From an optimization exercise on the open Yosys and OpenROAD flow, aimed at small area and a short achievable clock period; shortcuts taken in it are not production practice.
In this exercise RTL edits were held to simulation tests only and were not proved equivalent to the original.
Not every run is shown, and edits may drop behaviour that the tests do not exercise.

==> design/flow/design.v <==
module programCounter #(parameter LENGTH = 32)(
	input clock,reset,enable,
	input [LENGTH-1:0]D,
	output reg [LENGTH-1:0]Q
	);
always @(posedge clock, posedge reset) 
	begin
		if(reset) 
            Q <= 'h400000;
        else
			if(enable)
				Q <= D;
				else
					Q <= Q;
	end
endmodule
module ImmediateDecode (
    input [31:0] instruction,
	 input [2:0] sel,
    output reg [31:0] immediate
    );
localparam I_TYPE			= 3'b000;
localparam S_TYPE			= 3'b001;
localparam B_TYPE			= 3'b010;
localparam U_TYPE			= 3'b011;
localparam J_TYPE			= 3'b100;
localparam U_TYPE_SLL	= 3'b101;
    always @*
    begin
        case(sel)
        I_TYPE:
           immediate <= {{20{instruction[31]}},instruction[31:20]};
        S_TYPE:
           immediate <= {20'h0,instruction[31:25],instruction[11:7]};
        B_TYPE:
           immediate <= {{19{instruction[31]}},instruction[31],instruction[7],instruction[30:25],instruction[11:8],1'b0};
        U_TYPE:
           immediate <= {12'h0,instruction[31:12]};
        J_TYPE:
           immediate <= {{11{instruction[31]}},instruction[31],instruction[19:12],instruction[20],instruction[30:21],1'b0};
        U_TYPE_SLL:
           immediate <= ({12'h0,instruction[31:12]} << 'hC);
        default: 
           immediate <= {19'h0,instruction[31],instruction[7],instruction[30:25],instruction[11:8],1'b0} - 3'h4;
        endcase
    end
endmodule
module Adder_param #(parameter LENGTH = 32)(
	input [LENGTH-1:0]A,
	input [LENGTH-1:0]B,
	output reg [LENGTH-1:0]Q
	);
always @*
				Q <= A + B;
endmodule
module Mux_2in_1out #(parameter LENGTH = 32)(
    input clk, rst, enable,
    input [LENGTH-1:0]A, 
    input [LENGTH-1:0]B,
    input sel,
    output reg [LENGTH-1:0]Q
    );
localparam A_TO_OUT = 1'b0;
localparam B_TO_OUT = 1'b1;
always @*
begin
			case (sel)
			A_TO_OUT: Q <= A;
			B_TO_OUT: Q <= B;
			default: Q <= A;
			endcase
end
endmodule
module Mux_4in_1out #(parameter LENGTH = 32)(
input clk, rst, enable,
input [LENGTH-1:0]A, B, C, D,
input [1:0] sel,
output reg [LENGTH-1:0]Q
);
localparam A_TO_OUT = 2'b00;
localparam B_TO_OUT = 2'b01;
localparam C_TO_OUT = 2'b10;
localparam D_TO_OUT = 2'b11;
always @*
begin
			case (sel)
			A_TO_OUT: Q <= A;
			B_TO_OUT: Q <= B;
			C_TO_OUT: Q <= C;
			D_TO_OUT: Q <= D;
			endcase
end
endmodule
module RegisterFile #(parameter DATA_WIDTH=32, parameter ADDR_WIDTH=5)(
	input [(ADDR_WIDTH-1):0] A1, A2, A3,     
	input [(DATA_WIDTH-1):0] WD3,            
	input WE3,                               
	input clk,reset,
	output [(DATA_WIDTH-1):0] RD1,RD2    
	);
	reg [DATA_WIDTH-1:0] ram[2**ADDR_WIDTH-1:0];
	integer i;
always @ (posedge clk)
  begin
	 if(reset)
		for (i = 0; i < 2**ADDR_WIDTH; i = i + 1)
			ram[i] <= (i == 2) ? 'h7FFFEFFC : 'h0;
	 else
    if (WE3) 
        ram[A3] <= WD3;
  end
assign RD1 = ram[A1];
assign RD2 = ram[A2];
endmodule
module ALU_Control (
	input rst,
	input [2:0] ALUOp,
	input [2:0] funct,
	input [6:0] funct7,
	input [6:0] opCode,
	output reg [2:0] ALUControl
);
localparam R_Type = 7'b0110011;
localparam ADD_FN	= 3'b000;
localparam SUB_FN	= 3'b100;
localparam AND_FN	= 3'b111;
localparam OR_FN	= 3'b110;
localparam SLL_FN	= 3'b001;
localparam SRL_FN	= 3'b101;
localparam SLT_FN	= 3'b010;
localparam SLTU_FN = 3'b011;
reg [2:0] ALUFunctions_o;
always @*
    begin
        if(rst)
            ALUFunctions_o <= 3'b000;       
        else
            case (funct)
					ADD_FN:
						if((funct7 == 6'h01) & (opCode == R_Type))
                    ALUFunctions_o <= 3'b101;
						 else
                    ALUFunctions_o <= 3'b010;
					SUB_FN:
                    ALUFunctions_o <= 3'b110;
					AND_FN:
                    ALUFunctions_o <= 3'b000;
					OR_FN:
                    ALUFunctions_o <= 3'b001;
					SLL_FN:
                    ALUFunctions_o <= 3'b111;
					SRL_FN:
                    ALUFunctions_o <= 3'b011;
					SLT_FN:
                    ALUFunctions_o <= 3'b100;
					SLTU_FN:
                    ALUFunctions_o <= 3'b100;
                default: 
                    ALUFunctions_o <= 3'b010;
            endcase
    end
always @*
    begin
        case (ALUOp)
            3'b000:
                ALUControl = 3'b010;
            3'b001:
                ALUControl = 3'b110;
            3'b010:
                ALUControl = ALUFunctions_o;
            3'b011:
                ALUControl = 3'b011;
				default:
					 ALUControl = 3'b010;
        endcase
    end
endmodule
module ALU #(parameter LENGTH = 5)(
input clk,
input signed [LENGTH-1:0] A,B,                  
input [2:0] ALU_Sel,
input [4:0] shamt,
output reg [LENGTH-1:0] ALU_Out,
output reg zero
    );
localparam AND					= 3'b000;
localparam OR					= 3'b001;
localparam ADD					= 3'b010;
localparam SUB					= 3'b110;
localparam SHIFT_LEFT		= 3'b111;
localparam SHIFT_RIGHT		= 3'b011;
localparam SET_LESS_THAN	= 3'b100;
localparam MUL					= 3'b101;
    always @*
    begin
        case(ALU_Sel)
        AND:
           ALU_Out = A & B;
        OR:
           ALU_Out = A | B;
        ADD:
           ALU_Out = A + B;
        SUB:
           ALU_Out = A - B;
        SHIFT_LEFT:
           ALU_Out = A << B[4:0];
        SHIFT_RIGHT:
           ALU_Out = A >> B;
        SET_LESS_THAN:
           ALU_Out = A < B;
        MUL:
           ALU_Out = A * B;
        default: 
           ALU_Out = 'h0; 
        endcase
			zero = (ALU_Out == 0)? 1:0;
    end
endmodule
module ControlUnit (
    input clk, rst,
    input [6:0] opCode,
	 input [2:0] funct,
	 output reg BranchEQ,
	 output reg BranchNE,
	 output reg MemRead,
    output reg MemtoReg,
    output reg MemWrite,
	 output reg ALUSrcA,
	 output reg [1:0] ALUSrcB,
    output reg RegWrite,
	 output reg HADDR_Sel,
	 output reg RegDst,
	 output reg [2:0] immediateSel,
    output reg [2:0] ALUOp,
	 output reg JalFunct,
	 output reg PCMux
);
localparam B_Type = 7'b1100011;
localparam JAL = 7'b1101111;
localparam I_Type = 7'b0010011;
localparam S_Type = 7'b0100011;
localparam R_Type = 7'b0110011;
localparam BEQ = 3'b000;
localparam BNE = 3'b001;
localparam JALR = 7'b1100111;
localparam AUIPC = 7'b0010111;
localparam LW	= 7'b0000011;
localparam SW	=	3'b010;
always @*
	begin
		if (rst) 
					begin
						BranchEQ			=	1'b0;
						BranchNE			=	1'b0;
						MemRead			=	1'b0;
						MemtoReg			=	1'b0;
						MemWrite			=	1'b0;
						ALUSrcA			=	1'b0;
						ALUSrcB			=	2'b00;
						RegWrite			=	1'b0;
						HADDR_Sel		=	1'b0;
						RegDst			=	1'b0;
						immediateSel	=	3'b000;
						ALUOp				=	3'b000;
						JalFunct			=	1'b0;
						PCMux				=	1'b0;
					end
		else 
		case (opCode)
            R_Type:
					begin
						BranchEQ			=	1'b0;
						BranchNE			=	1'b0;
						MemRead			=	1'b0;  
						MemtoReg			=	1'b0;
						MemWrite			=	1'b0;
						ALUSrcA			=	1'b1;	 
						ALUSrcB			=	2'b00;	 
						RegWrite			=	1'b1;
						HADDR_Sel		=	1'b0;
						RegDst			=	1'b1;
						immediateSel	=	3'b000;
						ALUOp				=	3'b010;
						JalFunct			=	1'b0;
						PCMux				=	1'b0;
					end
            I_Type:
					begin
						BranchEQ			=	1'b0;
						BranchNE			=	1'b0;
						MemRead			=	1'b0;  
						MemtoReg			=	1'b0;
						MemWrite			=	1'b0;
						ALUSrcA			=	1'b1;		 
						ALUSrcB			=	2'b01;		 
						RegWrite			=	1'b1;
						HADDR_Sel		=	1'b0;
						RegDst			=	1'b1;
						immediateSel	=	3'b000;	 
						ALUOp				=	3'b010;	 
						JalFunct			=	1'b0;
						PCMux				=	1'b0;
					end
				AUIPC:
					begin
						BranchEQ			=	1'b0;
						BranchNE			=	1'b0;
						MemRead			=	1'b0;	 
						MemtoReg			=	1'b0;
						MemWrite			=	1'b0;
						ALUSrcA			=	1'b0;	 
						ALUSrcB			=	2'b01;	 
						RegWrite			=	1'b1;	 
						HADDR_Sel		=	1'b0;
						RegDst			=	1'b1;	 
						immediateSel	=	3'b101;	 
						ALUOp				=	3'b000;	 
						JalFunct			=	1'b0;
						PCMux				=	1'b0;
					end
				LW:
					begin
						BranchEQ			=	1'b0;
						BranchNE			=	1'b0;
						MemRead			=	1'b0;
						MemtoReg			=	1'b1;	 
						MemWrite			=	1'b0;
						ALUSrcA			=	1'b1;	 
						ALUSrcB			=	2'b01;	 
						RegWrite			=	1'b1;	 
						HADDR_Sel		=	1'b1;	 
						RegDst			=	1'b1;	 
						immediateSel	=	3'b000;	 
						ALUOp				=	3'b000;	 
						JalFunct			=	1'b0;
						PCMux				=	1'b0;
					end
				B_Type:
					if(funct == BEQ)
					begin
						BranchEQ			=	1'b1;	 
						BranchNE			=	1'b0;
						MemRead			=	1'b0;
						MemtoReg			=	1'b0;
						MemWrite			=	1'b0;
						ALUSrcA			=	1'b1;	 
						ALUSrcB			=	2'b00;	 
						RegWrite			=	1'b0;
						HADDR_Sel		=	1'b0;
						RegDst			=	1'b0;
						immediateSel	=	3'b010;	 
						ALUOp				=	3'b001;	 
						JalFunct			=	1'b0;
						PCMux				=	1'b0;
					end
					else if(funct == BNE)
					begin
						BranchEQ			=	1'b0;
						BranchNE			=	1'b1;	 
						MemRead			=	1'b0;
						MemtoReg			=	1'b0;
						MemWrite			=	1'b0;
						ALUSrcA			=	1'b1;	 
						ALUSrcB			=	2'b00;	 
						RegWrite			=	1'b0;
						HADDR_Sel		=	1'b0;
						RegDst			=	1'b0;
						immediateSel	=	3'b010;	 
						ALUOp				=	3'b001;	 
						JalFunct			=	1'b0;
						PCMux				=	1'b0;
					end
					else
					begin
						BranchEQ			=	1'b0;
						BranchNE			=	1'b0;
						MemRead			=	1'b0;
						MemtoReg			=	1'b0;
						MemWrite			=	1'b0;
						ALUSrcA			=	1'b0;
						ALUSrcB			=	2'b00;
						RegWrite			=	1'b0;
						HADDR_Sel		=	1'b0;
						RegDst			=	1'b0;
						immediateSel	=	3'b000;
						ALUOp				=	3'b000;
						JalFunct			=	1'b0;
						PCMux				=	1'b0;
					end
				JAL:
					begin
						BranchEQ			=	1'b0;
						BranchNE			=	1'b0;
						MemRead			=	1'b0;
						MemtoReg			=	1'b0;
						MemWrite			=	1'b0;
						ALUSrcA			=	1'b0;	 
						ALUSrcB			=	2'b10;	 
						RegWrite			=	1'b1;	 
						HADDR_Sel		=	1'b0;
						RegDst			=	1'b1;	 
						immediateSel	=	3'b100;	 
						ALUOp				=	3'b000;	 
						JalFunct			=	1'b1;		 
						PCMux				=	1'b0;
					end
				JALR:
					begin
						BranchEQ			=	1'b0;
						BranchNE			=	1'b0;
						MemRead			=	1'b0;
						MemtoReg			=	1'b0;
						MemWrite			=	1'b0;
						ALUSrcA			=	1'b0;	 
						ALUSrcB			=	2'b10;	 
						RegWrite			=	1'b1;	 
						HADDR_Sel		=	1'b0;
						RegDst			=	1'b1;	 
						immediateSel	=	3'b000;	 
						ALUOp				=	3'b000;	 
						JalFunct			=	1'b0;
						PCMux				=	1'b1;		 
					end
				S_Type:
					begin
						BranchEQ			=	1'b0;
						BranchNE			=	1'b0;
						MemRead			=	1'b0;
						MemtoReg			=	1'b0;
						MemWrite			=	1'b1;	 
						ALUSrcA			=	1'b1;	 
						ALUSrcB			=	2'b01;	 
						RegWrite			=	1'b0;
						HADDR_Sel		=	1'b1;	 
						RegDst			=	1'b0;
						immediateSel	=	3'b001;	 
						ALUOp				=	3'b000;	 
						JalFunct			=	1'b0;
						PCMux				=	1'b0;
					end
				default:
					begin
						BranchEQ			=	1'b0;
						BranchNE			=	1'b0;
						MemRead			=	1'b0;
						MemtoReg			=	1'b0;
						MemWrite			=	1'b0;
						ALUSrcA			=	1'b0;
						ALUSrcB			=	2'b00;
						RegWrite			=	1'b0;
						HADDR_Sel		=	1'b0;
						RegDst			=	1'b0;
						immediateSel	=	3'b000;
						ALUOp				=	3'b000;
						JalFunct			=	1'b0;
						PCMux				=	1'b0;
					end
	endcase	 
	end
endmodule
module RISC_V #(parameter LENGTH = 32)(
    input clock,reset,
	 input [LENGTH-1:0] HRDATA_Instr, HRDATA_Data,
	 output MemWrite,
	 output [LENGTH-1:0] RegisterFile_RD2_w, HADDR,
	 output [LENGTH-1:0] programCounter_Output
    );
wire [LENGTH-1:0] programCounter_Output_mux;
wire [LENGTH-1:0] programCounter_Output_mux2;
wire [LENGTH-1:0] programCounter_Output_normal;
wire [LENGTH-1:0] programCounter_Output_branch;
wire [LENGTH-1:0] programCounter_Output_JALR;
wire [LENGTH-1:0] immediate_w;
wire [LENGTH-1:0] ALU_Out;
wire [LENGTH-1:0] RegisterFile_RD1_w;
wire [LENGTH-1:0] RD2_Imm_mux_w;
wire [LENGTH-1:0] RD1_PC_mux_w;
wire [LENGTH-1:0] ALU_Result;
wire [LENGTH-1:0] ALU_DataMem_mux;
wire [2:0] immediateSel;
wire PCSrc;
wire HADDR_Sel;
wire ALUSrcA;
wire [1:0] ALUSrcB;
wire [2:0] ALUOp;
wire [2:0] ALUControl;
wire zero;
wire MemtoReg;
wire RegDst;
wire [4:0] RegisterFile_A3_w;
wire BranchEQ;
wire BranchNE;
wire MemRead;
wire RegWrite;
wire JalFunct;
wire PCMux;
programCounter  #(.LENGTH(LENGTH)) programCounter_TOP(  
    .clock(clock),
    .reset(reset),
    .enable(1'b1),
    .D(programCounter_Output_mux2),
    .Q(programCounter_Output)
    );
ImmediateDecode ImmediateDecode_TOP(  
    .sel(immediateSel),
    .instruction(HRDATA_Instr),
    .immediate(immediate_w)
    );
Adder_param #(.LENGTH(LENGTH)) Adder_param_PC(  
	.A(programCounter_Output),
	.B('h4),
	.Q(programCounter_Output_normal)
);
Adder_param #(.LENGTH(LENGTH)) Adder_param_Branch(  
	.A(programCounter_Output),
	.B(immediate_w),
	.Q(programCounter_Output_branch)
);
Adder_param #(.LENGTH(LENGTH)) Adder_param_JALR(  
	.A(RegisterFile_RD1_w),
	.B(immediate_w),
	.Q(programCounter_Output_JALR)
);
Mux_2in_1out #(.LENGTH(LENGTH)) Mux_2in_1out_1(        
    .clk(clock),
    .rst(reset),
    .enable(1'b1),
    .A(programCounter_Output_normal),
    .B(programCounter_Output_branch),
    .sel(PCSrc),
    .Q(programCounter_Output_mux)
    );
Mux_2in_1out #(.LENGTH(LENGTH)) Mux_2in_1out_7(        
    .clk(clock),
    .rst(reset),
    .enable(1'b1),
    .A(programCounter_Output_mux),
    .B(programCounter_Output_JALR),
    .sel(PCMux),
    .Q(programCounter_Output_mux2)
    );
Mux_2in_1out #(.LENGTH(LENGTH)) Mux_2in_1out_2(        
    .clk(clock),
    .rst(reset),
    .enable(1'b1),
    .A(programCounter_Output),
    .B(ALU_Result),
    .sel(HADDR_Sel),	 
    .Q(HADDR)
    );
Mux_2in_1out #(.LENGTH(5)) Mux_2in_1out_5(        
    .clk(clock),
    .rst(reset),
    .enable(1'b1),
    .A(HRDATA_Instr[19:15]),
    .B(HRDATA_Instr[11:7]),
    .sel(RegDst),
    .Q(RegisterFile_A3_w)
    );
RegisterFile #(.DATA_WIDTH(LENGTH), .ADDR_WIDTH(5)) RegisterFile_TOP(
    .clk(clock),
    .reset(reset),
    .A1(HRDATA_Instr[19:15]),
    .A2(HRDATA_Instr[24:20]),
    .A3(RegisterFile_A3_w),
    .WD3(ALU_DataMem_mux),				 
    .WE3(RegWrite),	 
    .RD1(RegisterFile_RD1_w),                     
    .RD2(RegisterFile_RD2_w)
    );
Mux_2in_1out #(.LENGTH(LENGTH)) Mux_2in_1out_6(        
    .clk(clock),
    .rst(reset),
    .enable(1'b1),
    .A(programCounter_Output),
    .B(RegisterFile_RD1_w),		 
    .sel(ALUSrcA),	 
    .Q(RD1_PC_mux_w)
    );
Mux_4in_1out #(.LENGTH(LENGTH)) Mux_4in_1out_1(        
    .clk(clock),
    .rst(reset),
    .enable(1'b1),
    .A(RegisterFile_RD2_w),
    .B(immediate_w),		 
	 .C('h4),
    .sel(ALUSrcB),	 
    .Q(RD2_Imm_mux_w)
    );
ALU_Control ALU_Control_TOP(
	.rst(reset),
	.ALUOp(ALUOp),		 
	.funct(HRDATA_Instr[14:12]),
	.funct7(HRDATA_Instr[31:25]),
	.opCode(HRDATA_Instr[6:0]),
	.ALUControl(ALUControl)
    );
ALU #(.LENGTH(LENGTH)) ALU_TOP(       
    .clk(clock),
    .ALU_Sel(ALUControl),
    .A(RD1_PC_mux_w),
    .B(RD2_Imm_mux_w),                         
    .shamt(HRDATA_Instr[10:6]),
    .ALU_Out(ALU_Result),
	 .zero(zero)
    );
Mux_2in_1out #(.LENGTH(LENGTH)) Mux_2in_1out_4(        
    .clk(clock),
    .rst(reset),
    .enable(1'b1),
    .A(ALU_Result),
    .B(HRDATA_Data),		 
    .sel(MemtoReg),	 
    .Q(ALU_DataMem_mux)
    );
ControlUnit ControlUnit(
    .clk(clock),
	 .rst(reset),
    .opCode(HRDATA_Instr[6:0]),
	 .funct(HRDATA_Instr[14:12]),
	 .BranchEQ(BranchEQ),
	 .BranchNE(BranchNE),
	 .MemRead(MemRead),
    .MemtoReg(MemtoReg),
    .MemWrite(MemWrite),
	 .ALUSrcA(ALUSrcA),
	 .ALUSrcB(ALUSrcB),
    .RegWrite(RegWrite),
	 .HADDR_Sel(HADDR_Sel),
	 .RegDst(RegDst),
	 .immediateSel(immediateSel),
    .ALUOp(ALUOp),
	 .JalFunct(JalFunct),
	 .PCMux(PCMux)
);
assign PCSrc = ((zero & BranchEQ) | (~zero & BranchNE)) | JalFunct;
endmodule
==> design/flow/run.sh <==
#!/bin/bash
# synth_recipe.tcl (not shown) runs the flow's synth.tcl, then flattens the netlist and writes it again
# the make line also repeats each setting of config.mk as NAME=value (left out here)
make -C /OpenROAD-flow-scripts/flow DESIGN_CONFIG=/design/flow/config.mk WORK_HOME=/design/flow/orfs CLKGATE_MAP_FILE= SYNTH_SCRIPT=/design/flow/synth_recipe.tcl finish
==> design/flow/config.mk <==
export PLATFORM = sky130hd
export DESIGN_NAME = RISC_V
export DESIGN_NICKNAME = RISC_V
export VERILOG_FILES = /design/flow/design.v
export SDC_FILE = /design/flow/constraint.sdc
export NUM_CORES = 4
export LEC_CHECK = 0
export CAP_MARGIN = 20
export CORE_MARGIN = 2
export CORE_UTILIZATION = 40
export SETUP_SLACK_MARGIN = 0.6
export SLEW_MARGIN = 20
==> design/flow/constraint.sdc <==
create_clock -name core_clock -period 18.0 [get_ports {clock}]
set_input_delay 3.6000 -clock core_clock [delete_from_list [all_inputs] [get_ports {clock}]]
set_output_delay 3.6000 -clock core_clock [all_outputs]
set_load 0.01 [all_outputs]
Fig. 1: run 1, M1 wires
Drawn at 1 px/um. Supply wires on this layer in gray.
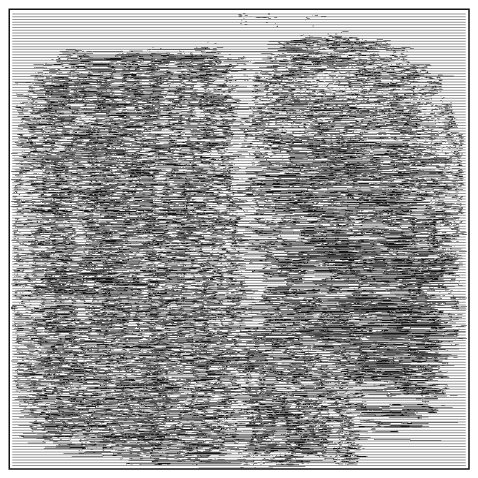
The layer carries 145 mm of wire. 8855 nets have wire on it. The wires run mostly horizontal.
vias: 73.1k
Total Wirelength: 427 mm
GRT met1 Usage: 46.3%

Fig. 2: run 1, signal wires on met2
Drawn at 1.5 px/um.
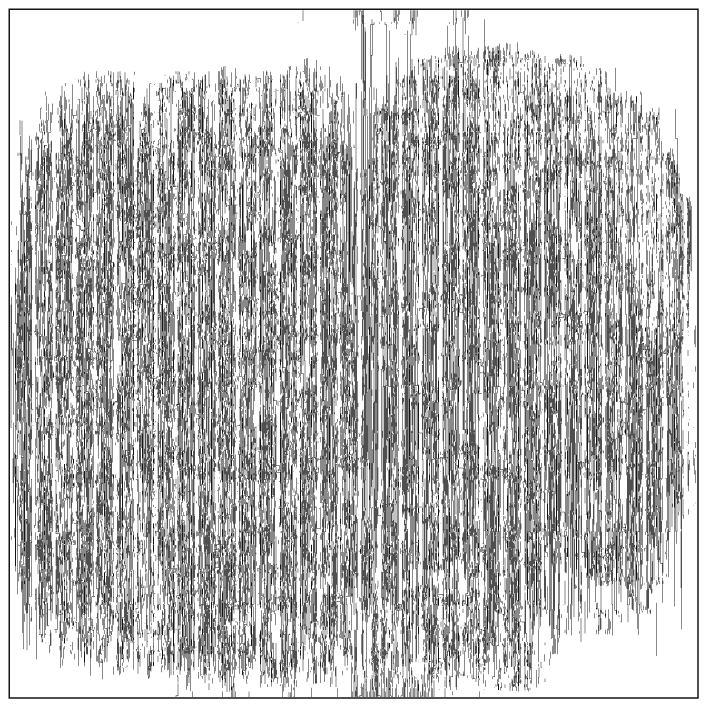
The longest straight run is 217 um. The layer holds 44% of the routed length. The layer carries 188 mm of wire. The wires run mostly vertical.

==> flow_summary.json, run 1 <==
{
  "grt_max_degree": 95,
  "ys_warn_count": 42,
  "grtUsageMet2_pct": 61.8,
  "antenna_found_initial": 22,
  "whs_ps": 672,
  "maxCapViolCount": 0,
  "cp_num_buf_inv": 15,
  "max-clock-path-buffers": 3,
  "cts_num_sinks": 1056,
  "hold_path.startpoint": "programCounter_TOP.Q[0]",
  "met3_usage_pct": 8.73,
  "wl_met1_mm": 145,
  "crit_type": "in -> out",
  "grt_pass1_vias": 73500,
  "cp.depth": 42,
  "synth_xor_xnor_area_share_pct": 2.01,
  "dp_hpwl_mm": 303,
  "fin_util_pct": 47.6,
  "h-tree-depth": 3,
  "final_nets": 9384,
  "drt_iter0_drc": 10500,
  "setup_ws_ps": 577,
  "synth_compound_area_share_pct": 10.5,
  "routed_via_density": 6.43,
  "place_area_mm2": 0.0930,
  "grt_usage_pct": 39.9,
  "synth_area_leaders": "edfxtp_1 (37%), mux2i_1 (10%), fa_1 (10%)",
  "synthesis.instances": 8037,
  "wl_per_cell_um": 37.5,
  "worstPathArrival_ps": 13820,
  "final_cell_area_mm2": 0.0976,
  "dp_cells": 11100,
  "drtAntennaViolNets": 0,
  "status": "complete, no violations",
  "hold_depth": 2,
  "ioPinCount": 163,
  "root_buffer": "clkbuf_16",
  "synth_top_family_by_area": "multiplexers",
  "yosysSeqAreaShare_pct": 38.2,
  "synthToLayoutAreaGrowth_pct": 18.2,
  "dieArea_mm2": 0.210,
  "layout_common_cells": "nor2_1 (1528), edfxtp_1 (1024), mux2i_1 (807)",
  "worst_slew_pin_slew_ps": 1300,
  "final-hold-violation-count": 0,
  "top_layer": "met5",
  "die_w_um": 458,
  "crit_fanout": 16,
  "setup_viol": 0,
  "cpMostUsedCell": "buf_4",
  "final_common_cell": "nor2_1",
  "wl_met3_mm": 45.3,
  "cts_tree": "yes",
  "cts-hold-fix-buffers": 0,
  "instances_no_fill": 11400,
  "endpoint": "HADDR[30]",
  "portBuffers": 162,
  "fin_crit_ps": 17420,
  "synthMuxAreaShare_pct": 15.8,
  "rows": 166,
  "clk_pin_slew_ps": 60,
  "grt_pass1_wl_mm": 583,
  "synth_largest_area_cell": "edfxtp_1",
  "synthArstFlopShare_pct": 3.03,
  "hp-class": "reg -> reg",
  "path_delay_family": "adder cells",
  "rsz0062_at_grt": "yes",
  "n_fill_cell": 18900,
  "drt-pass1-iter-count": 12,
  "critPathRequiredTime_ps": 14400,
  "max_freq_mhz": 57.4,
  "end_kind": "output pin",
  "fin_setup_tns_ps": 0,
  "synth_edf_count": 1024,
  "worst_r2r_endpoint": "programCounter_TOP.Q[17]",
  "fp.dieH_um": 458,
  "finalCritPeriodShare_pct": 96.8,
  "initial_core_util_pct": 40.3,
  "synth-simple-area-share_pct": 12.7,
  "clock_latency_ps": 770,
  "critPathSlowestCell": "nor2_2",
  "worst_clock_skew_ps": 45.1,
  "wl_met2_mm": 188,
  "worstReg2RegStart": "RegisterFile_TOP.ram[6][5]",
  "yosysUniqueCellTypes": 109,
  "drive_above_1_share_pct": 18.3,
  "reg2reg_slack_ps": 5290,
  "crit_start": "HRDATA_Instr[23]",
  "slew_viol_final": 0,
  "hold_end": "programCounter_TOP.Q[0]",
  "ys.flop_type": "edfxtp_1",
  "worst_path_largest_cell_delay_ps": 640
}
Fig. 3: run 1, metal 3
Drawn at 1 px/um.
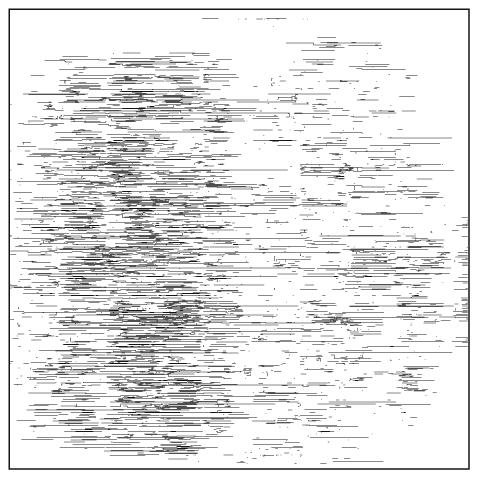
The layer holds 11% of the routed length. The layer carries 45.3 mm of wire. 1208 nets have wire on it.

Fig. 4: run 1, the metal 4 layer
Drawn at 1 px/um. Supply wires on this layer in gray.
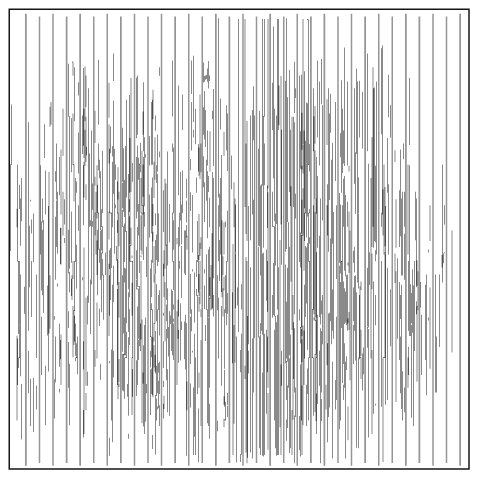
The layer holds 11% of the routed length. 437 nets have wire on it. The wires run mostly vertical. The longest straight run is 313 um.

## run 1: cell type report
cell class	count	area (um2)	area share, %
Antenna cell	9	22.5	0.0231
Clock buffer	137	2810	2.88
Clock inverter	58	629	0.645
Inverter	573	2160	2.22
Multi-Input combinational cell	5786	47300	48.4
Sequential cell	1056	31600	32.3
Tap cell	2688	3360	3.45
Timing Repair Buffer	1070	9770	10.0
## run 1: state kept, by name, summed over array words and instances, names as in the netlist
| name | cells |
|---|---|
| RegisterFile_TOP.ram | 1024 |
| programCounter_TOP.Q | 32 |
## run 1: cell usage after synthesis, drive strengths merged (10+ instances only)
cell,number
nor2,1551
edfxtp,1024
mux2i,845
inv,564
nand2,490
fa,412
clkbuf,372
a22oi,357
a21oi,345
ha,312
buf,250
mux4,165
xnor2,143
o21ai,139
o22ai,110
nand3,97
mux2,75
nor3,62
nor4,52
a21o,47
xor2,44
nor2b,41
a211oi,37
nand2b,36
nand4,35
a31oi,33
dfrtp,31
a221oi,27
and2,27
or3,19
and3,18
o21a,17
o31ai,17
a22o,16
o211ai,15
o21bai,14
or4,10
## run 1: timing repair
action,CTS,global route
gates resized for setup,70,98
endpoints found under the setup margin,18,14
pin swaps,20,42
setup buffers,17,15
gates cloned,0,0
Fig. 5: run 1, track usage over the die
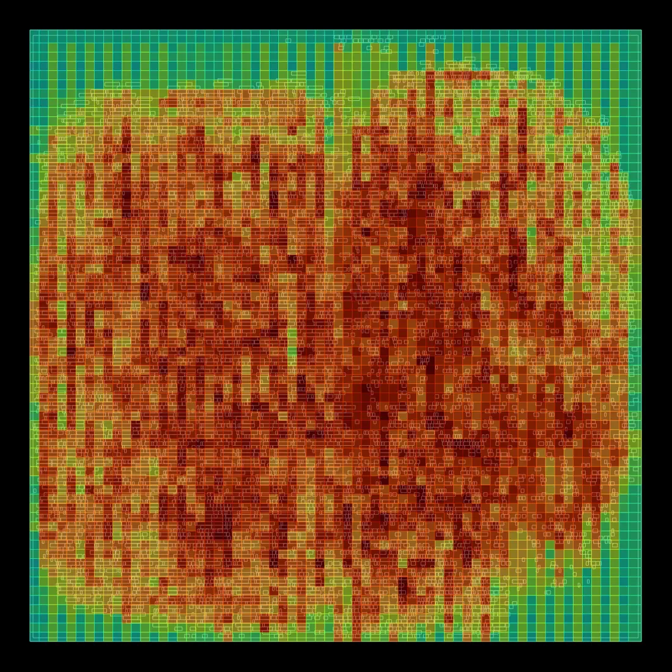

==> run 2: too many edits to list; what changed since run 1 <==
design/flow/design.v: 637 -> 1497 lines; modules unchanged: 0
  add32: new, 3 lines
  add32c: new, 4 lines
  rf_read: new, 9 lines
  mul_tree: new, 1363 lines
  mfa: new, 4 lines
  mha: new, 4 lines
  RISC_V: edited, 177 -> 110 lines
  removed: programCounter, ImmediateDecode, Adder_param, Mux_2in_1out, Mux_4in_1out, RegisterFile, ALU_Control, ALU, ControlUnit
==> module rf_read as of run 2 <==
module rf_read (input [1023:0] q, input [4:0] a, input [31:0] w, input hit, output reg [31:0] d);
wire [31:0] dec = 32'b1 << a;
integer k;
always @* begin
    d = w & {32{hit}};
    for (k = 0; k < 32; k = k + 1)
        d = d | (q[32*k +: 32] & {32{dec[k] & ~hit}});
end
endmodule
==> module RISC_V as of run 2 <==
module RISC_V #(parameter LENGTH = 32)(
    input clock,reset,
    input [LENGTH-1:0] HRDATA_Instr, HRDATA_Data,
    output MemWrite,
    output [LENGTH-1:0] RegisterFile_RD2_w, HADDR,
    output [LENGTH-1:0] programCounter_Output
    );
wire [31:0] ins = HRDATA_Instr;
wire [6:0] op = ins[6:0];
wire [2:0] f3 = ins[14:12];
wire [6:0] f7 = ins[31:25];
wire [4:0] rd  = ins[11:7];
wire [4:0] rs1 = ins[19:15];
wire [4:0] rs2 = ins[24:20];
wire is_r     = (op == 7'b0110011);
wire is_i     = (op == 7'b0010011);
wire is_auipc = (op == 7'b0010111);
wire is_ld    = (op == 7'b0000011);
wire is_st    = (op == 7'b0100011);
wire is_br    = (op == 7'b1100011);
wire is_jal   = (op == 7'b1101111);
wire is_jalr  = (op == 7'b1100111);
wire [31:0] immI = {{20{ins[31]}}, ins[31:20]};
wire [31:0] immS = {20'h0, ins[31:25], ins[11:7]};
wire [31:0] immB = {{19{ins[31]}}, ins[31], ins[7], ins[30:25], ins[11:8], 1'b0};
wire [31:0] immJ = {{11{ins[31]}}, ins[31], ins[19:12], ins[20], ins[30:21], 1'b0};
wire [31:0] immU = {ins[31:12], 12'h0};
reg [31:0] pc;
assign programCounter_Output = pc;
reg [31:0] p_s, p_c;      
reg        p_cin;
reg        p_slt;         
reg        p_we;
reg [4:0]  p_rd;
wire [31:0] p_sum;
add32c u_fin (.a(p_s), .b(p_c), .ci(p_cin), .s(p_sum));
wire p_lt = (p_s[31] == p_c[31]) ? p_s[31] : p_sum[31];
wire [31:0] w = p_slt ? {31'b0, p_lt} : p_sum;
reg [31:0] rf [0:31];
wire [1023:0] rfq;
genvar gq;
generate for (gq = 0; gq < 32; gq = gq + 1) begin : g_q
    assign rfq[32*gq +: 32] = rf[gq];
end endgenerate
wire hit1 = p_we & (p_rd == rs1);
wire hit2 = p_we & (p_rd == rs2);
wire [31:0] rs1v, rs2v;
rf_read u_rd1 (.q(rfq), .a(rs1), .w(w), .hit(hit1), .d(rs1v));
rf_read u_rd2 (.q(rfq), .a(rs2), .w(w), .hit(hit2), .d(rs2v));
assign RegisterFile_RD2_w = rs2v;
wire [31:0] w0 = w & {32{~reset}};
wire [31:0] w2 = (w & ~{32{reset}}) | (32'h7FFFEFFC & {32{reset}});
genvar gi;
generate for (gi = 0; gi < 32; gi = gi + 1) begin : g_rf
    always @(posedge clock)
        if (reset | (p_we & (p_rd == gi)))
            rf[gi] <= (gi == 2) ? w2 : w0;
end endgenerate
wire [31:0] A = rs1v;
wire [31:0] B = is_r ? rs2v : immI;
wire is_mul = is_r & (f7 == 7'b0000001) & (f3 == 3'b000);
wire is_alu = is_r | is_i;
wire [31:0] mul_s, mul_c;
mul_tree u_mul (.a(rs1v), .b(rs2v), .s(mul_s), .c(mul_c));
reg [31:0] x, y;
reg cin, slt;
always @* begin
    x = 32'b0; y = 32'b0; cin = 1'b0; slt = 1'b0;
    if (is_alu) begin
        case (f3)
        3'b000: begin x = A; y = B; end
        3'b100: begin x = A; y = ~B; cin = 1'b1; end
        3'b111: x = A & B;
        3'b110: x = A | B;
        3'b001: x = A << B[4:0];
        3'b101: x = A >> B;
        default: begin x = A; y = ~B; cin = 1'b1; slt = 1'b1; end
        endcase
        if (is_mul) begin x = mul_s; y = mul_c; cin = 1'b0; end
    end else if (is_ld) begin
        x = HRDATA_Data;
    end else if (is_auipc) begin
        x = pc; y = immU;
    end else begin
        x = pc; y = 32'd4;
    end
end
wire we = is_alu | is_ld | is_auipc | is_jal | is_jalr;
always @(posedge clock) begin
    p_s   <= x;
    p_c   <= y;
    p_cin <= cin;
    p_slt <= slt;
    p_rd  <= rd;
    p_we  <= we & ~reset;
end
wire [31:0] pc4  = pc + 32'd4;
wire [31:0] pcim;
add32 u_pcim (.a(pc), .b(is_jal ? immJ : immB), .s(pcim));
wire [31:0] agu;
add32 u_agu (.a(rs1v), .b(is_st ? immS : immI), .s(agu));
wire eq = (rs1v == rs2v);
wire take = is_jal | (is_br & ((f3 == 3'b000) & eq | (f3 == 3'b001) & ~eq));
wire [31:0] npc = is_jalr ? agu : take ? pcim : pc4;
always @(posedge clock, posedge reset)
    if (reset) pc <= 32'h00400000;
    else       pc <= npc;
assign HADDR = (is_ld | is_st) ? agu : pc;
assign MemWrite = is_st & ~reset;
endmodule
==> module mfa as of run 2 <==
module mfa (input a, input b, input c, output s, output co);
assign s = a ^ b ^ c;
assign co = (a & b) | (a & c) | (b & c);
endmodule
==> module add32 as of run 2 <==
module add32 (input [31:0] a, input [31:0] b, output [31:0] s);
assign s = a + b;
endmodule
==> module add32c as of run 2 <==
module add32c (input [31:0] a, input [31:0] b, input ci, output [31:0] s);
wire [32:0] t = {a, 1'b1} + {b, ci};
assign s = t[32:1];
endmodule
==> module mha as of run 2 <==
module mha (input a, input b, output s, output co);
assign s = a ^ b;
assign co = a & b;
endmodule
--- a/design/flow/config.mk
+++ b/design/flow/config.mk
@@ -11,2 +11,3 @@
 export SETUP_SLACK_MARGIN = 0.6
 export SLEW_MARGIN = 20
+export SYNTH_HIERARCHICAL = 1
Fig. 6: run 2, track usage over the die
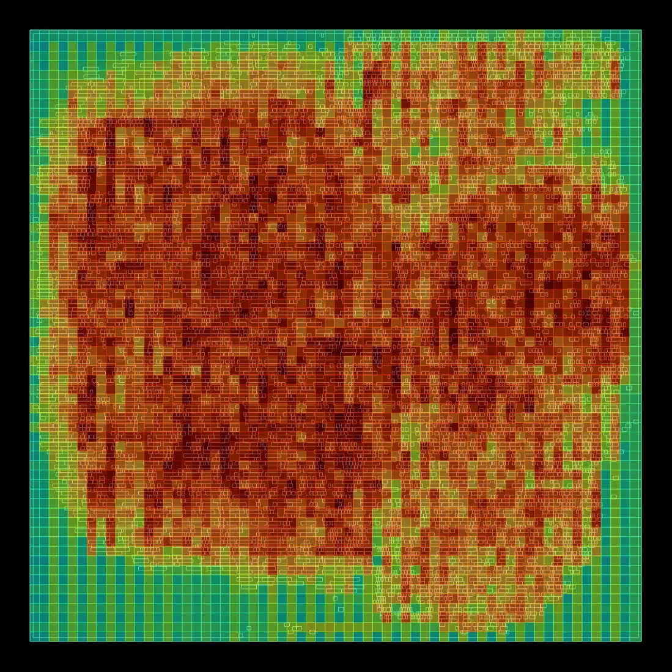
Routed WL per cell: 44.5 um
GRT met2 Usage: 61.1%
Top Usage Layer GRT: met2
GRT met1 Usage: 52.2%
final core utilization: 44.7%

Fig. 7: run 2, metal 3
Drawn at 1 px/um.
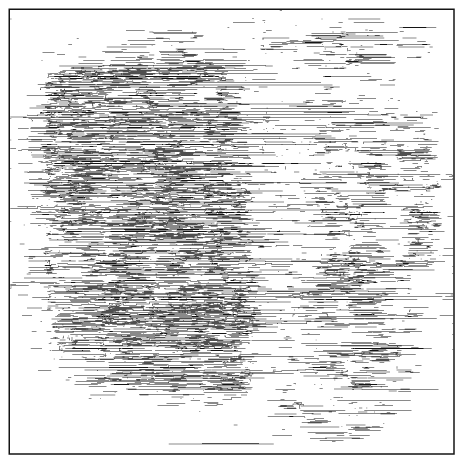
The layer carries 65.6 mm of wire. The wires run mostly horizontal. 1471 nets have wire on it. The longest straight run is 323 um.

==> run 2 against run 1 <==
Critical path depth is 19 lower. Highest routed layer unchanged. Still clean. Register-to-register slack better by 1600 ps. Clock skew is 32 ps higher. Largest cell class unchanged.
==> flow_summary.json, run 2 <==
{
  "clock_buffers": 158,
  "yosysMostFrequentCell": "edfxtp_1",
  "regArea_mm2": 0.0330,
  "clock_latency_ps": 830,
  "taps": 2526,
  "dieArea_mm2": 0.196,
  "drive_above_1_share_pct": 15.2,
  "finalCritPeriodShare_pct": 86.6,
  "max_freq_mhz": 64.1,
  "dp_cells": 9611,
  "final_common_cell": "edfxtp_1",
  "ys_warn_count": 9,
  "n_fill_cell": 18000,
  "initial_core_util_pct": 40.1,
  "instances_no_fill": 9869,
  "critPathSlowestCell": "nor2b_2",
  "synthArstFlopShare_pct": 2.84,
  "diodes": 23,
  "cpMostUsedCell": "buf_4",
  "cts_tree": "yes",
  "largest_reg_flops": 1024,
  "synth_edf_count": 1024,
  "vias": 74800,
  "hp-class": "reg -> reg",
  "multi_input_comb_cells": 5373,
  "synthesis.instances": 7330,
  "final_cell_area_mm2": 0.0860,
  "worstPathArrival_ps": 11990,
  "max-clock-path-buffers": 3,
  "worst_slew_pin_slew_ps": 1240,
  "ys.flop_type": "edfxtp_1",
  "rows": 161,
  "final_nets": 7621,
  "antenna_found_initial": 51,
  "synthMuxAreaShare_pct": 5.69,
  "worst_clock_skew_ps": 77.4,
  "path_delay_family": "simple AND/OR/NAND/NOR gates",
  "reg2reg_slack_ps": 6930,
  "top_area_cell_class": "multi-input combinational cells",
  "end_kind": "output pin",
  "met3_usage_pct": 17.4,
  "fin_crit_ps": 15590,
  "clk_pin_slew_ps": 50,
  "num-nonclk-buffers": 499,
  "crit_type": "in -> out",
  "die_w_um": 443,
  "fin_setup_tns_ps": 0,
  "fp.dieH_um": 443,
  "cp.depth": 23,
  "crit_fanout": 46,
  "hold_path.startpoint": "pc[22]",
  "h-tree-depth": 4,
  "clock_area_share_pct": 5.14,
  "dp_hpwl_mm": 283,
  "synthToLayoutAreaGrowth_pct": 11.4,
  "setup_viol": 0,
  "place_area_mm2": 0.0814,
  "root_buffer": "clkbuf_16",
  "status": "complete, no violations",
  "postCtsSetupRepairBufs": 0,
  "wl_mm": 440
}
Fig. 8: run 2, signal wires on met2
Drawn at 1.5 px/um.
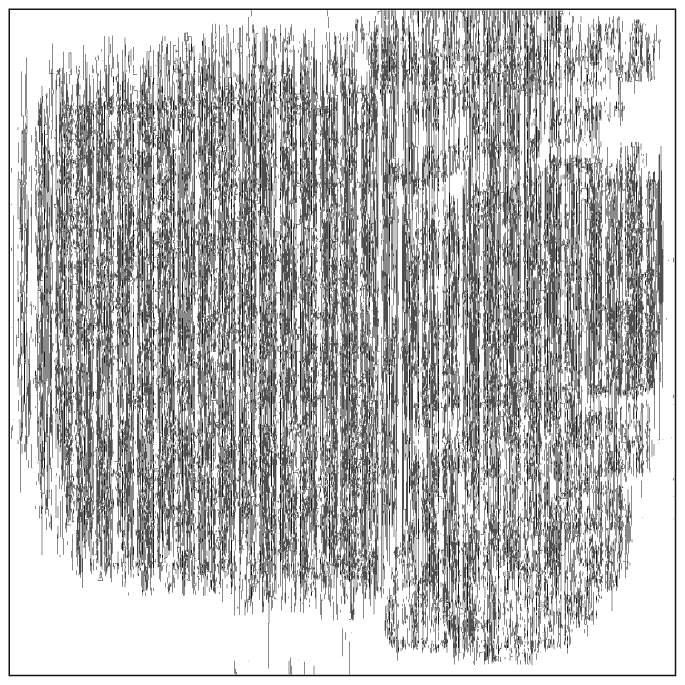
The longest straight run is 215 um. The layer carries 178 mm of wire. The layer holds 41% of the routed length. The wires run mostly vertical. 6430 nets have wire on it.

run 2: changes by cell type in the layout (fill, tap and decap cells not counted), moves of 141 or more:
cell,change
nor2_1,-1281
mux2i_1,-646
inv_1,-468
buf_4,-455
a22oi_1,+357
a21oi_1,+270
and3_1,+230
fa_1,-191
ha_1,-178
mux4_2,-157
nand4_1,+153
mux2_2,+141
run 2: logic make-up (layout without fill, tap and decap cells):
kind of cell,after synthesis,count (layout)
adder cells (fa/ha/maj),367,367
XOR/XNOR,223,223
multiplexers,398,398
buffers and inverters,829,819
AO/OA/AOI/OAI,2428,2428
flip-flops,1128,1128
other,2,25
AND/OR/NAND/NOR,1955,1955
run 2: worst max-delay path by stage:
| stage | slack, ps | end | start |
|---|---|---|---|
| after floorplan | 6510 | HADDR[16] | HRDATA_Instr[17] |
| after global placement | 2440 | HADDR[27] | HRDATA_Instr[17] |
| after detailed placement | 2440 | HADDR[27] | HRDATA_Instr[17] |
| after CTS | 2460 | HADDR[27] | HRDATA_Instr[17] |
| after global routing | 2490 | HADDR[27] | HRDATA_Instr[17] |
| final | 2410 | HADDR[27] | HRDATA_Instr[17] |
--- run 3 (diff from run 2) ---
--- a/design/flow/design.v
+++ b/design/flow/design.v
@@ -1,18 +1,145 @@
 module add32 (input [31:0] a, input [31:0] b, output [31:0] s);
 assign s = a + b;
 endmodule
-module add32c (input [31:0] a, input [31:0] b, input ci, output [31:0] s);
-wire [32:0] t = {a, 1'b1} + {b, ci};
-assign s = t[32:1];
+module add32bk (input [31:0] a, input [31:0] b, input ci, output [31:0] s);
+wire [31:0] p = a ^ b;
+wire [31:0] g0 = a & b;
+wire gc0 = g0[0] | (p[0] & ci);
+wire G1 = g0[1] | (p[1] & gc0);
+wire G2 = g0[3] | (p[3] & g0[2]);
+wire P2 = p[3] & p[2];
+wire G3 = g0[5] | (p[5] & g0[4]);
+wire P3 = p[5] & p[4];
+wire G4 = g0[7] | (p[7] & g0[6]);
+wire P4 = p[7] & p[6];
+wire G5 = g0[9] | (p[9] & g0[8]);
+wire P5 = p[9] & p[8];
+wire G6 = g0[11] | (p[11] & g0[10]);
+wire P6 = p[11] & p[10];
+wire G7 = g0[13] | (p[13] & g0[12]);
+wire P7 = p[13] & p[12];
+wire G8 = g0[15] | (p[15] & g0[14]);
+wire P8 = p[15] & p[14];
+wire G9 = g0[17] | (p[17] & g0[16]);
+wire P9 = p[17] & p[16];
+wire G10 = g0[19] | (p[19] & g0[18]);
+wire P10 = p[19] & p[18];
+wire G11 = g0[21] | (p[21] & g0[20]);
+wire P11 = p[21] & p[20];
+wire G12 = g0[23] | (p[23] & g0[22]);
+wire P12 = p[23] & p[22];
+wire G13 = g0[25] | (p[25] & g0[24]);
+wire P13 = p[25] & p[24];
+wire G14 = g0[27] | (p[27] & g0[26]);
+wire P14 = p[27] & p[26];
+wire G15 = g0[29] | (p[29] & g0[28]);
+wire P15 = p[29] & p[28];
+wire G16 = g0[31] | (p[31] & g0[30]);
+wire P16 = p[31] & p[30];
+wire G17 = G2 | (P2 & G1);
+wire G18 = G4 | (P4 & G3);
+wire P18 = P4 & P3;
+wire G19 = G6 | (P6 & G5);
+wire P19 = P6 & P5;
+wire G20 = G8 | (P8 & G7);
+wire P20 = P8 & P7;
+wire G21 = G10 | (P10 & G9);
+wire P21 = P10 & P9;
+wire G22 = G12 | (P12 & G11);
+wire P22 = P12 & P11;
+wire G23 = G14 | (P14 & G13);
+wire P23 = P14 & P13;
+wire G24 = G16 | (P16 & G15);
+wire P24 = P16 & P15;
+wire G25 = G18 | (P18 & G17);
+wire G26 = G20 | (P20 & G19);
+wire P26 = P20 & P19;
+wire G27 = G22 | (P22 & G21);
+wire P27 = P22 & P21;
+wire G28 = G24 | (P24 & G23);
+wire P28 = P24 & P23;
+wire G29 = G26 | (P26 & G25);
+wire G30 = G28 | (P28 & G27);
+wire P30 = P28 & P27;
+wire G31 = G30 | (P30 & G29);
+wire G32 = G27 | (P27 & G29);
+wire G33 = G19 | (P19 & G25);
+wire G34 = G21 | (P21 & G29);
+wire G35 = G23 | (P23 & G32);
+wire G36 = G3 | (P3 & G17);
+wire G37 = G5 | (P5 & G25);
+wire G38 = G7 | (P7 & G33);
+wire G39 = G9 | (P9 & G29);
+wire G40 = G11 | (P11 & G34);
+wire G41 = G13 | (P13 & G32);
+wire G42 = G15 | (P15 & G35);
+wire G43 = g0[2] | (p[2] & G1);
+wire G44 = g0[4] | (p[4] & G17);
+wire G45 = g0[6] | (p[6] & G36);
+wire G46 = g0[8] | (p[8] & G25);
+wire G47 = g0[10] | (p[10] & G37);
+wire G48 = g0[12] | (p[12] & G33);
+wire G49 = g0[14] | (p[14] & G38);
+wire G50 = g0[16] | (p[16] & G29);
+wire G51 = g0[18] | (p[18] & G39);
+wire G52 = g0[20] | (p[20] & G34);
+wire G53 = g0[22] | (p[22] & G40);
+wire G54 = g0[24] | (p[24] & G32);
+wire G55 = g0[26] | (p[26] & G41);
+wire G56 = g0[28] | (p[28] & G35);
+wire G57 = g0[30] | (p[30] & G42);
+assign s[0] = p[0] ^ ci;
+assign s[1] = p[1] ^ gc0;
+assign s[2] = p[2] ^ G1;
+assign s[3] = p[3] ^ G43;
+assign s[4] = p[4] ^ G17;
+assign s[5] = p[5] ^ G44;
+assign s[6] = p[6] ^ G36;
+assign s[7] = p[7] ^ G45;
+assign s[8] = p[8] ^ G25;
+assign s[9] = p[9] ^ G46;
+assign s[10] = p[10] ^ G37;
+assign s[11] = p[11] ^ G47;
+assign s[12] = p[12] ^ G33;
+assign s[13] = p[13] ^ G48;
+assign s[14] = p[14] ^ G38;
+assign s[15] = p[15] ^ G49;
+assign s[16] = p[16] ^ G29;
+assign s[17] = p[17] ^ G50;
+assign s[18] = p[18] ^ G39;
+assign s[19] = p[19] ^ G51;
+assign s[20] = p[20] ^ G34;
+assign s[21] = p[21] ^ G52;
+assign s[22] = p[22] ^ G40;
+assign s[23] = p[23] ^ G53;
+assign s[24] = p[24] ^ G32;
+assign s[25] = p[25] ^ G54;
+assign s[26] = p[26] ^ G41;
+assign s[27] = p[27] ^ G55;
+assign s[28] = p[28] ^ G35;
+assign s[29] = p[29] ^ G56;
+assign s[30] = p[30] ^ G42;
+assign s[31] = p[31] ^ G57;
 endmodule
-module rf_read (input [1023:0] q, input [4:0] a, input [31:0] w, input hit, output reg [31:0] d);
+module rf_read (input [1023:0] q, input [4:0] a, input [31:0] w, input hit, output [31:0] d);
 wire [31:0] dec = 32'b1 << a;
-integer k;
-always @* begin
-    d = w & {32{hit}};
-    for (k = 0; k < 32; k = k + 1)
-        d = d | (q[32*k +: 32] & {32{dec[k] & ~hit}});
-end
+wire [32:0] sel = {hit, dec & {32{~hit}}};
+genvar j, g;
+generate for (j = 0; j < 32; j = j + 1) begin : g_bit
+    wire [32:0] v = {w[j], q[j+992], q[j+960], q[j+928], q[j+896], q[j+864], q[j+832], q[j+800],
+                     q[j+768], q[j+736], q[j+704], q[j+672], q[j+640], q[j+608], q[j+576], q[j+544],
+                     q[j+512], q[j+480], q[j+448], q[j+416], q[j+384], q[j+352], q[j+320], q[j+288],
+                     q[j+256], q[j+224], q[j+192], q[j+160], q[j+128], q[j+96], q[j+64], q[j+32], q[j]};
+    wire [10:0] n;
+    for (g = 0; g < 11; g = g + 1) begin : g_grp
+        aoi222 u (.a1(v[3*g]), .b1(sel[3*g]), .a2(v[3*g+1]), .b2(sel[3*g+1]),
+                  .a3(v[3*g+2]), .b3(sel[3*g+2]), .y(n[g]));
+    end
+    assign d[j] = ~&n;
+end endgenerate
+endmodule
+module aoi222 (input a1, input b1, input a2, input b2, input a3, input b3, output y);
+assign y = ~((a1 & b1) | (a2 & b2) | (a3 & b3));
 endmodule
 module mul_tree (input [31:0] a, input [31:0] b, output [31:0] s, output [31:0] c);
 wire pp0_0;
@@ -1417,12 +1544,18 @@
 reg [31:0] p_s, p_c;      
 reg        p_cin;
 reg        p_slt;         
+reg        p_rev;         
 reg        p_we;
 reg [4:0]  p_rd;
 wire [31:0] p_sum;
-add32c u_fin (.a(p_s), .b(p_c), .ci(p_cin), .s(p_sum));
+add32bk u_fin (.a(p_s), .b(p_c), .ci(p_cin), .s(p_sum));
 wire p_lt = (p_s[31] == p_c[31]) ? p_s[31] : p_sum[31];
-wire [31:0] w = p_slt ? {31'b0, p_lt} : p_sum;
+wire [31:0] p_sum_r;
+genvar gr;
+generate for (gr = 0; gr < 32; gr = gr + 1) begin : g_rev
+    assign p_sum_r[gr] = p_sum[31-gr];
+end endgenerate
+wire [31:0] w = p_slt ? {31'b0, p_lt} : p_rev ? p_sum_r : p_sum;
 reg [31:0] rf [0:31];
 wire [1023:0] rfq;
 genvar gq;
@@ -1447,20 +1580,30 @@
 wire [31:0] B = is_r ? rs2v : immI;
 wire is_mul = is_r & (f7 == 7'b0000001) & (f3 == 3'b000);
 wire is_alu = is_r | is_i;
+wire is_sll = (f3 == 3'b001);
+wire is_srl = (f3 == 3'b101);
+wire [31:0] rs1r;
+generate for (gr = 0; gr < 32; gr = gr + 1) begin : g_rev1
+    assign rs1r[gr] = rs1v[31-gr];
+end endgenerate
+wire big = is_srl & (|B[31:5]);
+wire [31:0] oh = big ? 32'b0 : (32'b1 << B[4:0]);
+wire [31:0] ma = is_srl ? rs1r : rs1v;
+wire [31:0] mb = (is_sll | is_srl) ? oh : rs2v;
 wire [31:0] mul_s, mul_c;
-mul_tree u_mul (.a(rs1v), .b(rs2v), .s(mul_s), .c(mul_c));
+mul_tree u_mul (.a(ma), .b(mb), .s(mul_s), .c(mul_c));
 reg [31:0] x, y;
-reg cin, slt;
+reg cin, slt, rev;
 always @* begin
-    x = 32'b0; y = 32'b0; cin = 1'b0; slt = 1'b0;
+    x = 32'b0; y = 32'b0; cin = 1'b0; slt = 1'b0; rev = 1'b0;
     if (is_alu) begin
         case (f3)
         3'b000: begin x = A; y = B; end
         3'b100: begin x = A; y = ~B; cin = 1'b1; end
         3'b111: x = A & B;
         3'b110: x = A | B;
-        3'b001: x = A << B[4:0];
-        3'b101: x = A >> B;
+        3'b001: begin x = mul_s; y = mul_c; end
+        3'b101: begin x = mul_s; y = mul_c; rev = 1'b1; end
         default: begin x = A; y = ~B; cin = 1'b1; slt = 1'b1; end
         endcase
         if (is_mul) begin x = mul_s; y = mul_c; cin = 1'b0; end
@@ -1478,17 +1621,17 @@
     p_c   <= y;
     p_cin <= cin;
     p_slt <= slt;
+    p_rev <= rev;
     p_rd  <= rd;
     p_we  <= we & ~reset;
 end
-wire [31:0] pc4  = pc + 32'd4;
 wire [31:0] pcim;
-add32 u_pcim (.a(pc), .b(is_jal ? immJ : immB), .s(pcim));
 wire [31:0] agu;
 add32 u_agu (.a(rs1v), .b(is_st ? immS : immI), .s(agu));
 wire eq = (rs1v == rs2v);
 wire take = is_jal | (is_br & ((f3 == 3'b000) & eq | (f3 == 3'b001) & ~eq));
-wire [31:0] npc = is_jalr ? agu : take ? pcim : pc4;
+add32bk u_pcim (.a(pc), .b(is_jal ? immJ : take ? immB : 32'd4), .ci(1'b0), .s(pcim));
+wire [31:0] npc = is_jalr ? agu : pcim;
 always @(posedge clock, posedge reset)
     if (reset) pc <= 32'h00400000;
     else       pc <= npc;
--- a/design/flow/config.mk
+++ b/design/flow/config.mk
@@ -8,6 +8,7 @@
 export CAP_MARGIN = 20
 export CORE_MARGIN = 2
 export CORE_UTILIZATION = 40
+export CTS_BUF_LIST = sky130_fd_sc_hd__clkbuf_8
 export SETUP_SLACK_MARGIN = 0.6
 export SLEW_MARGIN = 20
 export SYNTH_HIERARCHICAL = 1
Fig. 9: run 3, signal wires on met2
Drawn at 1.5 px/um.
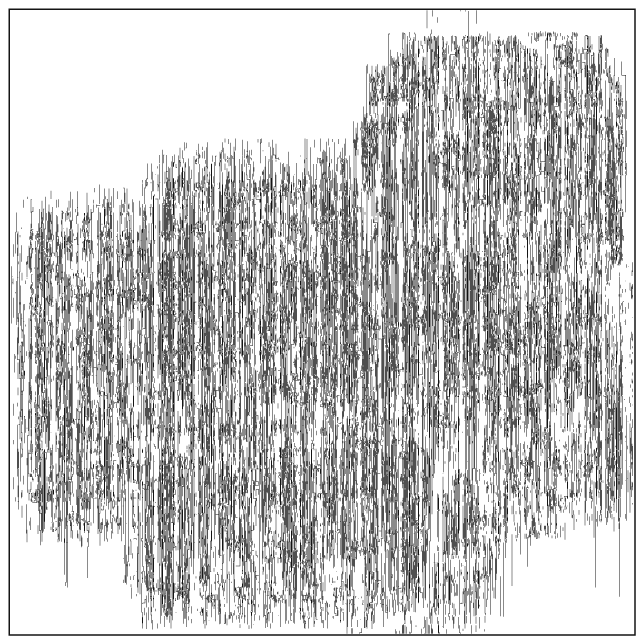
Total Wirelength: 299 mm
vias: 56.8k
GRT met2 Usage: 48.9%

Fig. 10: run 3, track usage over the die
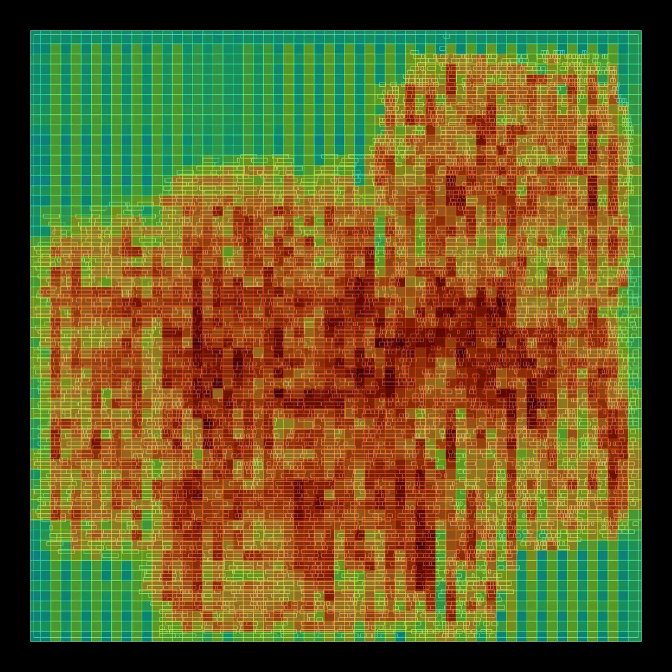
Routed WL per cell: 37.7 um
final core utilization: 44.9%
GR Layer Usage met3: 11.1%
GRT met1 Usage: 42.0%

Fig. 11: run 3, the metal 4 layer
Drawn at 1 px/um. Supply wires on this layer in gray.
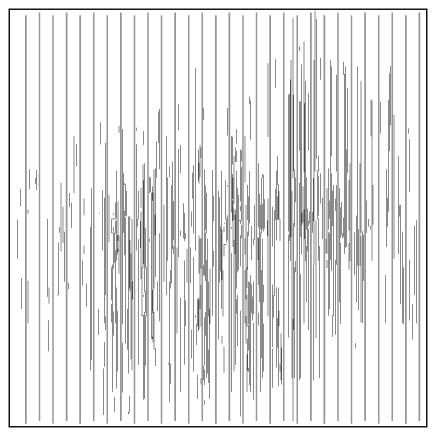

==> run 3 against run 2 <==
Die area is 12% lower. Wire length is 32% lower. Fmax is 4.6% higher. Clock skew is 5.0 ps lower. Utilization is 0.19 points higher. Count of clock-buffer cells in the layout is 29 higher. Area after synthesis is 12% lower. Critical endpoint unchanged. Largest cell class unchanged. Still clean on timing, DRC and antenna. First-iteration DRC count is 10% lower. Highest routed layer unchanged. Via count is 24% lower.
==> flow_summary.json, run 3 <==
{
  "gp_congestion": 1.03,
  "top_layer": "met5",
  "postCtsSetupRepairBufs": 0,
  "grt_pass1_vias": 53300,
  "crit_path_cell_trace": "clkdlybuf4s50_1 -> buf_4 -> xor2_1 -> nor4_1 -> and3_1 -> buf_4 -> nand4bb_1 -> nor2_2 -> buf_4 -> a222oi_1 -> nand4_1 -> or3_1 -> ha_1 -> nand4_1 -> nor4_2 -> and3_1 -> o21bai_1 -> or2_1 -> xor2_1 -> mux2_2 -> clkdlybuf4s50_1",
  "drtAntennaViolNets": 0,
  "cts_resized": 0,
  "synth_edf_count": 1024,
  "hold_path.startpoint": "p_slt",
  "hold_depth": 1,
  "hold_end": "rf[2][8]",
  "max_freq_mhz": 67.1,
  "synth_compound_area_share_pct": 22.4,
  "fp.dieH_um": 416,
  "h-tree-depth": 4,
  "synth_largest_area_cell": "edfxtp_1",
  "status": "complete, no violations",
  "wl_met1_mm": 108,
  "critPathRequiredTime_ps": 14400,
  "cts_made_buffers": 181,
  "final_cell_area_mm2": 0.0760,
  "crit_start": "HRDATA_Instr[17]",
  "coreArea_mm2": 0.169,
  "yosysUniqueCellTypes": 97,
  "synthMuxAreaShare_pct": 5.27,
  "grt_max_degree": 72,
  "dp_hpwl_mm": 197,
  "path_delay_family": "simple AND/OR/NAND/NOR gates",
  "synth.avg_cell_area_um2": 12.6,
  "instances_no_fill": 7935,
  "finalCritPeriodShare_pct": 82.8,
  "grt-busiest-layer": "met2",
  "place_area_mm2": 0.0726,
  "dp_cells": 7600,
  "setup_viol": 0,
  "worst_path_largest_cell_delay_ps": 840,
  "synthToLayoutAreaGrowth_pct": 11.8,
  "root_buffer": "clkbuf_8",
  "cpMostUsedCell": "buf_4",
  "worst_slew_pin_slew_ps": 1190,
  "yosys.area.top_type_share_pct": 45.3,
  "synth-simple-area-share_pct": 7.97,
  "regMostFlops": "rf",
  "drt-pass1-iter-count": 14,
  "synthAdderAreaFrac_pct": 9.78,
  "initial_core_util_pct": 40.2,
  "cts_tree": "yes",
  "synth_xor_xnor_area_share_pct": 2.15,
  "rows": 151,
  "routed_via_density": 7.16,
  "crit_type": "in -> out",
  "setup_ws_ps": 3100,
  "final-hold-violation-count": 0,
  "synthesis.instances": 5409,
  "maxCapViolCount": 0,
  "cp-start-kind": "primary input",
  "max-clock-path-buffers": 3,
  "ioPinCount": 163,
  "fin_crit_ps": 14900,
  "crit_fanout": 32,
  "dp_slack_ps": 3300,
  "worst_r2r_endpoint": "p_s[31]",
  "critPathSlowestCell": "or3_1",
  "route.detailed.drc": 0,
  "max_slew_margin_pct": 20.1,
  "synth_seq_cells": 1129,
  "reg2reg_slack_ps": 5170,
  "synth_area_mm2": 0.0679,
  "drive_above_1_share_pct": 18.1,
  "drt_iter0_drc": 13200,
  "ys.flop_type": "edfxtp_1",
  "r2r_cells": 32,
  "worstPathArrival_ps": 11300,
  "grt_pass1_wl_mm": 410,
  "antenna_found_initial": 25,
  "fin_setup_tns_ps": 0,
  "endpoint": "HADDR[27]",
  "rsz0062_at_grt": "no",
  "wl_met3_mm": 41.5,
  "cts-hold-fix-buffers": 0,
  "dieArea_mm2": 0.173,
  "hp-class": "reg -> reg",
  "die_w_um": 416,
  "yosysSeqAreaShare_pct": 48.6,
  "clock_latency_ps": 1000,
  "synthArstFlopShare_pct": 2.83,
  "synth_top_family_by_area": "compound AO/OA/AOI/OAI gates",
  "yosysMostFrequentCell": "edfxtp_1",
  "portBuffers": 162,
  "worst_clock_skew_ps": 72.4,
  "slew_viol_final": 0,
  "final_common_cell": "edfxtp_1",
  "synth_area_leaders": "edfxtp_1 (45%), a222oi_1 (10%), fa_1 (7.2%)",
  "largest_reg_flops": 1024,
  "end_kind": "output pin",
  "ys_warn_count": 8,
  "final_nets": 5992,
  "grt_overflow_total": 0,
  "layout_common_cells": "edfxtp_1 (1024), a222oi_1 (704), a21oi_1 (360)",
  "wl_met2_mm": 127,
  "cp.depth": 21,
  "cts_num_sinks": 1129,
  "grt_usage_pct": 33.2,
  "cp_num_buf_inv": 5,
  "worstReg2RegStart": "p_s[0]",
  "clk_pin_slew_ps": 70,
  "synth_commonest_cells": "edfxtp_1 (1024), a222oi_1 (704), a21oi_1 (363)",
  "whs_ps": 697
}
run 3: cell count changes after synthesis, moves of 151 or more:
cell      change
and3_1      -230
a21oi_1     -232
a222oi_1    +677
clkbuf_1    -195
a22oi_1     -693
nand3_1     -151
nand2_1     -180
run 3: cell type report:
class	instances	area (um2)
Fill cell	15300	93100
Multi-Input combinational cell	3782	33100
Sequential cell	1129	33000
Timing Repair Buffer	400	3400
Tap cell	2218	2780
Clock buffer	187	2570
Clock inverter	134	778
Inverter	71	269
Antenna cell	14	35.0
run 3: Yosys stat by module (local to each module, per instance):
module	area (um2)	flip-flops and latches
mul_tree	10400	0
add32	1750	0
aoi222	10.0	0
rf_read	1070	0
mha	12.5	0
mfa	20.0	0
RISC_V	39400	1129
add32bk	1300	0
run 3: through the flow:
stage	util (%)
after floorplan	-
after global placement	42.9
after detailed placement	42.9
after CTS	44.9
after global routing	44.9
final	44.9
Fig. 12: run 3, metal 3
Drawn at 1 px/um.
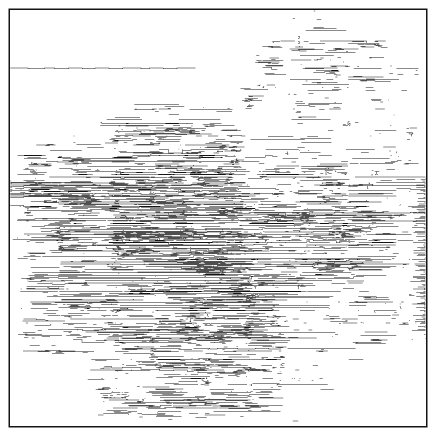

--- run 4 (diff from run 3) ---
--- a/design/flow/config.mk
+++ b/design/flow/config.mk
@@ -9,6 +9,6 @@
 export CORE_MARGIN = 2
 export CORE_UTILIZATION = 40
 export CTS_BUF_LIST = sky130_fd_sc_hd__clkbuf_8
-export SETUP_SLACK_MARGIN = 0.6
+export SETUP_SLACK_MARGIN = 5
 export SLEW_MARGIN = 20
 export SYNTH_HIERARCHICAL = 1
Fig. 13: run 4, metal 3
Drawn at 1 px/um.
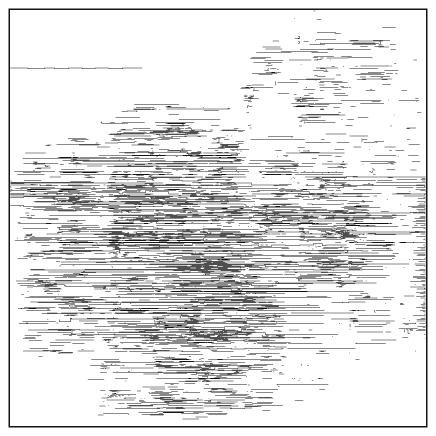
1257 nets have wire on it. The wires run mostly horizontal. The layer holds 14% of the routed length. The layer carries 43.5 mm of wire.
vias: 57.7k
Total Wirelength: 306 mm
GR Layer Usage met3: 12.4%

Fig. 14: run 4, the metal 4 layer
Drawn at 1 px/um. Supply wires on this layer in gray.
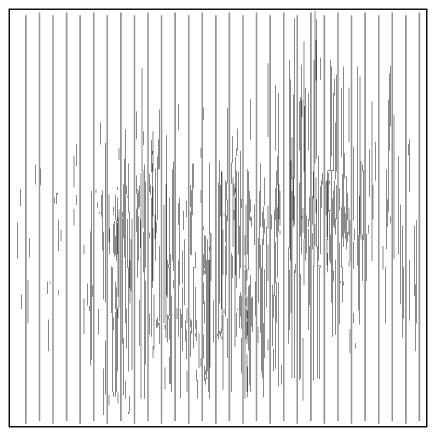
The layer holds 7.5% of the routed length. The longest straight run is 234 um. 333 nets have wire on it.

==> run 4 against run 3 <==
Worst setup slack gained 1800 ps. Via count is 1.6% higher. First-iteration DRC count barely moved. Critical path depth decreased by 1. Global-route usage rose by 0.66 points. Synthesized cell count is the same. Hold slack worse by 9.5 ps. Critical path type unchanged. Still clean. Highest routed layer unchanged. Fmax up 14%. Sequential share of layout area down 1.2 points.
==> flow_summary.json, run 4 <==
{
  "wl_per_cell_um": 38.1,
  "cp.depth": 20,
  "cts_made_buffers": 181,
  "dieArea_mm2": 0.173,
  "critPathRequiredTime_ps": 14400,
  "grt_pass1_vias": 54000,
  "crit_path_cell_trace": "clkdlybuf4s50_1 -> buf_8 -> xnor2_1 -> and3_4 -> nand4b_1 -> buf_4 -> nor2_2 -> buf_6 -> a222oi_1 -> nand4_1 -> or3_4 -> ha_4 -> a211oi_2 -> nor2_2 -> o311ai_4 -> nor2b_2 -> o21ai_0 -> xor2_1 -> mux2_2 -> clkdlybuf4s50_1",
  "grt_pass1_wl_mm": 417,
  "synth_area_leaders": "edfxtp_1 (45%), a222oi_1 (10%), fa_1 (7.2%)",
  "cts_tree": "yes",
  "wl_met3_mm": 43.5,
  "place_area_mm2": 0.0726,
  "path_delay_family": "simple AND/OR/NAND/NOR gates",
  "synthesis.instances": 5409,
  "fin_setup_tns_ps": 0,
  "yosysUniqueCellTypes": 97,
  "layout_common_cells": "edfxtp_1 (1024), a222oi_1 (704), a21oi_1 (354)",
  "worst_clock_skew_ps": 83.1,
  "die_w_um": 416,
  "cp-start-kind": "primary input",
  "ioPinCount": 163,
  "worst_slew_pin_slew_ps": 1130,
  "yosysSeqAreaShare_pct": 48.6,
  "clock_latency_ps": 980,
  "multi_input_area_mm2": 0.0340,
  "largest_reg_flops": 1024,
  "worst_path_largest_cell_delay_ps": 560,
  "gp_congestion": 1.03,
  "grt_usage_pct": 33.9,
  "worstPathArrival_ps": 9480,
  "ys_warn_count": 8,
  "ys.flop_type": "edfxtp_1",
  "worst_r2r_endpoint": "p_s[25]",
  "fp.dieH_um": 416,
  "cts-hold-fix-buffers": 0,
  "portBuffers": 162,
  "crit_fanout": 32,
  "wl_met1_mm": 109,
  "max_freq_mhz": 76.4,
  "synth_top_family_by_area": "compound AO/OA/AOI/OAI gates",
  "synth_compound_area_share_pct": 22.4,
  "finalCritPeriodShare_pct": 72.7,
  "slew_viol_final": 0,
  "initial_core_util_pct": 40.2,
  "rsz0062_at_grt": "yes",
  "crit_start": "HRDATA_Instr[15]",
  "crit_type": "in -> out",
  "synth_largest_area_cell": "edfxtp_1",
  "rows": 151,
  "r2r_cells": 33,
  "n_fill_cell": 15100,
  "endpoint": "HADDR[13]",
  "instances_no_fill": 8024,
  "drive_above_1_share_pct": 21.6,
  "synth_commonest_cells": "edfxtp_1 (1024), a222oi_1 (704), a21oi_1 (363)",
  "status": "complete, no violations",
  "dp_hpwl_mm": 197,
  "cp_num_buf_inv": 5,
  "final-hold-violation-count": 0,
  "top_layer": "met5",
  "regMostFlops": "rf",
  "reg2reg_slack_ps": 5910,
  "cts_num_sinks": 1129,
  "maxCapViolCount": 0,
  "regArea_mm2": 0.0330,
  "drt-pass1-iter-count": 15,
  "max_slew_margin_pct": 22.7,
  "hold_depth": 2,
  "antenna_found_initial": 19,
  "synth.avg_cell_area_um2": 12.6,
  "final_cell_area_mm2": 0.0780,
  "end_kind": "output pin",
  "drtAntennaViolNets": 0,
  "grt_max_degree": 72,
  "synth_edf_count": 1024,
  "setup_viol": 0,
  "clk_pin_slew_ps": 70,
  "synth-simple-area-share_pct": 7.97,
  "whs_ps": 687,
  "coreArea_mm2": 0.169,
  "final_common_cell": "edfxtp_1",
  "hold_path.startpoint": "pc[7]",
  "final_nets": 6081,
  "yosys.area.top_type_share_pct": 45.3,
  "critPathSlowestCell": "or3_4",
  "hp-class": "reg -> reg",
  "synthAdderAreaFrac_pct": 9.78,
  "synth_xor_xnor_area_share_pct": 2.15,
  "dp_cells": 7600,
  "synth_seq_cells": 1129,
  "max-clock-path-buffers": 3,
  "synthArstFlopShare_pct": 2.83,
  "wl_met2_mm": 130,
  "synthToLayoutAreaGrowth_pct": 14.9,
  "root_buffer": "clkbuf_8",
  "route.detailed.drc": 0,
  "yosysMostFrequentCell": "edfxtp_1",
  "fin_crit_ps": 13080,
  "synthMuxAreaShare_pct": 5.27,
  "hold_end": "p_s[7]",
  "synth_area_mm2": 0.0679,
  "worstReg2RegStart": "p_s[0]",
  "h-tree-depth": 4,
  "routed_via_density": 7.19,
  "grt_overflow_total": 0,
  "drt_iter0_drc": 13200
}
Fig. 15: run 4, M1 wires
Drawn at 1 px/um. Supply wires on this layer in gray.
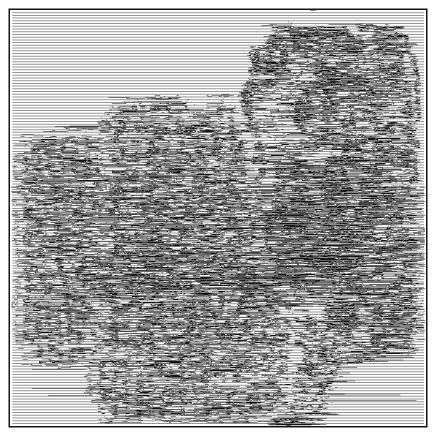
5719 nets have wire on it. The layer carries 109 mm of wire. The wires run mostly horizontal. The longest straight run is 138 um. The layer holds 36% of the routed length.
GRT met1 Usage: 42.3%

==> run 4: metal layers <==
layer  global-route usage (%)  vias up
met1                     42.3    28800
li1                         -    23300
met5                        0        -
met4                     21.3        8
met2                     49.6     4703
met3                     12.4      919
==> run 4: area by class of cell <==
cell class / count / share of cell area, %
sequential: 1129 / 42.3
tap: 2218 / 3.56
timing repair buffer: 484 / 5.84
multi-input combinational: 3787 / 43.6
clock buffer: 187 / 3.30
inverter: 71 / 0.345
clock inverter: 134 / 0.997
antenna: 14 / 0.0449
==> run 4: modules after synthesis, one instance, submodules excluded <==
module,area (um2),flops+latches,cells inside,copies in the design
mul_tree,10400,0,1429,1
RISC_V,39400,1129,2140,1
aoi222,10.0,0,1,704
add32,1750,0,243,1
add32bk,1300,0,149,2
rf_read,1070,0,178,2
mha,12.5,0,1,29
mfa,20.0,0,1,210
==> run 4: what timing repair did <==
item	in CTS	in global routing
endpoints found under the setup margin	58	54
gates cloned	8	4
resized for setup	203	86
buffers inserted	61	16
pin swaps	80	58
==> run 4: stage by stage <==
step                      setup slack, ps  utilization [%]
after detailed placement             3300             42.9
after global placement               3330             42.9
final                                4920             46.2
after floorplan                      5440                -
after global routing                 4900             46.1
after CTS                            5000             45.8
--- run 5 (diff from run 4) ---
--- a/design/flow/design.v
+++ b/design/flow/design.v
@@ -121,9 +121,10 @@
 assign s[30] = p[30] ^ G42;
 assign s[31] = p[31] ^ G57;
 endmodule
-module rf_read (input [1023:0] q, input [4:0] a, input [31:0] w, input hit, output [31:0] d);
+module rf_read (input [1023:0] q, input [4:0] a, input [31:0] w, input hit, input [31:0] npend,
+                output [31:0] d);
 wire [31:0] dec = 32'b1 << a;
-wire [32:0] sel = {hit, dec & {32{~hit}}};
+wire [32:0] sel = {hit, dec & npend};
 genvar j, g;
 generate for (j = 0; j < 32; j = j + 1) begin : g_bit
     wire [32:0] v = {w[j], q[j+992], q[j+960], q[j+928], q[j+896], q[j+864], q[j+832], q[j+800],
@@ -1565,15 +1566,16 @@
 wire hit1 = p_we & (p_rd == rs1);
 wire hit2 = p_we & (p_rd == rs2);
 wire [31:0] rs1v, rs2v;
-rf_read u_rd1 (.q(rfq), .a(rs1), .w(w), .hit(hit1), .d(rs1v));
-rf_read u_rd2 (.q(rfq), .a(rs2), .w(w), .hit(hit2), .d(rs2v));
+wire [31:0] pend = {31'b0, p_we} << p_rd;
+rf_read u_rd1 (.q(rfq), .a(rs1), .w(w), .hit(hit1), .npend(~pend), .d(rs1v));
+rf_read u_rd2 (.q(rfq), .a(rs2), .w(w), .hit(hit2), .npend(~pend), .d(rs2v));
 assign RegisterFile_RD2_w = rs2v;
 wire [31:0] w0 = w & {32{~reset}};
 wire [31:0] w2 = (w & ~{32{reset}}) | (32'h7FFFEFFC & {32{reset}});
 genvar gi;
 generate for (gi = 0; gi < 32; gi = gi + 1) begin : g_rf
     always @(posedge clock)
-        if (reset | (p_we & (p_rd == gi)))
+        if (reset | pend[gi])
             rf[gi] <= (gi == 2) ? w2 : w0;
 end endgenerate
 wire [31:0] A = rs1v;
==> design/flow/flow/run.sh (new file) <==
#!/bin/bash
set -euo pipefail
MARGIN=$(cat flow/margin.txt)
bash standard.sh synth > synth.log 2>&1
bash standard.sh SETUP_SLACK_MARGIN="$MARGIN" finish > layout.log 2>&1
==> design/flow/flow/margin.txt (new file) <==
7.5
==> design/flow/standard.sh (new file) <==
#!/bin/bash
# synth_recipe.tcl (not shown) runs the flow's synth.tcl, then flattens the netlist and writes it again
# the make line also repeats each setting of config.mk as NAME=value (left out here)
make -C /OpenROAD-flow-scripts/flow DESIGN_CONFIG=/design/flow/config.mk WORK_HOME=/design/flow/orfs CLKGATE_MAP_FILE= SYNTH_SCRIPT=/design/flow/synth_recipe.tcl "${@:-finish}"
--- a/design/flow/config.mk
+++ b/design/flow/config.mk
@@ -9,6 +9,6 @@
 export CORE_MARGIN = 2
 export CORE_UTILIZATION = 40
 export CTS_BUF_LIST = sky130_fd_sc_hd__clkbuf_8
-export SETUP_SLACK_MARGIN = 5
+export SETUP_SLACK_MARGIN = 0.6
 export SLEW_MARGIN = 20
 export SYNTH_HIERARCHICAL = 1
removed: design/flow/run.sh
==> run 5 against run 4 <==
Clock skew decreased by 7.8 ps. Final cell count increased by 2.8%. Via count increased by 7.2%. Sequential share of layout area decreased by 2.7 points. Non-clock buffer count increased by 224.
==> flow_summary.json, run 5 <==
{
  "layout_common_cells": "edfxtp_1 (1024), a222oi_1 (723), buf_4 (395)",
  "regMostFlops": "rf",
  "yosysMostFrequentCell": "edfxtp_1",
  "synth_largest_area_cell": "edfxtp_1",
  "grt_max_degree": 67,
  "synthToLayoutAreaGrowth_pct": 22.8,
  "flops_and_latches": 1129,
  "synthesis.instances": 5341,
  "max_freq_mhz": 82.6,
  "portBuffers": 162,
  "dp_slack_ps": 3630,
  "top_area_cell_class": "multi-input combinational cells",
  "grt_overflow_total": 0,
  "yosysSeqAreaShare_pct": 48.6,
  "diodes": 28,
  "root_buffer": "clkbuf_8",
  "rsz0062_at_grt": "yes",
  "drive_above_1_share_pct": 30.2,
  "cts-hold-fix-buffers": 0,
  "end_kind": "output pin",
  "synth_area_leaders": "edfxtp_1 (45%), a222oi_1 (11%), fa_1 (7.2%)",
  "fin_setup_tns_ps": 0,
  "worst_clock_skew_ps": 75.3,
  "clock_latency_ps": 970,
  "postCtsSetupRepairBufs": 239,
  "cts_tree": "yes",
  "yosys.area.top_type_share_pct": 45.2,
  "num-nonclk-buffers": 708,
  "synth_commonest_cells": "edfxtp_1 (1024), a222oi_1 (723), a21oi_1 (328)",
  "routed_via_density": 7.49,
  "status": "complete, no violations",
  "synth_edf_count": 1024,
  "cts_made_buffers": 180,
  "crit_fanout": 6,
  "reg2reg_slack_ps": 6810,
  "ioPinCount": 163,
  "multi_input_area_mm2": 0.0362,
  "path_delay_family": "simple AND/OR/NAND/NOR gates",
  "multi_input_comb_cells": 3754,
  "taps": 2218,
  "wl_mm": 335,
  "cp_num_buf_inv": 4,
  "inverters_excl_clock": 86,
  "critPathSlowestCell": "or3_4",
  "initial_core_util_pct": 40.2,
  "cts_num_sinks": 1129,
  "grt_pass1_wl_mm": 448,
  "synth_seq_cells": 1129,
  "cp-start-kind": "primary input",
  "final-hold-violation-count": 0,
  "dp_hpwl_mm": 196,
  "clock_buffers": 189,
  "drtAntennaViolNets": 0,
  "fin_crit_ps": 12110,
  "buf_share_pct": 9.15,
  "worst_path_largest_cell_delay_ps": 760,
  "drt_iter0_drc": 15500
}
run 5: logic make-up (layout without fill, tap and decap cells):
family                   Yosys count  after routing  synth area share, %
XOR/XNOR                         167            167                 2.15
multiplexers                     365            365                 6.08
other                              2             31               0.0111
AO/OA/AOI/OAI                   1763           1765                 21.7
flip-flops                      1129           1129                 48.6
AND/OR/NAND/NOR                 1022           1064                 7.80
adder cells (fa/ha/maj)          390            390                 9.78
buffers and inverters            503           1123                 3.88
run 5: metal layers:
layer | share of wire (%) | wire length [um] | GRT usage (%) | vias up
met3 | 18 | 61900 | 18.3 | 1450
met1 | 35 | 117000 | 46.7 | 30400
met4 | 7.7 | 25700 | 20.4 | 38
met2 | 39 | 130000 | 50.1 | 6191
met5 | 0.12 | 398 | 0.556 | -
li1 | - | - | - | 23800
run 5: final timing paths:
| kind | startpoint | to | depth (start not counted) |
|---|---|---|---|
| worst min register to register | p_slt | rf[2][19] | 1 |
| max in group asynchronous | reset | pc[22] | 5 |
| worst min-delay path | p_slt | rf[2][19] | 1 |
| worst max register to register | p_s[0] | p_s[30] | 38 |
| min in group asynchronous | reset | pc[3] | 5 |
| worst max-delay path | HRDATA_Instr[19] | HADDR[18] | 18 |
Fig. 16: run 5, metal 3
Drawn at 1 px/um.
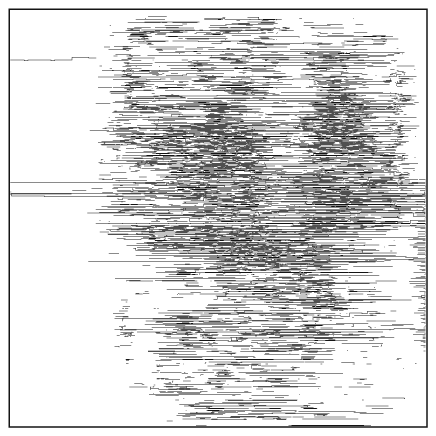
GR Layer Usage met3: 18.3%
vias: 61.8k

Fig. 17: run 5, track usage over the die
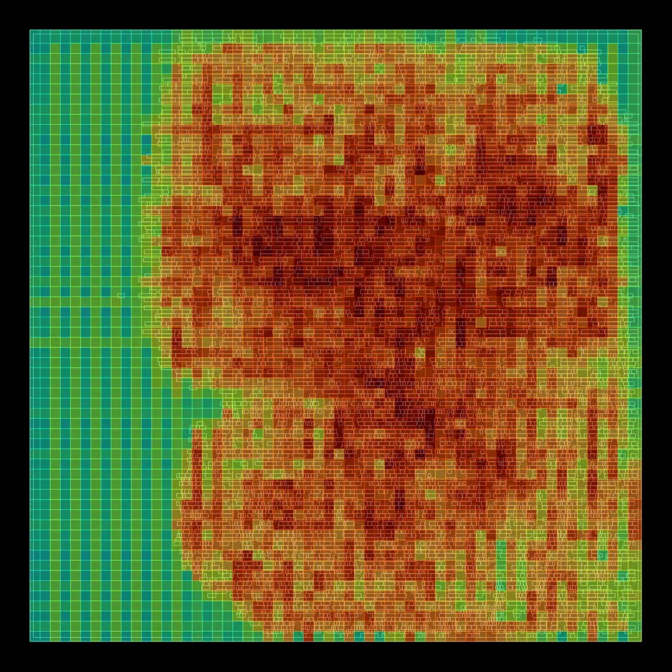
GRT met1 Usage: 46.7%
final core utilization: 49.3%
gr usage total: 36.7%
Routed WL per cell: 40.6 um
GRT met2 Usage: 50.1%

Fig. 18: run 5, signal wires on met2
Drawn at 1.5 px/um.
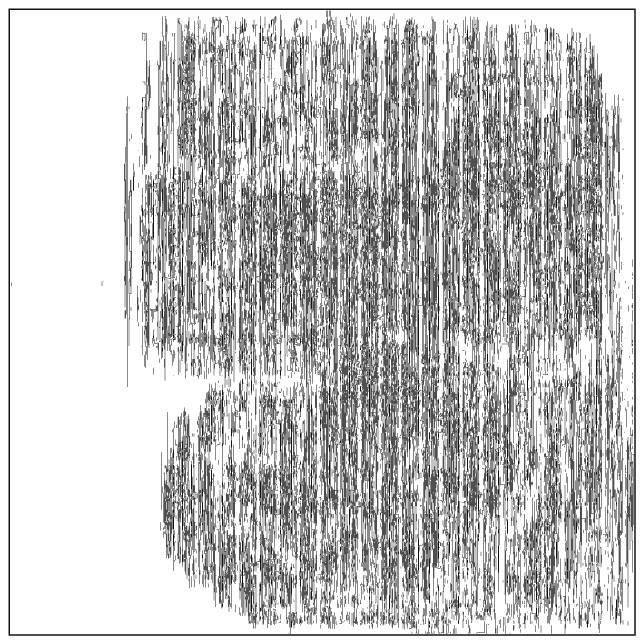
The wires run mostly vertical. The layer carries 130 mm of wire. The layer holds 39% of the routed length. The longest straight run is 194 um.

--- run 6: outline of the changes from run 5 ---
design/flow/design.v: 1642 -> 1865 lines; modules unchanged: 5
  add32sk: new, 199 lines
  pg_ha: new, 4 lines
  pg_gp: new, 4 lines
  pg_g: new, 3 lines
  mul_tree: edited, 1363 -> 1379 lines
  RISC_V: edited, 127 -> 127 lines
  removed: add32
==> module pg_g as of run 6 <==
module pg_g (input g1, input p1, input g0, output g);
assign g = g1 | (p1 & g0);
endmodule
==> module pg_gp as of run 6 <==
module pg_gp (input g1, input p1, input g0, input p0, output g, output p);
assign g = g1 | (p1 & g0);
assign p = p1 & p0;
endmodule
==> module pg_ha as of run 6 <==
module pg_ha (input a, input b, output p, output g);
assign p = a ^ b;
assign g = a & b;
endmodule
==> module RISC_V as of run 6 <==
module RISC_V #(parameter LENGTH = 32)(
    input clock,reset,
    input [LENGTH-1:0] HRDATA_Instr, HRDATA_Data,
    output MemWrite,
    output [LENGTH-1:0] RegisterFile_RD2_w, HADDR,
    output [LENGTH-1:0] programCounter_Output
    );
wire [31:0] ins = HRDATA_Instr;
wire [6:0] op = ins[6:0];
wire [2:0] f3 = ins[14:12];
wire [6:0] f7 = ins[31:25];
wire [4:0] rd  = ins[11:7];
wire [4:0] rs1 = ins[19:15];
wire [4:0] rs2 = ins[24:20];
wire is_r     = (op == 7'b0110011);
wire is_i     = (op == 7'b0010011);
wire is_auipc = (op == 7'b0010111);
wire is_ld    = (op == 7'b0000011);
wire is_st    = (op == 7'b0100011);
wire is_br    = (op == 7'b1100011);
wire is_jal   = (op == 7'b1101111);
wire is_jalr  = (op == 7'b1100111);
wire [31:0] immI = {{20{ins[31]}}, ins[31:20]};
wire [31:0] immS = {20'h0, ins[31:25], ins[11:7]};
wire [31:0] immB = {{19{ins[31]}}, ins[31], ins[7], ins[30:25], ins[11:8], 1'b0};
wire [31:0] immJ = {{11{ins[31]}}, ins[31], ins[19:12], ins[20], ins[30:21], 1'b0};
wire [31:0] immU = {ins[31:12], 12'h0};
reg [31:0] pc;
assign programCounter_Output = pc;
reg [31:0] p_s, p_c;      
reg        p_cin;
reg        p_slt;         
reg        p_zero;        
reg        p_rev;         
reg        p_we;
reg [4:0]  p_rd;
wire [31:0] p_sum;
add32bk u_fin (.a(p_s), .b(p_c), .ci(p_cin), .s(p_sum));
wire p_lt = (p_s[31] == p_c[31]) ? p_s[31] : p_sum[31];
wire [31:0] p_sum_r;
genvar gr;
generate for (gr = 0; gr < 32; gr = gr + 1) begin : g_rev
    assign p_sum_r[gr] = p_sum[31-gr];
end endgenerate
wire [31:0] w = p_zero ? 32'b0 : p_slt ? {31'b0, p_lt} : p_rev ? p_sum_r : p_sum;
reg [31:0] rf [0:31];
wire [1023:0] rfq;
genvar gq;
generate for (gq = 0; gq < 32; gq = gq + 1) begin : g_q
    assign rfq[32*gq +: 32] = rf[gq];
end endgenerate
wire hit1 = p_we & (p_rd == rs1);
wire hit2 = p_we & (p_rd == rs2);
wire [31:0] rs1v, rs2v;
wire [31:0] pend = {31'b0, p_we} << p_rd;
rf_read u_rd1 (.q(rfq), .a(rs1), .w(w), .hit(hit1), .npend(~pend), .d(rs1v));
rf_read u_rd2 (.q(rfq), .a(rs2), .w(w), .hit(hit2), .npend(~pend), .d(rs2v));
assign RegisterFile_RD2_w = rs2v;
wire [31:0] w0 = w & {32{~reset}};
wire [31:0] w2 = (w & ~{32{reset}}) | (32'h7FFFEFFC & {32{reset}});
genvar gi;
generate for (gi = 0; gi < 32; gi = gi + 1) begin : g_rf
    always @(posedge clock)
        if (reset | pend[gi])
            rf[gi] <= (gi == 2) ? w2 : w0;
end endgenerate
wire [31:0] A = rs1v;
wire [31:0] B = is_r ? rs2v : immI;
wire is_mul = is_r & (f7 == 7'b0000001) & (f3 == 3'b000);
wire is_alu = is_r | is_i;
wire is_sll = (f3 == 3'b001);
wire is_srl = (f3 == 3'b101);
wire [31:0] rs1r;
generate for (gr = 0; gr < 32; gr = gr + 1) begin : g_rev1
    assign rs1r[gr] = rs1v[31-gr];
end endgenerate
wire big = is_alu & is_srl & (|B[31:5]);
wire [31:0] ma = is_srl ? rs1r : rs1v;
wire [31:0] mul_s, mul_c;
mul_tree u_mul (.a(ma), .b(rs2v), .sh(is_sll | is_srl), .n(B[4:0]), .s(mul_s), .c(mul_c));
reg [31:0] x, y;
reg cin, slt, rev;
always @* begin
    x = 32'b0; y = 32'b0; cin = 1'b0; slt = 1'b0; rev = 1'b0;
    if (is_alu) begin
        case (f3)
        3'b000: begin x = A; y = B; end
        3'b100: begin x = A; y = ~B; cin = 1'b1; end
        3'b111: x = A & B;
        3'b110: x = A | B;
        3'b001: begin x = mul_s; y = mul_c; end
        3'b101: begin x = mul_s; y = mul_c; rev = 1'b1; end
        default: begin x = A; y = ~B; cin = 1'b1; slt = 1'b1; end
        endcase
        if (is_mul) begin x = mul_s; y = mul_c; cin = 1'b0; end
    end else if (is_ld) begin
        x = HRDATA_Data;
    end else if (is_auipc) begin
        x = pc; y = immU;
    end else begin
        x = pc; y = 32'd4;
    end
end
wire we = is_alu | is_ld | is_auipc | is_jal | is_jalr;
always @(posedge clock) begin
    p_s   <= x;
    p_c   <= y;
    p_cin <= cin;
    p_slt <= slt;
    p_zero <= big;
    p_rev <= rev;
    p_rd  <= rd;
    p_we  <= we & ~reset;
end
wire [31:0] pcim;
wire [31:0] agu;
add32sk u_agu (.a(rs1v), .b(is_st ? immS : immI), .s(agu));
wire eq = (rs1v == rs2v);
wire take = is_jal | (is_br & ((f3 == 3'b000) & eq | (f3 == 3'b001) & ~eq));
add32bk u_pcim (.a(pc), .b(is_jal ? immJ : take ? immB : 32'd4), .ci(1'b0), .s(pcim));
wire [31:0] npc = is_jalr ? agu : pcim;
always @(posedge clock, posedge reset)
    if (reset) pc <= 32'h00400000;
    else       pc <= npc;
assign HADDR = (is_ld | is_st) ? agu : pc;
assign MemWrite = is_st & ~reset;
endmodule
==> design/flow/flow/run.sh (replaced) <==
#!/bin/bash
# Own layout flow: the standard synthesis and layout steps, with the port
# buffers that placement inserts made plain buffers (buf_2) instead of the
# delay cells buffer_ports picks by default. Each step's log is under
# orfs/logs; the two make runs log to synth.log and layout.log here.
set -euo pipefail
bash standard.sh synth > synth.log 2>&1
bash standard.sh "BUFFER_PORTS_ARGS=-buffer_cell sky130_fd_sc_hd__buf_2" finish > layout.log 2>&1
--- a/design/flow/config.mk
+++ b/design/flow/config.mk
@@ -10,5 +10,5 @@
 export CORE_UTILIZATION = 40
 export CTS_BUF_LIST = sky130_fd_sc_hd__clkbuf_8
-export SETUP_SLACK_MARGIN = 0.6
+export SETUP_SLACK_MARGIN = 5
 export SLEW_MARGIN = 20
 export SYNTH_HIERARCHICAL = 1
removed: design/flow/flow/margin.txt
==> run 6 against run 5 <==
Global-route usage fell by 2.8 points. Wire length is 16% lower. Flip-flop and latch count is 1 higher. Count of clock-buffer cells in the layout decreased by 4.
==> flow_summary.json, run 6 <==
{
  "sh_seq_area_pct": 46.8,
  "hold_end": "p_s[21]",
  "fin_crit_ps": 12840,
  "whs_ps": 659,
  "crit_fanout": 16,
  "rows": 146,
  "crit_path_cell_trace": "inv_1 -> fa_1 -> fa_1 -> nand2b_1 -> a21oi_1 -> o21ai_1 -> a211oi_2 -> o31ai_2 -> fa_1 -> xnor2_1 -> mux2i_2 -> nor2_1 -> a222oi_1 -> nand4_1 -> or3_1 -> ha_1 -> and2_1 -> and2_1 -> a21o_1 -> a21o_1 -> a21o_1 -> xor2_1 -> mux2_2 -> buf_2",
  "worstPathArrival_ps": 9240,
  "num-nonclk-buffers": 340,
  "routed_via_density": 7.18,
  "critPathSlowestCell": "or3_1",
  "setup_viol": 0,
  "top_layer": "met5",
  "hp-class": "reg -> reg",
  "max-clock-path-buffers": 3,
  "instances_no_fill": 7226,
  "n_fill_cell": 14500,
  "grt-busiest-layer": "met2",
  "portBuffers": 162,
  "clk_pin_slew_ps": 70,
  "synth_seq_cells": 1130,
  "hold_path.startpoint": "pc[21]",
  "final_nets": 5435,
  "cts_made_buffers": 182,
  "final_cell_area_mm2": 0.0707,
  "ys.flop_type": "edfxtp_1",
  "reg2reg_slack_ps": 6330,
  "rsz0062_at_grt": "yes",
  "dp_cells": 6894,
  "h-tree-depth": 4,
  "worst_r2r_endpoint": "p_s[31]",
  "multi_input_area_mm2": 0.0292,
  "dieArea_mm2": 0.162,
  "status": "complete, no violations",
  "slew_viol_final": 0,
  "r2r_cells": 31,
  "synth.avg_cell_area_um2": 13.3,
  "end_kind": "output pin",
  "grt_usage_pct": 33.9,
  "crit_start": "p_s[0]",
  "synth_area_mm2": 0.0636,
  "grt_pass1_vias": 49400,
  "worst_path_largest_cell_delay_ps": 790,
  "dp_slack_ps": 5410,
  "initial_core_util_pct": 40.2,
  "gp_congestion": 1.01,
  "diodes": 13,
  "coreArea_mm2": 0.158,
  "finalCritPeriodShare_pct": 71.3,
  "fp.dieH_um": 403,
  "regMostFlops": "rf",
  "critPathRequiredTime_ps": 14400,
  "flops_and_latches": 1130,
  "clock_buffers": 185,
  "worst_slew_pin_slew_ps": 1240,
  "regArea_mm2": 0.0330,
  "ioPinCount": 163,
  "endpoint": "HADDR[19]",
  "layout_common_cells": "edfxtp_1 (1024), a222oi_1 (704), xnor2_1 (303)",
  "max_slew_margin_pct": 17.3,
  "route.detailed.drc": 0,
  "final_common_cell": "edfxtp_1",
  "largest_reg_flops": 1024,
  "met3_usage_pct": 11.6,
  "fin_setup_tns_ps": 0,
  "clock_latency_ps": 940,
  "synthesis.instances": 4782,
  "drive_above_1_share_pct": 16.3,
  "drt_iter0_drc": 12200,
  "yosysUniqueCellTypes": 83,
  "buf_share_pct": 3.10,
  "grt_pass1_wl_mm": 389,
  "dp_hpwl_mm": 184,
  "cts_tree": "yes",
  "yosysSeqAreaShare_pct": 51.9,
  "taps": 2072,
  "max_freq_mhz": 77.9
}
-- run 6: modules after synthesis, one instance, submodules excluded --
module / cells / cell area, um2 / flip-flops and latches
mfa: 1 / 20.0 / 0
mul_tree: 879 / 6440 / 0
mha: 1 / 12.5 / 0
add32bk: 152 / 1320 / 0
pg_g: 1 / 7.51 / 0
pg_ha: 1 / 12.5 / 0
aoi222: 1 / 10.0 / 0
pg_gp: 2 / 13.8 / 0
add32sk: 32 / 279 / 0
RISC_V: 2128 / 39300 / 1130
rf_read: 172 / 1060 / 0
-- run 6: cell families after synthesis --
family                   share of synthesized area, %
other                                          0.0118
AND/OR/NAND/NOR                                  7.40
multiplexers                                     2.92
AO/OA/AOI/OAI                                    19.4
adder cells (fa/ha/maj)                          9.99
XOR/XNOR                                         5.43
buffers and inverters                            2.92
flip-flops                                       51.9
-- run 6: critical path: cells and delay by family, from the launching register on --
family,cells,cell delay (ps)
fa+ha+maj,4,1750
buf+inv,2,180
flops,1,310
xor+xnor,2,540
compound gates,8,2500
mux,2,960
simple gates,6,2090
-- run 6: repair_timing --
| action | CTS | global route |
|---|---|---|
| endpoints found under the setup margin | 0 | 16 |
| gates resized for setup | 0 | 3 |
| hold endpoints to repair | 0 | 0 |
Fig. 19: run 6, track usage over the die
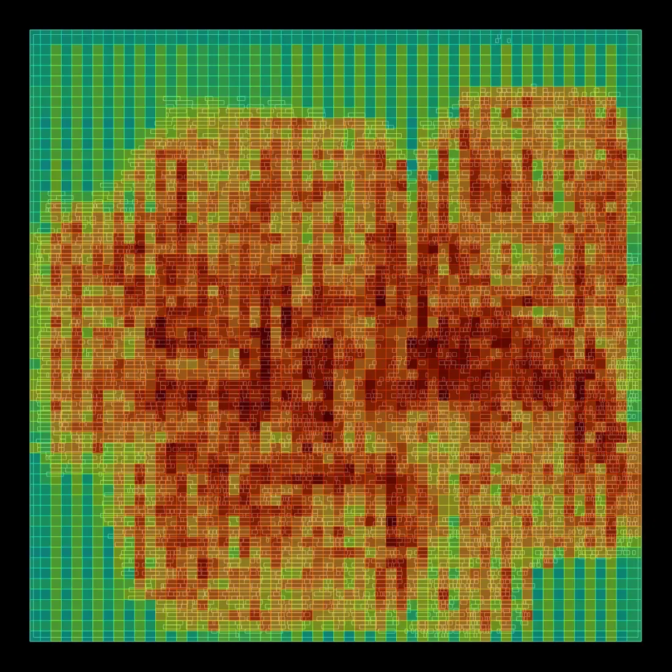
Routed WL per cell: 39.2 um
GRT met2 Usage: 50.0%
final core utilization: 44.7%

Fig. 20: run 6, M1 wires
Drawn at 1 px/um. Supply wires on this layer in gray.
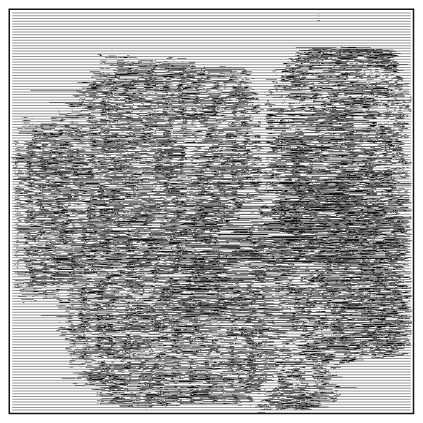
The layer carries 99.0 mm of wire. The longest straight run is 168 um. 5032 nets have wire on it.
vias: 51.9k
GRT met1 Usage: 41.7%
Total Wirelength: 283 mm

Fig. 21: run 6, signal wires on met2
Drawn at 1.5 px/um.
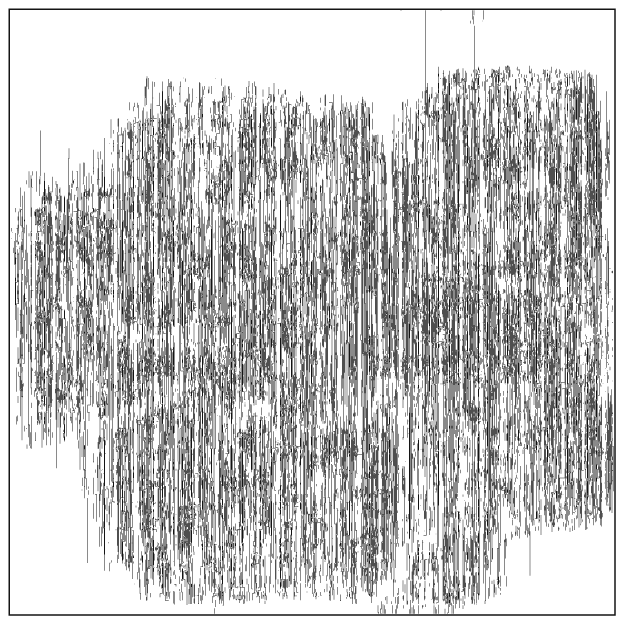
The layer holds 43% of the routed length. The wires run mostly vertical. 4800 nets have wire on it.

--- run 7 (diff from run 6) ---
==> design/flow/flow/run.sh (replaced) <==
#!/bin/bash
# Own layout flow: the standard synthesis and layout steps, with the port
# buffers that placement inserts made plain buffers (buf_2) instead of the
# delay cells buffer_ports picks by default, and timing repair aimed at the
# setup margin in flow/margin.txt (the SDC and clock period are unchanged).
# Each step's log is under orfs/logs; the two make runs log to synth.log and
# layout.log here.
set -euo pipefail
MARGIN=$(cat flow/margin.txt)
bash standard.sh synth > synth.log 2>&1
bash standard.sh "BUFFER_PORTS_ARGS=-buffer_cell sky130_fd_sc_hd__buf_2" SETUP_SLACK_MARGIN="$MARGIN" finish > layout.log 2>&1
==> design/flow/flow/margin.txt (new file) <==
6
Fig. 22: run 7, the metal 4 layer
Drawn at 1 px/um. Supply wires on this layer in gray.
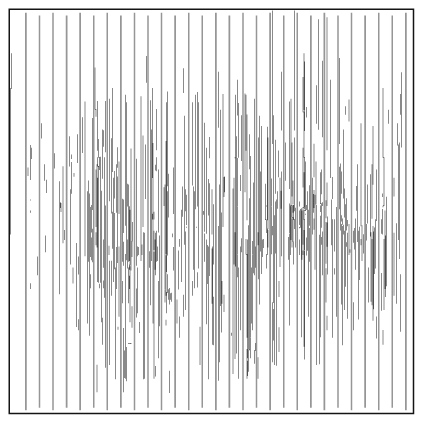
Total Wirelength: 283 mm
vias: 51.8k

Fig. 23: run 7, track usage over the die
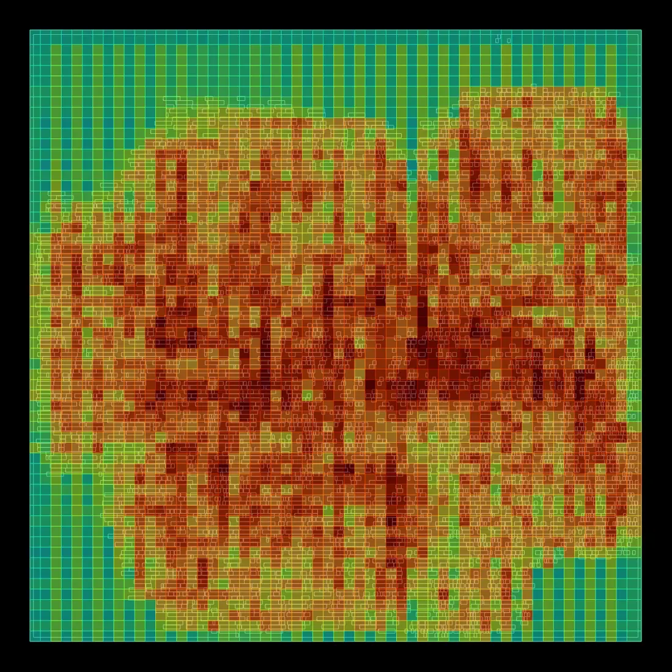
GR Layer Usage met3: 11.7%
GRT met1 Usage: 41.9%

Fig. 24: run 7, signal wires on met2
Drawn at 1.5 px/um.
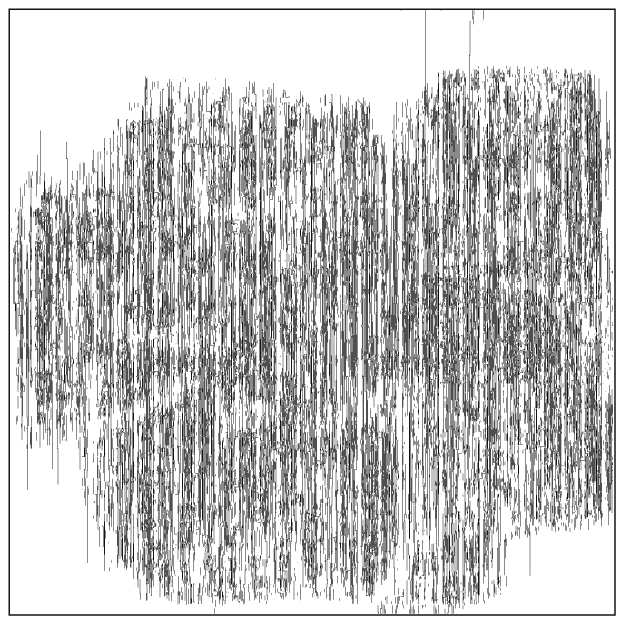
The layer carries 121 mm of wire. The layer holds 43% of the routed length.
GRT met2 Usage: 49.7%

==> run 7 against run 6 <==
Hold slack better by 1.3 ps. Final cell count about the same. Non-clock buffer count rose by 5. Synthesized cell count is the same. Count of clock-buffer cells in the layout stayed put. Final area rose by 0.51%. Register-to-register slack improved by 60 ps. Fmax is 6.6% higher. Wire length about the same. Critical endpoint is now HADDR[31].
==> flow_summary.json, run 7 <==
{
  "final_common_cell": "edfxtp_1",
  "synth_commonest_cells": "edfxtp_1 (1024), a222oi_1 (704), xnor2_1 (303)",
  "yosysMostFrequentCell": "edfxtp_1",
  "postCtsSetupRepairBufs": 2,
  "cpMostUsedCell": "a21o_1",
  "ys_warn_count": 8,
  "yosysUniqueCellTypes": 83,
  "wl_met3_mm": 39.3,
  "cts-hold-fix-buffers": 0,
  "synth_largest_area_cell": "edfxtp_1",
  "crit_type": "in -> out",
  "max-clock-path-buffers": 3,
  "whs_ps": 660,
  "cts_resized": 32,
  "synth_area_mm2": 0.0636,
  "fin_setup_tns_ps": 0,
  "initial_core_util_pct": 40.2,
  "max_slew_margin_pct": 16.0,
  "dp_hpwl_mm": 184,
  "drtAntennaViolNets": 0,
  "synth_area_leaders": "edfxtp_1 (48%), a222oi_1 (11%), fa_1 (7.7%)",
  "worst_path_largest_cell_delay_ps": 840,
  "regArea_mm2": 0.0330,
  "grt_max_degree": 72,
  "finalCritPeriodShare_pct": 66.9,
  "cts_num_sinks": 1130,
  "die_w_um": 403,
  "antenna_found_initial": 27,
  "synth_top_family_by_area": "compound AO/OA/AOI/OAI gates",
  "slew_viol_final": 0,
  "cp-start-kind": "primary input",
  "largest_reg_flops": 1024,
  "cts_tree": "yes",
  "setup_ws_ps": 5950,
  "worst_clock_skew_ps": 90.7,
  "synth_seq_cells": 1130,
  "rows": 146,
  "synthToLayoutAreaGrowth_pct": 11.6,
  "synth.avg_cell_area_um2": 13.3,
  "multi_input_area_mm2": 0.0294,
  "hp-class": "reg -> reg",
  "final-hold-violation-count": 0,
  "portBuffers": 162,
  "cts_made_buffers": 182,
  "routed_via_density": 7.16,
  "synthMuxAreaShare_pct": 2.92,
  "rsz0062_at_grt": "no",
  "max_freq_mhz": 83.0,
  "dieArea_mm2": 0.162,
  "status": "complete, no violations",
  "ys.flop_type": "edfxtp_1",
  "gp_congestion": 1.01,
  "critPathSlowestCell": "or3_2",
  "route.detailed.drc": 0,
  "synth-simple-area-share_pct": 7.40,
  "final_nets": 5440,
  "grt_overflow_total": 0,
  "wl_met2_mm": 121,
  "cp_num_buf_inv": 3,
  "grt-busiest-layer": "met2",
  "drt_iter0_drc": 11900,
  "grt_pass1_vias": 49300,
  "dp_slack_ps": 5410,
  "clock_latency_ps": 950,
  "yosysSeqAreaShare_pct": 51.9,
  "setup_viol": 0,
  "ioPinCount": 163,
  "wl_met1_mm": 99.4,
  "h-tree-depth": 4,
  "top_layer": "met5",
  "path_delay_family": "simple AND/OR/NAND/NOR gates",
  "crit_path_cell_trace": "clkbuf_4 -> and3b_1 -> and3_1 -> buf_4 -> a222oi_1 -> nand4_1 -> or3_2 -> ha_1 -> and2_1 -> a21o_1 -> a21o_1 -> a21o_1 -> a21o_1 -> xor2_1 -> mux2_2 -> buf_2",
  "end_kind": "output pin",
  "worst_slew_pin_slew_ps": 1260,
  "drive_above_1_share_pct": 17.3,
  "grt_usage_pct": 33.9,
  "maxCapViolCount": 0,
  "yosys.area.top_type_share_pct": 48.3,
  "worstPathArrival_ps": 8450,
  "synth_edf_count": 1024,
  "root_buffer": "clkbuf_8",
  "wl_per_cell_um": 39.2,
  "drt-pass1-iter-count": 14,
  "fin_util_pct": 44.9,
  "layout_common_cells": "edfxtp_1 (1024), a222oi_1 (704), xnor2_1 (303)",
  "clk_pin_slew_ps": 70,
  "synthesis.instances": 4782,
  "synth_compound_area_share_pct": 19.4,
  "coreArea_mm2": 0.158,
  "fp.dieH_um": 403,
  "synth_xor_xnor_area_share_pct": 5.43,
  "synthArstFlopShare_pct": 2.83,
  "n_fill_cell": 14500,
  "critPathRequiredTime_ps": 14400,
  "regMostFlops": "rf",
  "synthAdderAreaFrac_pct": 9.99,
  "crit_fanout": 32,
  "grt_pass1_wl_mm": 389,
  "fin_crit_ps": 12050
}
==> run 7: cell counts after synthesis <==
No cell type changed its count.
==> run 7: through the flow <==
stage               cell area (um2)  std cells
finish                        71000       7233
global route                  71000       7221
CTS                           70700       7213
detailed placement            67200       6894
global placement              67200       6893
floorplan                     63600       4783
==> run 7: path summary, 6_finish.rpt <==
| path | startpoint | end | slack, ps | cells after the start |
|---|---|---|---|---|
| setup reg to reg | p_s[0] | p_s[31] | 6390 | 33 |
| setup / recovery | HRDATA_Instr[19] | HADDR[31] | 5950 | 16 |
| min in group asynchronous | reset | pc[5] | 3440 | 4 |
| max in group asynchronous | reset | pc[23] | 14090 | 4 |
| hold reg to reg | pc[21] | p_s[21] | 660 | 2 |
| hold / removal | pc[21] | p_s[21] | 660 | 2 |
==> run 7: modules after synthesis, one instance, submodules excluded, excerpt <==
module	times used	flip-flops and latches
pg_ha	32	0
mha	29	0
pg_g	30	0
aoi222	704	0
RISC_V	1	1130
pg_gp	45	0
add32bk	2	0
==> run 7: cell type report <==
class	count	area share (%)
clock buffers	185	3.59
repair buffers	345	3.20
diodes	15	0.0529
clock inverters	132	1.12
flip-flops and latches	1130	46.5
well taps	2072	3.65
inverters	78	0.416
multi-input cells	3276	41.5
==> run 8: too many edits to list; what changed since run 7 <==
design/flow/design.v: 1865 -> 2072 lines; modules unchanged: 10
  add32skc: new, 201 lines
  RISC_V: edited, 127 -> 121 lines
  fin32: new, 12 lines
==> module fin32 as of run 8 <==
module fin32 (input [31:0] s, input [31:0] c, input cin, input slt, input rev, input zero,
              output [31:0] w);
wire [31:0] sum;
add32skc u_add (.a(s), .b(c), .ci(cin), .s(sum));
wire lt = (s[31] == c[31]) ? s[31] : sum[31];
wire [31:0] sum_r;
genvar i;
generate for (i = 0; i < 32; i = i + 1) begin : g_rev
    assign sum_r[i] = sum[31-i];
end endgenerate
assign w = zero ? 32'b0 : slt ? {31'b0, lt} : rev ? sum_r : sum;
endmodule
==> design/flow/flow/margin.txt (replaced) <==
6.5
==> run 8 against run 7 <==
Still clean. Wire length rose by 0.28%. Register-to-register slack improved by 990 ps. Synthesized cell count rose by 0.54%. First-iteration DRC count grew 1.1%. Count of clock-buffer cells in the layout grew 1. Via count rose by 1.9%. Critical path type unchanged. Highest routed layer unchanged.
==> flow_summary.json, run 8 <==
{
  "status": "complete, no violations",
  "synth_commonest_cells": "edfxtp_1 (1024), a222oi_1 (704), xnor2_1 (296)",
  "hold_path.startpoint": "pc[17]",
  "hp-class": "reg -> reg",
  "synth.avg_cell_area_um2": 13.3,
  "worstPathArrival_ps": 8080,
  "grt-busiest-layer": "met2",
  "reg2reg_slack_ps": 7380,
  "whs_ps": 643,
  "ioPinCount": 163,
  "synth-simple-area-share_pct": 7.94,
  "synthesis.instances": 4808,
  "initial_core_util_pct": 40.3,
  "worst_clock_skew_ps": 82.6,
  "cts_tree": "yes",
  "synth_largest_area_cell": "edfxtp_1",
  "hold_end": "p_s[17]",
  "worst_path_largest_cell_delay_ps": 550,
  "crit_path_cell_trace": "buf_16 -> and3b_2 -> and3_4 -> buf_4 -> clkbuf_16 -> a222oi_1 -> nand4_1 -> or3_1 -> buf_6 -> ha_4 -> and2_1 -> and2_1 -> a21o_4 -> a21o_1 -> a21o_1 -> xor2_2 -> mux2_4 -> buf_6",
  "yosys.area.top_type_share_pct": 48.1,
  "hold_depth": 2,
  "clk_pin_slew_ps": 60,
  "dp_hpwl_mm": 178,
  "max_slew_margin_pct": 15.6,
  "final_nets": 5514,
  "endpoint": "HADDR[31]",
  "largest_reg_flops": 1024,
  "drt-pass1-iter-count": 15,
  "cts_resized": 102,
  "synth_edf_count": 1024,
  "max_freq_mhz": 85.6,
  "slew_viol_final": 0,
  "clock_latency_ps": 980,
  "rsz0062_at_grt": "yes",
  "cts_num_sinks": 1130,
  "worst_r2r_endpoint": "p_s[31]",
  "setup_ws_ps": 6320,
  "drt_iter0_drc": 12100,
  "grt_pass1_vias": 49800,
  "die_w_um": 404,
  "dp_slack_ps": 5320,
  "critPathRequiredTime_ps": 14400,
  "synth_area_mm2": 0.0639,
  "wl_met1_mm": 98.3,
  "top_layer": "met5",
  "yosysUniqueCellTypes": 83,
  "synth_top_family_by_area": "compound AO/OA/AOI/OAI gates",
  "synthAdderAreaFrac_pct": 9.48,
  "layout_common_cells": "edfxtp_1 (1024), a222oi_1 (704), xnor2_1 (296)",
  "crit_type": "in -> out",
  "instances_no_fill": 7332,
  "fp.dieH_um": 404,
  "regMostFlops": "rf",
  "ys.flop_type": "edfxtp_1",
  "final-hold-violation-count": 0,
  "dieArea_mm2": 0.163,
  "final_cell_area_mm2": 0.0728,
  "gp_congestion": 1.01,
  "place_area_mm2": 0.0675,
  "setup_viol": 0,
  "synth_xor_xnor_area_share_pct": 5.62,
  "h-tree-depth": 4,
  "synth_compound_area_share_pct": 19.6,
  "antenna_found_initial": 31,
  "dp_cells": 6929,
  "max-clock-path-buffers": 3,
  "fin_setup_tns_ps": 0,
  "cts_made_buffers": 181,
  "grt_max_degree": 43,
  "coreArea_mm2": 0.159,
  "fin_crit_ps": 11680,
  "r2r_cells": 25,
  "wl_met3_mm": 41.4,
  "final_common_cell": "edfxtp_1",
  "finalCritPeriodShare_pct": 64.9,
  "yosysSeqAreaShare_pct": 51.7,
  "portBuffers": 162,
  "rows": 146,
  "routed_via_density": 7.20,
  "worst_slew_pin_slew_ps": 1270,
  "wl_per_cell_um": 38.7,
  "grt_pass1_wl_mm": 382,
  "crit_fanout": 8,
  "end_kind": "output pin",
  "wl_met2_mm": 120,
  "n_fill_cell": 14300,
  "synthMuxAreaShare_pct": 2.91,
  "synthToLayoutAreaGrowth_pct": 13.8,
  "root_buffer": "clkbuf_8",
  "yosysMostFrequentCell": "edfxtp_1",
  "cp-start-kind": "primary input",
  "maxCapViolCount": 0,
  "postCtsSetupRepairBufs": 4,
  "critPathSlowestCell": "nand4_1",
  "ys_warn_count": 8,
  "route.detailed.drc": 0,
  "grt_overflow_total": 0,
  "cts-hold-fix-buffers": 0,
  "crit_start": "HRDATA_Instr[17]",
  "synthArstFlopShare_pct": 2.83,
  "synth_area_leaders": "edfxtp_1 (48%), a222oi_1 (11%), fa_1 (7.1%)",
  "synth_seq_cells": 1130,
  "drtAntennaViolNets": 0,
  "worstReg2RegStart": "p_s[0]",
  "drive_above_1_share_pct": 19.1
}
run 8: layout make-up:
cell class                      count  area, um2  area share (%)
Sequential cell                  1130      33000            45.4
Inverter                           52        196           0.270
Antenna cell                       13       32.5          0.0447
Multi-Input combinational cell   3337      30200            41.5
Clock inverter                    144        866            1.19
Tap cell                         2072       2590            3.56
Clock buffer                      186       2560            3.52
Timing Repair Buffer              398       3300            4.54
run 8: critical path: cells and delay by family:
family / cells / cell delay (ps)
buffers and inverters: 5 / 790
AND/OR/NAND/NOR: 6 / 1900
multiplexers: 1 / 280
XOR/XNOR: 1 / 170
adder cells (fa/ha/maj): 1 / 280
AO/OA/AOI/OAI: 4 / 1010
run 8: logic make-up (layout without fill, tap and decap cells):
| family | Yosys count | count (layout) |
|---|---|---|
| multiplexers | 173 | 173 |
| other | 2 | 16 |
| AO/OA/AOI/OAI | 1483 | 1485 |
| flip-flops | 1130 | 1130 |
| buffers and inverters | 344 | 780 |
| adder cells (fa/ha/maj) | 348 | 348 |
| XOR/XNOR | 409 | 409 |
| AND/OR/NAND/NOR | 919 | 919 |
Fig. 25: run 8, track usage over the die
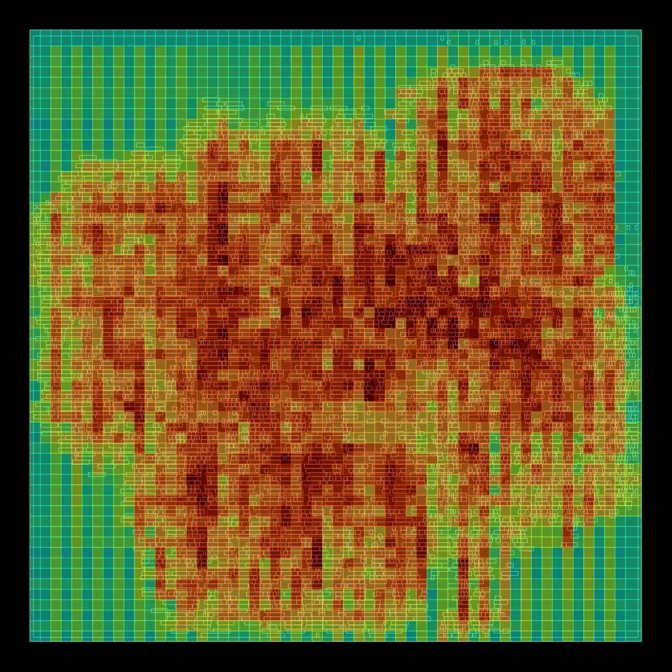
GRT met2 Usage: 48.5%
final core utilization: 45.9%
gr usage total: 33.1%
GRT met1 Usage: 41.0%
GR Layer Usage met3: 11.0%

Fig. 26: run 8, signal wires on met2
Drawn at 1.5 px/um.
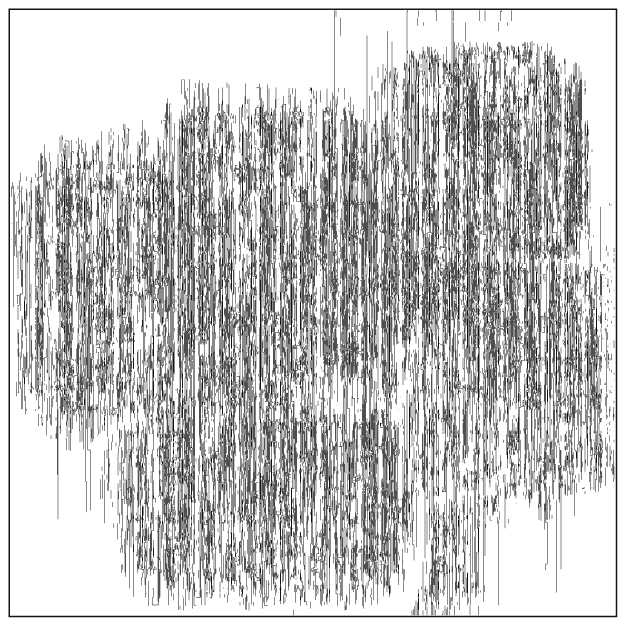
Total Wirelength: 284 mm
vias: 52.8k

Fig. 27: run 8, metal 3
Drawn at 1 px/um.
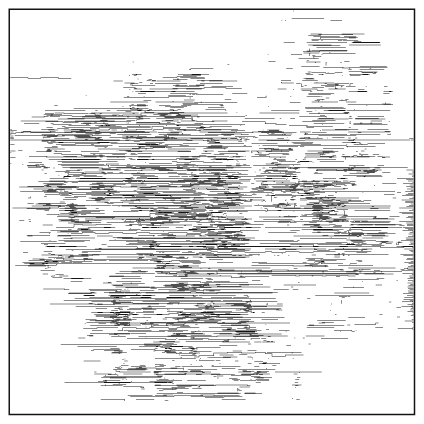
The longest straight run is 179 um. The wires run mostly horizontal.


==> gallery <==
M1 wires.
Drawn at 1 px/um. Supply wires on this layer in gray.
shot_01.png
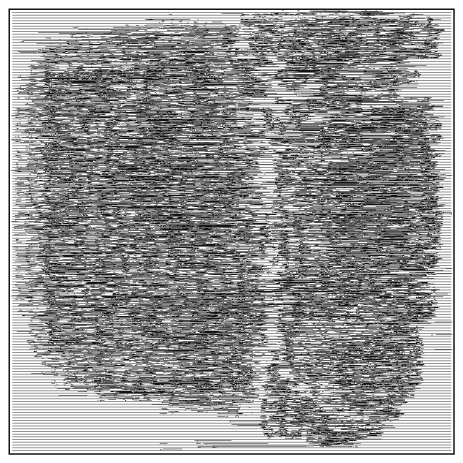
shot_02.png
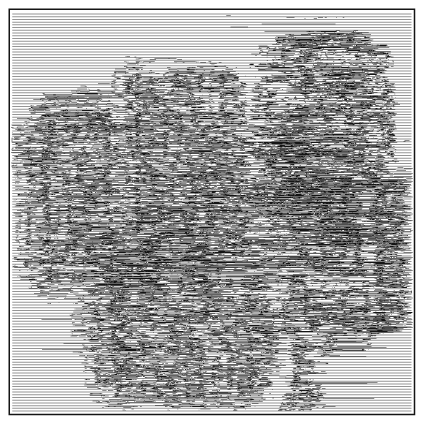
shot_02.png comes from run 8.
shot_01.png comes from run 2.

port drivers added, routing unchanged:
Ports are ideal in the flow. The routed layouts listed here were re-timed in OpenROAD. Step 1: set_driving_cell puts a clkbuf_16 on clock and a buf_2 on each other input, an assumption about the parent block. Step 2 times the ports against the registers' clock, not the clock port: input delays grow and output delays shrink by t, the midpoint of the rising clock arrivals with the driver on. a / b / c = ideal / step 1 / step 2; a / b = the first two.
run	t, ns	setup WS [ns]	worst setup path at the end	clock arrival spread, ns	worst register clock-pin slew, ns
run 1	0.828	0.577 / 0.524 / 0.524	input to output	0.045 / 0.045	0.07 / 0.07
run 2	0.873	2.405 / 2.382 / 2.382	input to output	0.077 / 0.077	0.08 / 0.08
run 3	1.045	3.095 / 3.071 / 2.838	input to register	0.073 / 0.072	0.07 / 0.07
run 4	1.018	4.917 / 4.880 / 4.039	input to register	0.083 / 0.083	0.07 / 0.07
run 5	1.018	5.887 / 5.819 / 5.769	input to register	0.078 / 0.078	0.08 / 0.08
run 6	0.968	5.158 / 5.080 / 5.206	input to output	0.099 / 0.098	0.07 / 0.07
run 7	0.984	5.952 / 5.894 / 5.194	input to register	0.091 / 0.091	0.07 / 0.07
run 8	1.020	6.322 / 6.070 / 5.428	input to register	0.085 / 0.085	0.07 / 0.07
After both steps every run listed still meets setup and hold. The setup slack of run 8, which loses most, moves by -0.252 ns with the drivers and by -0.894 ns with both steps.
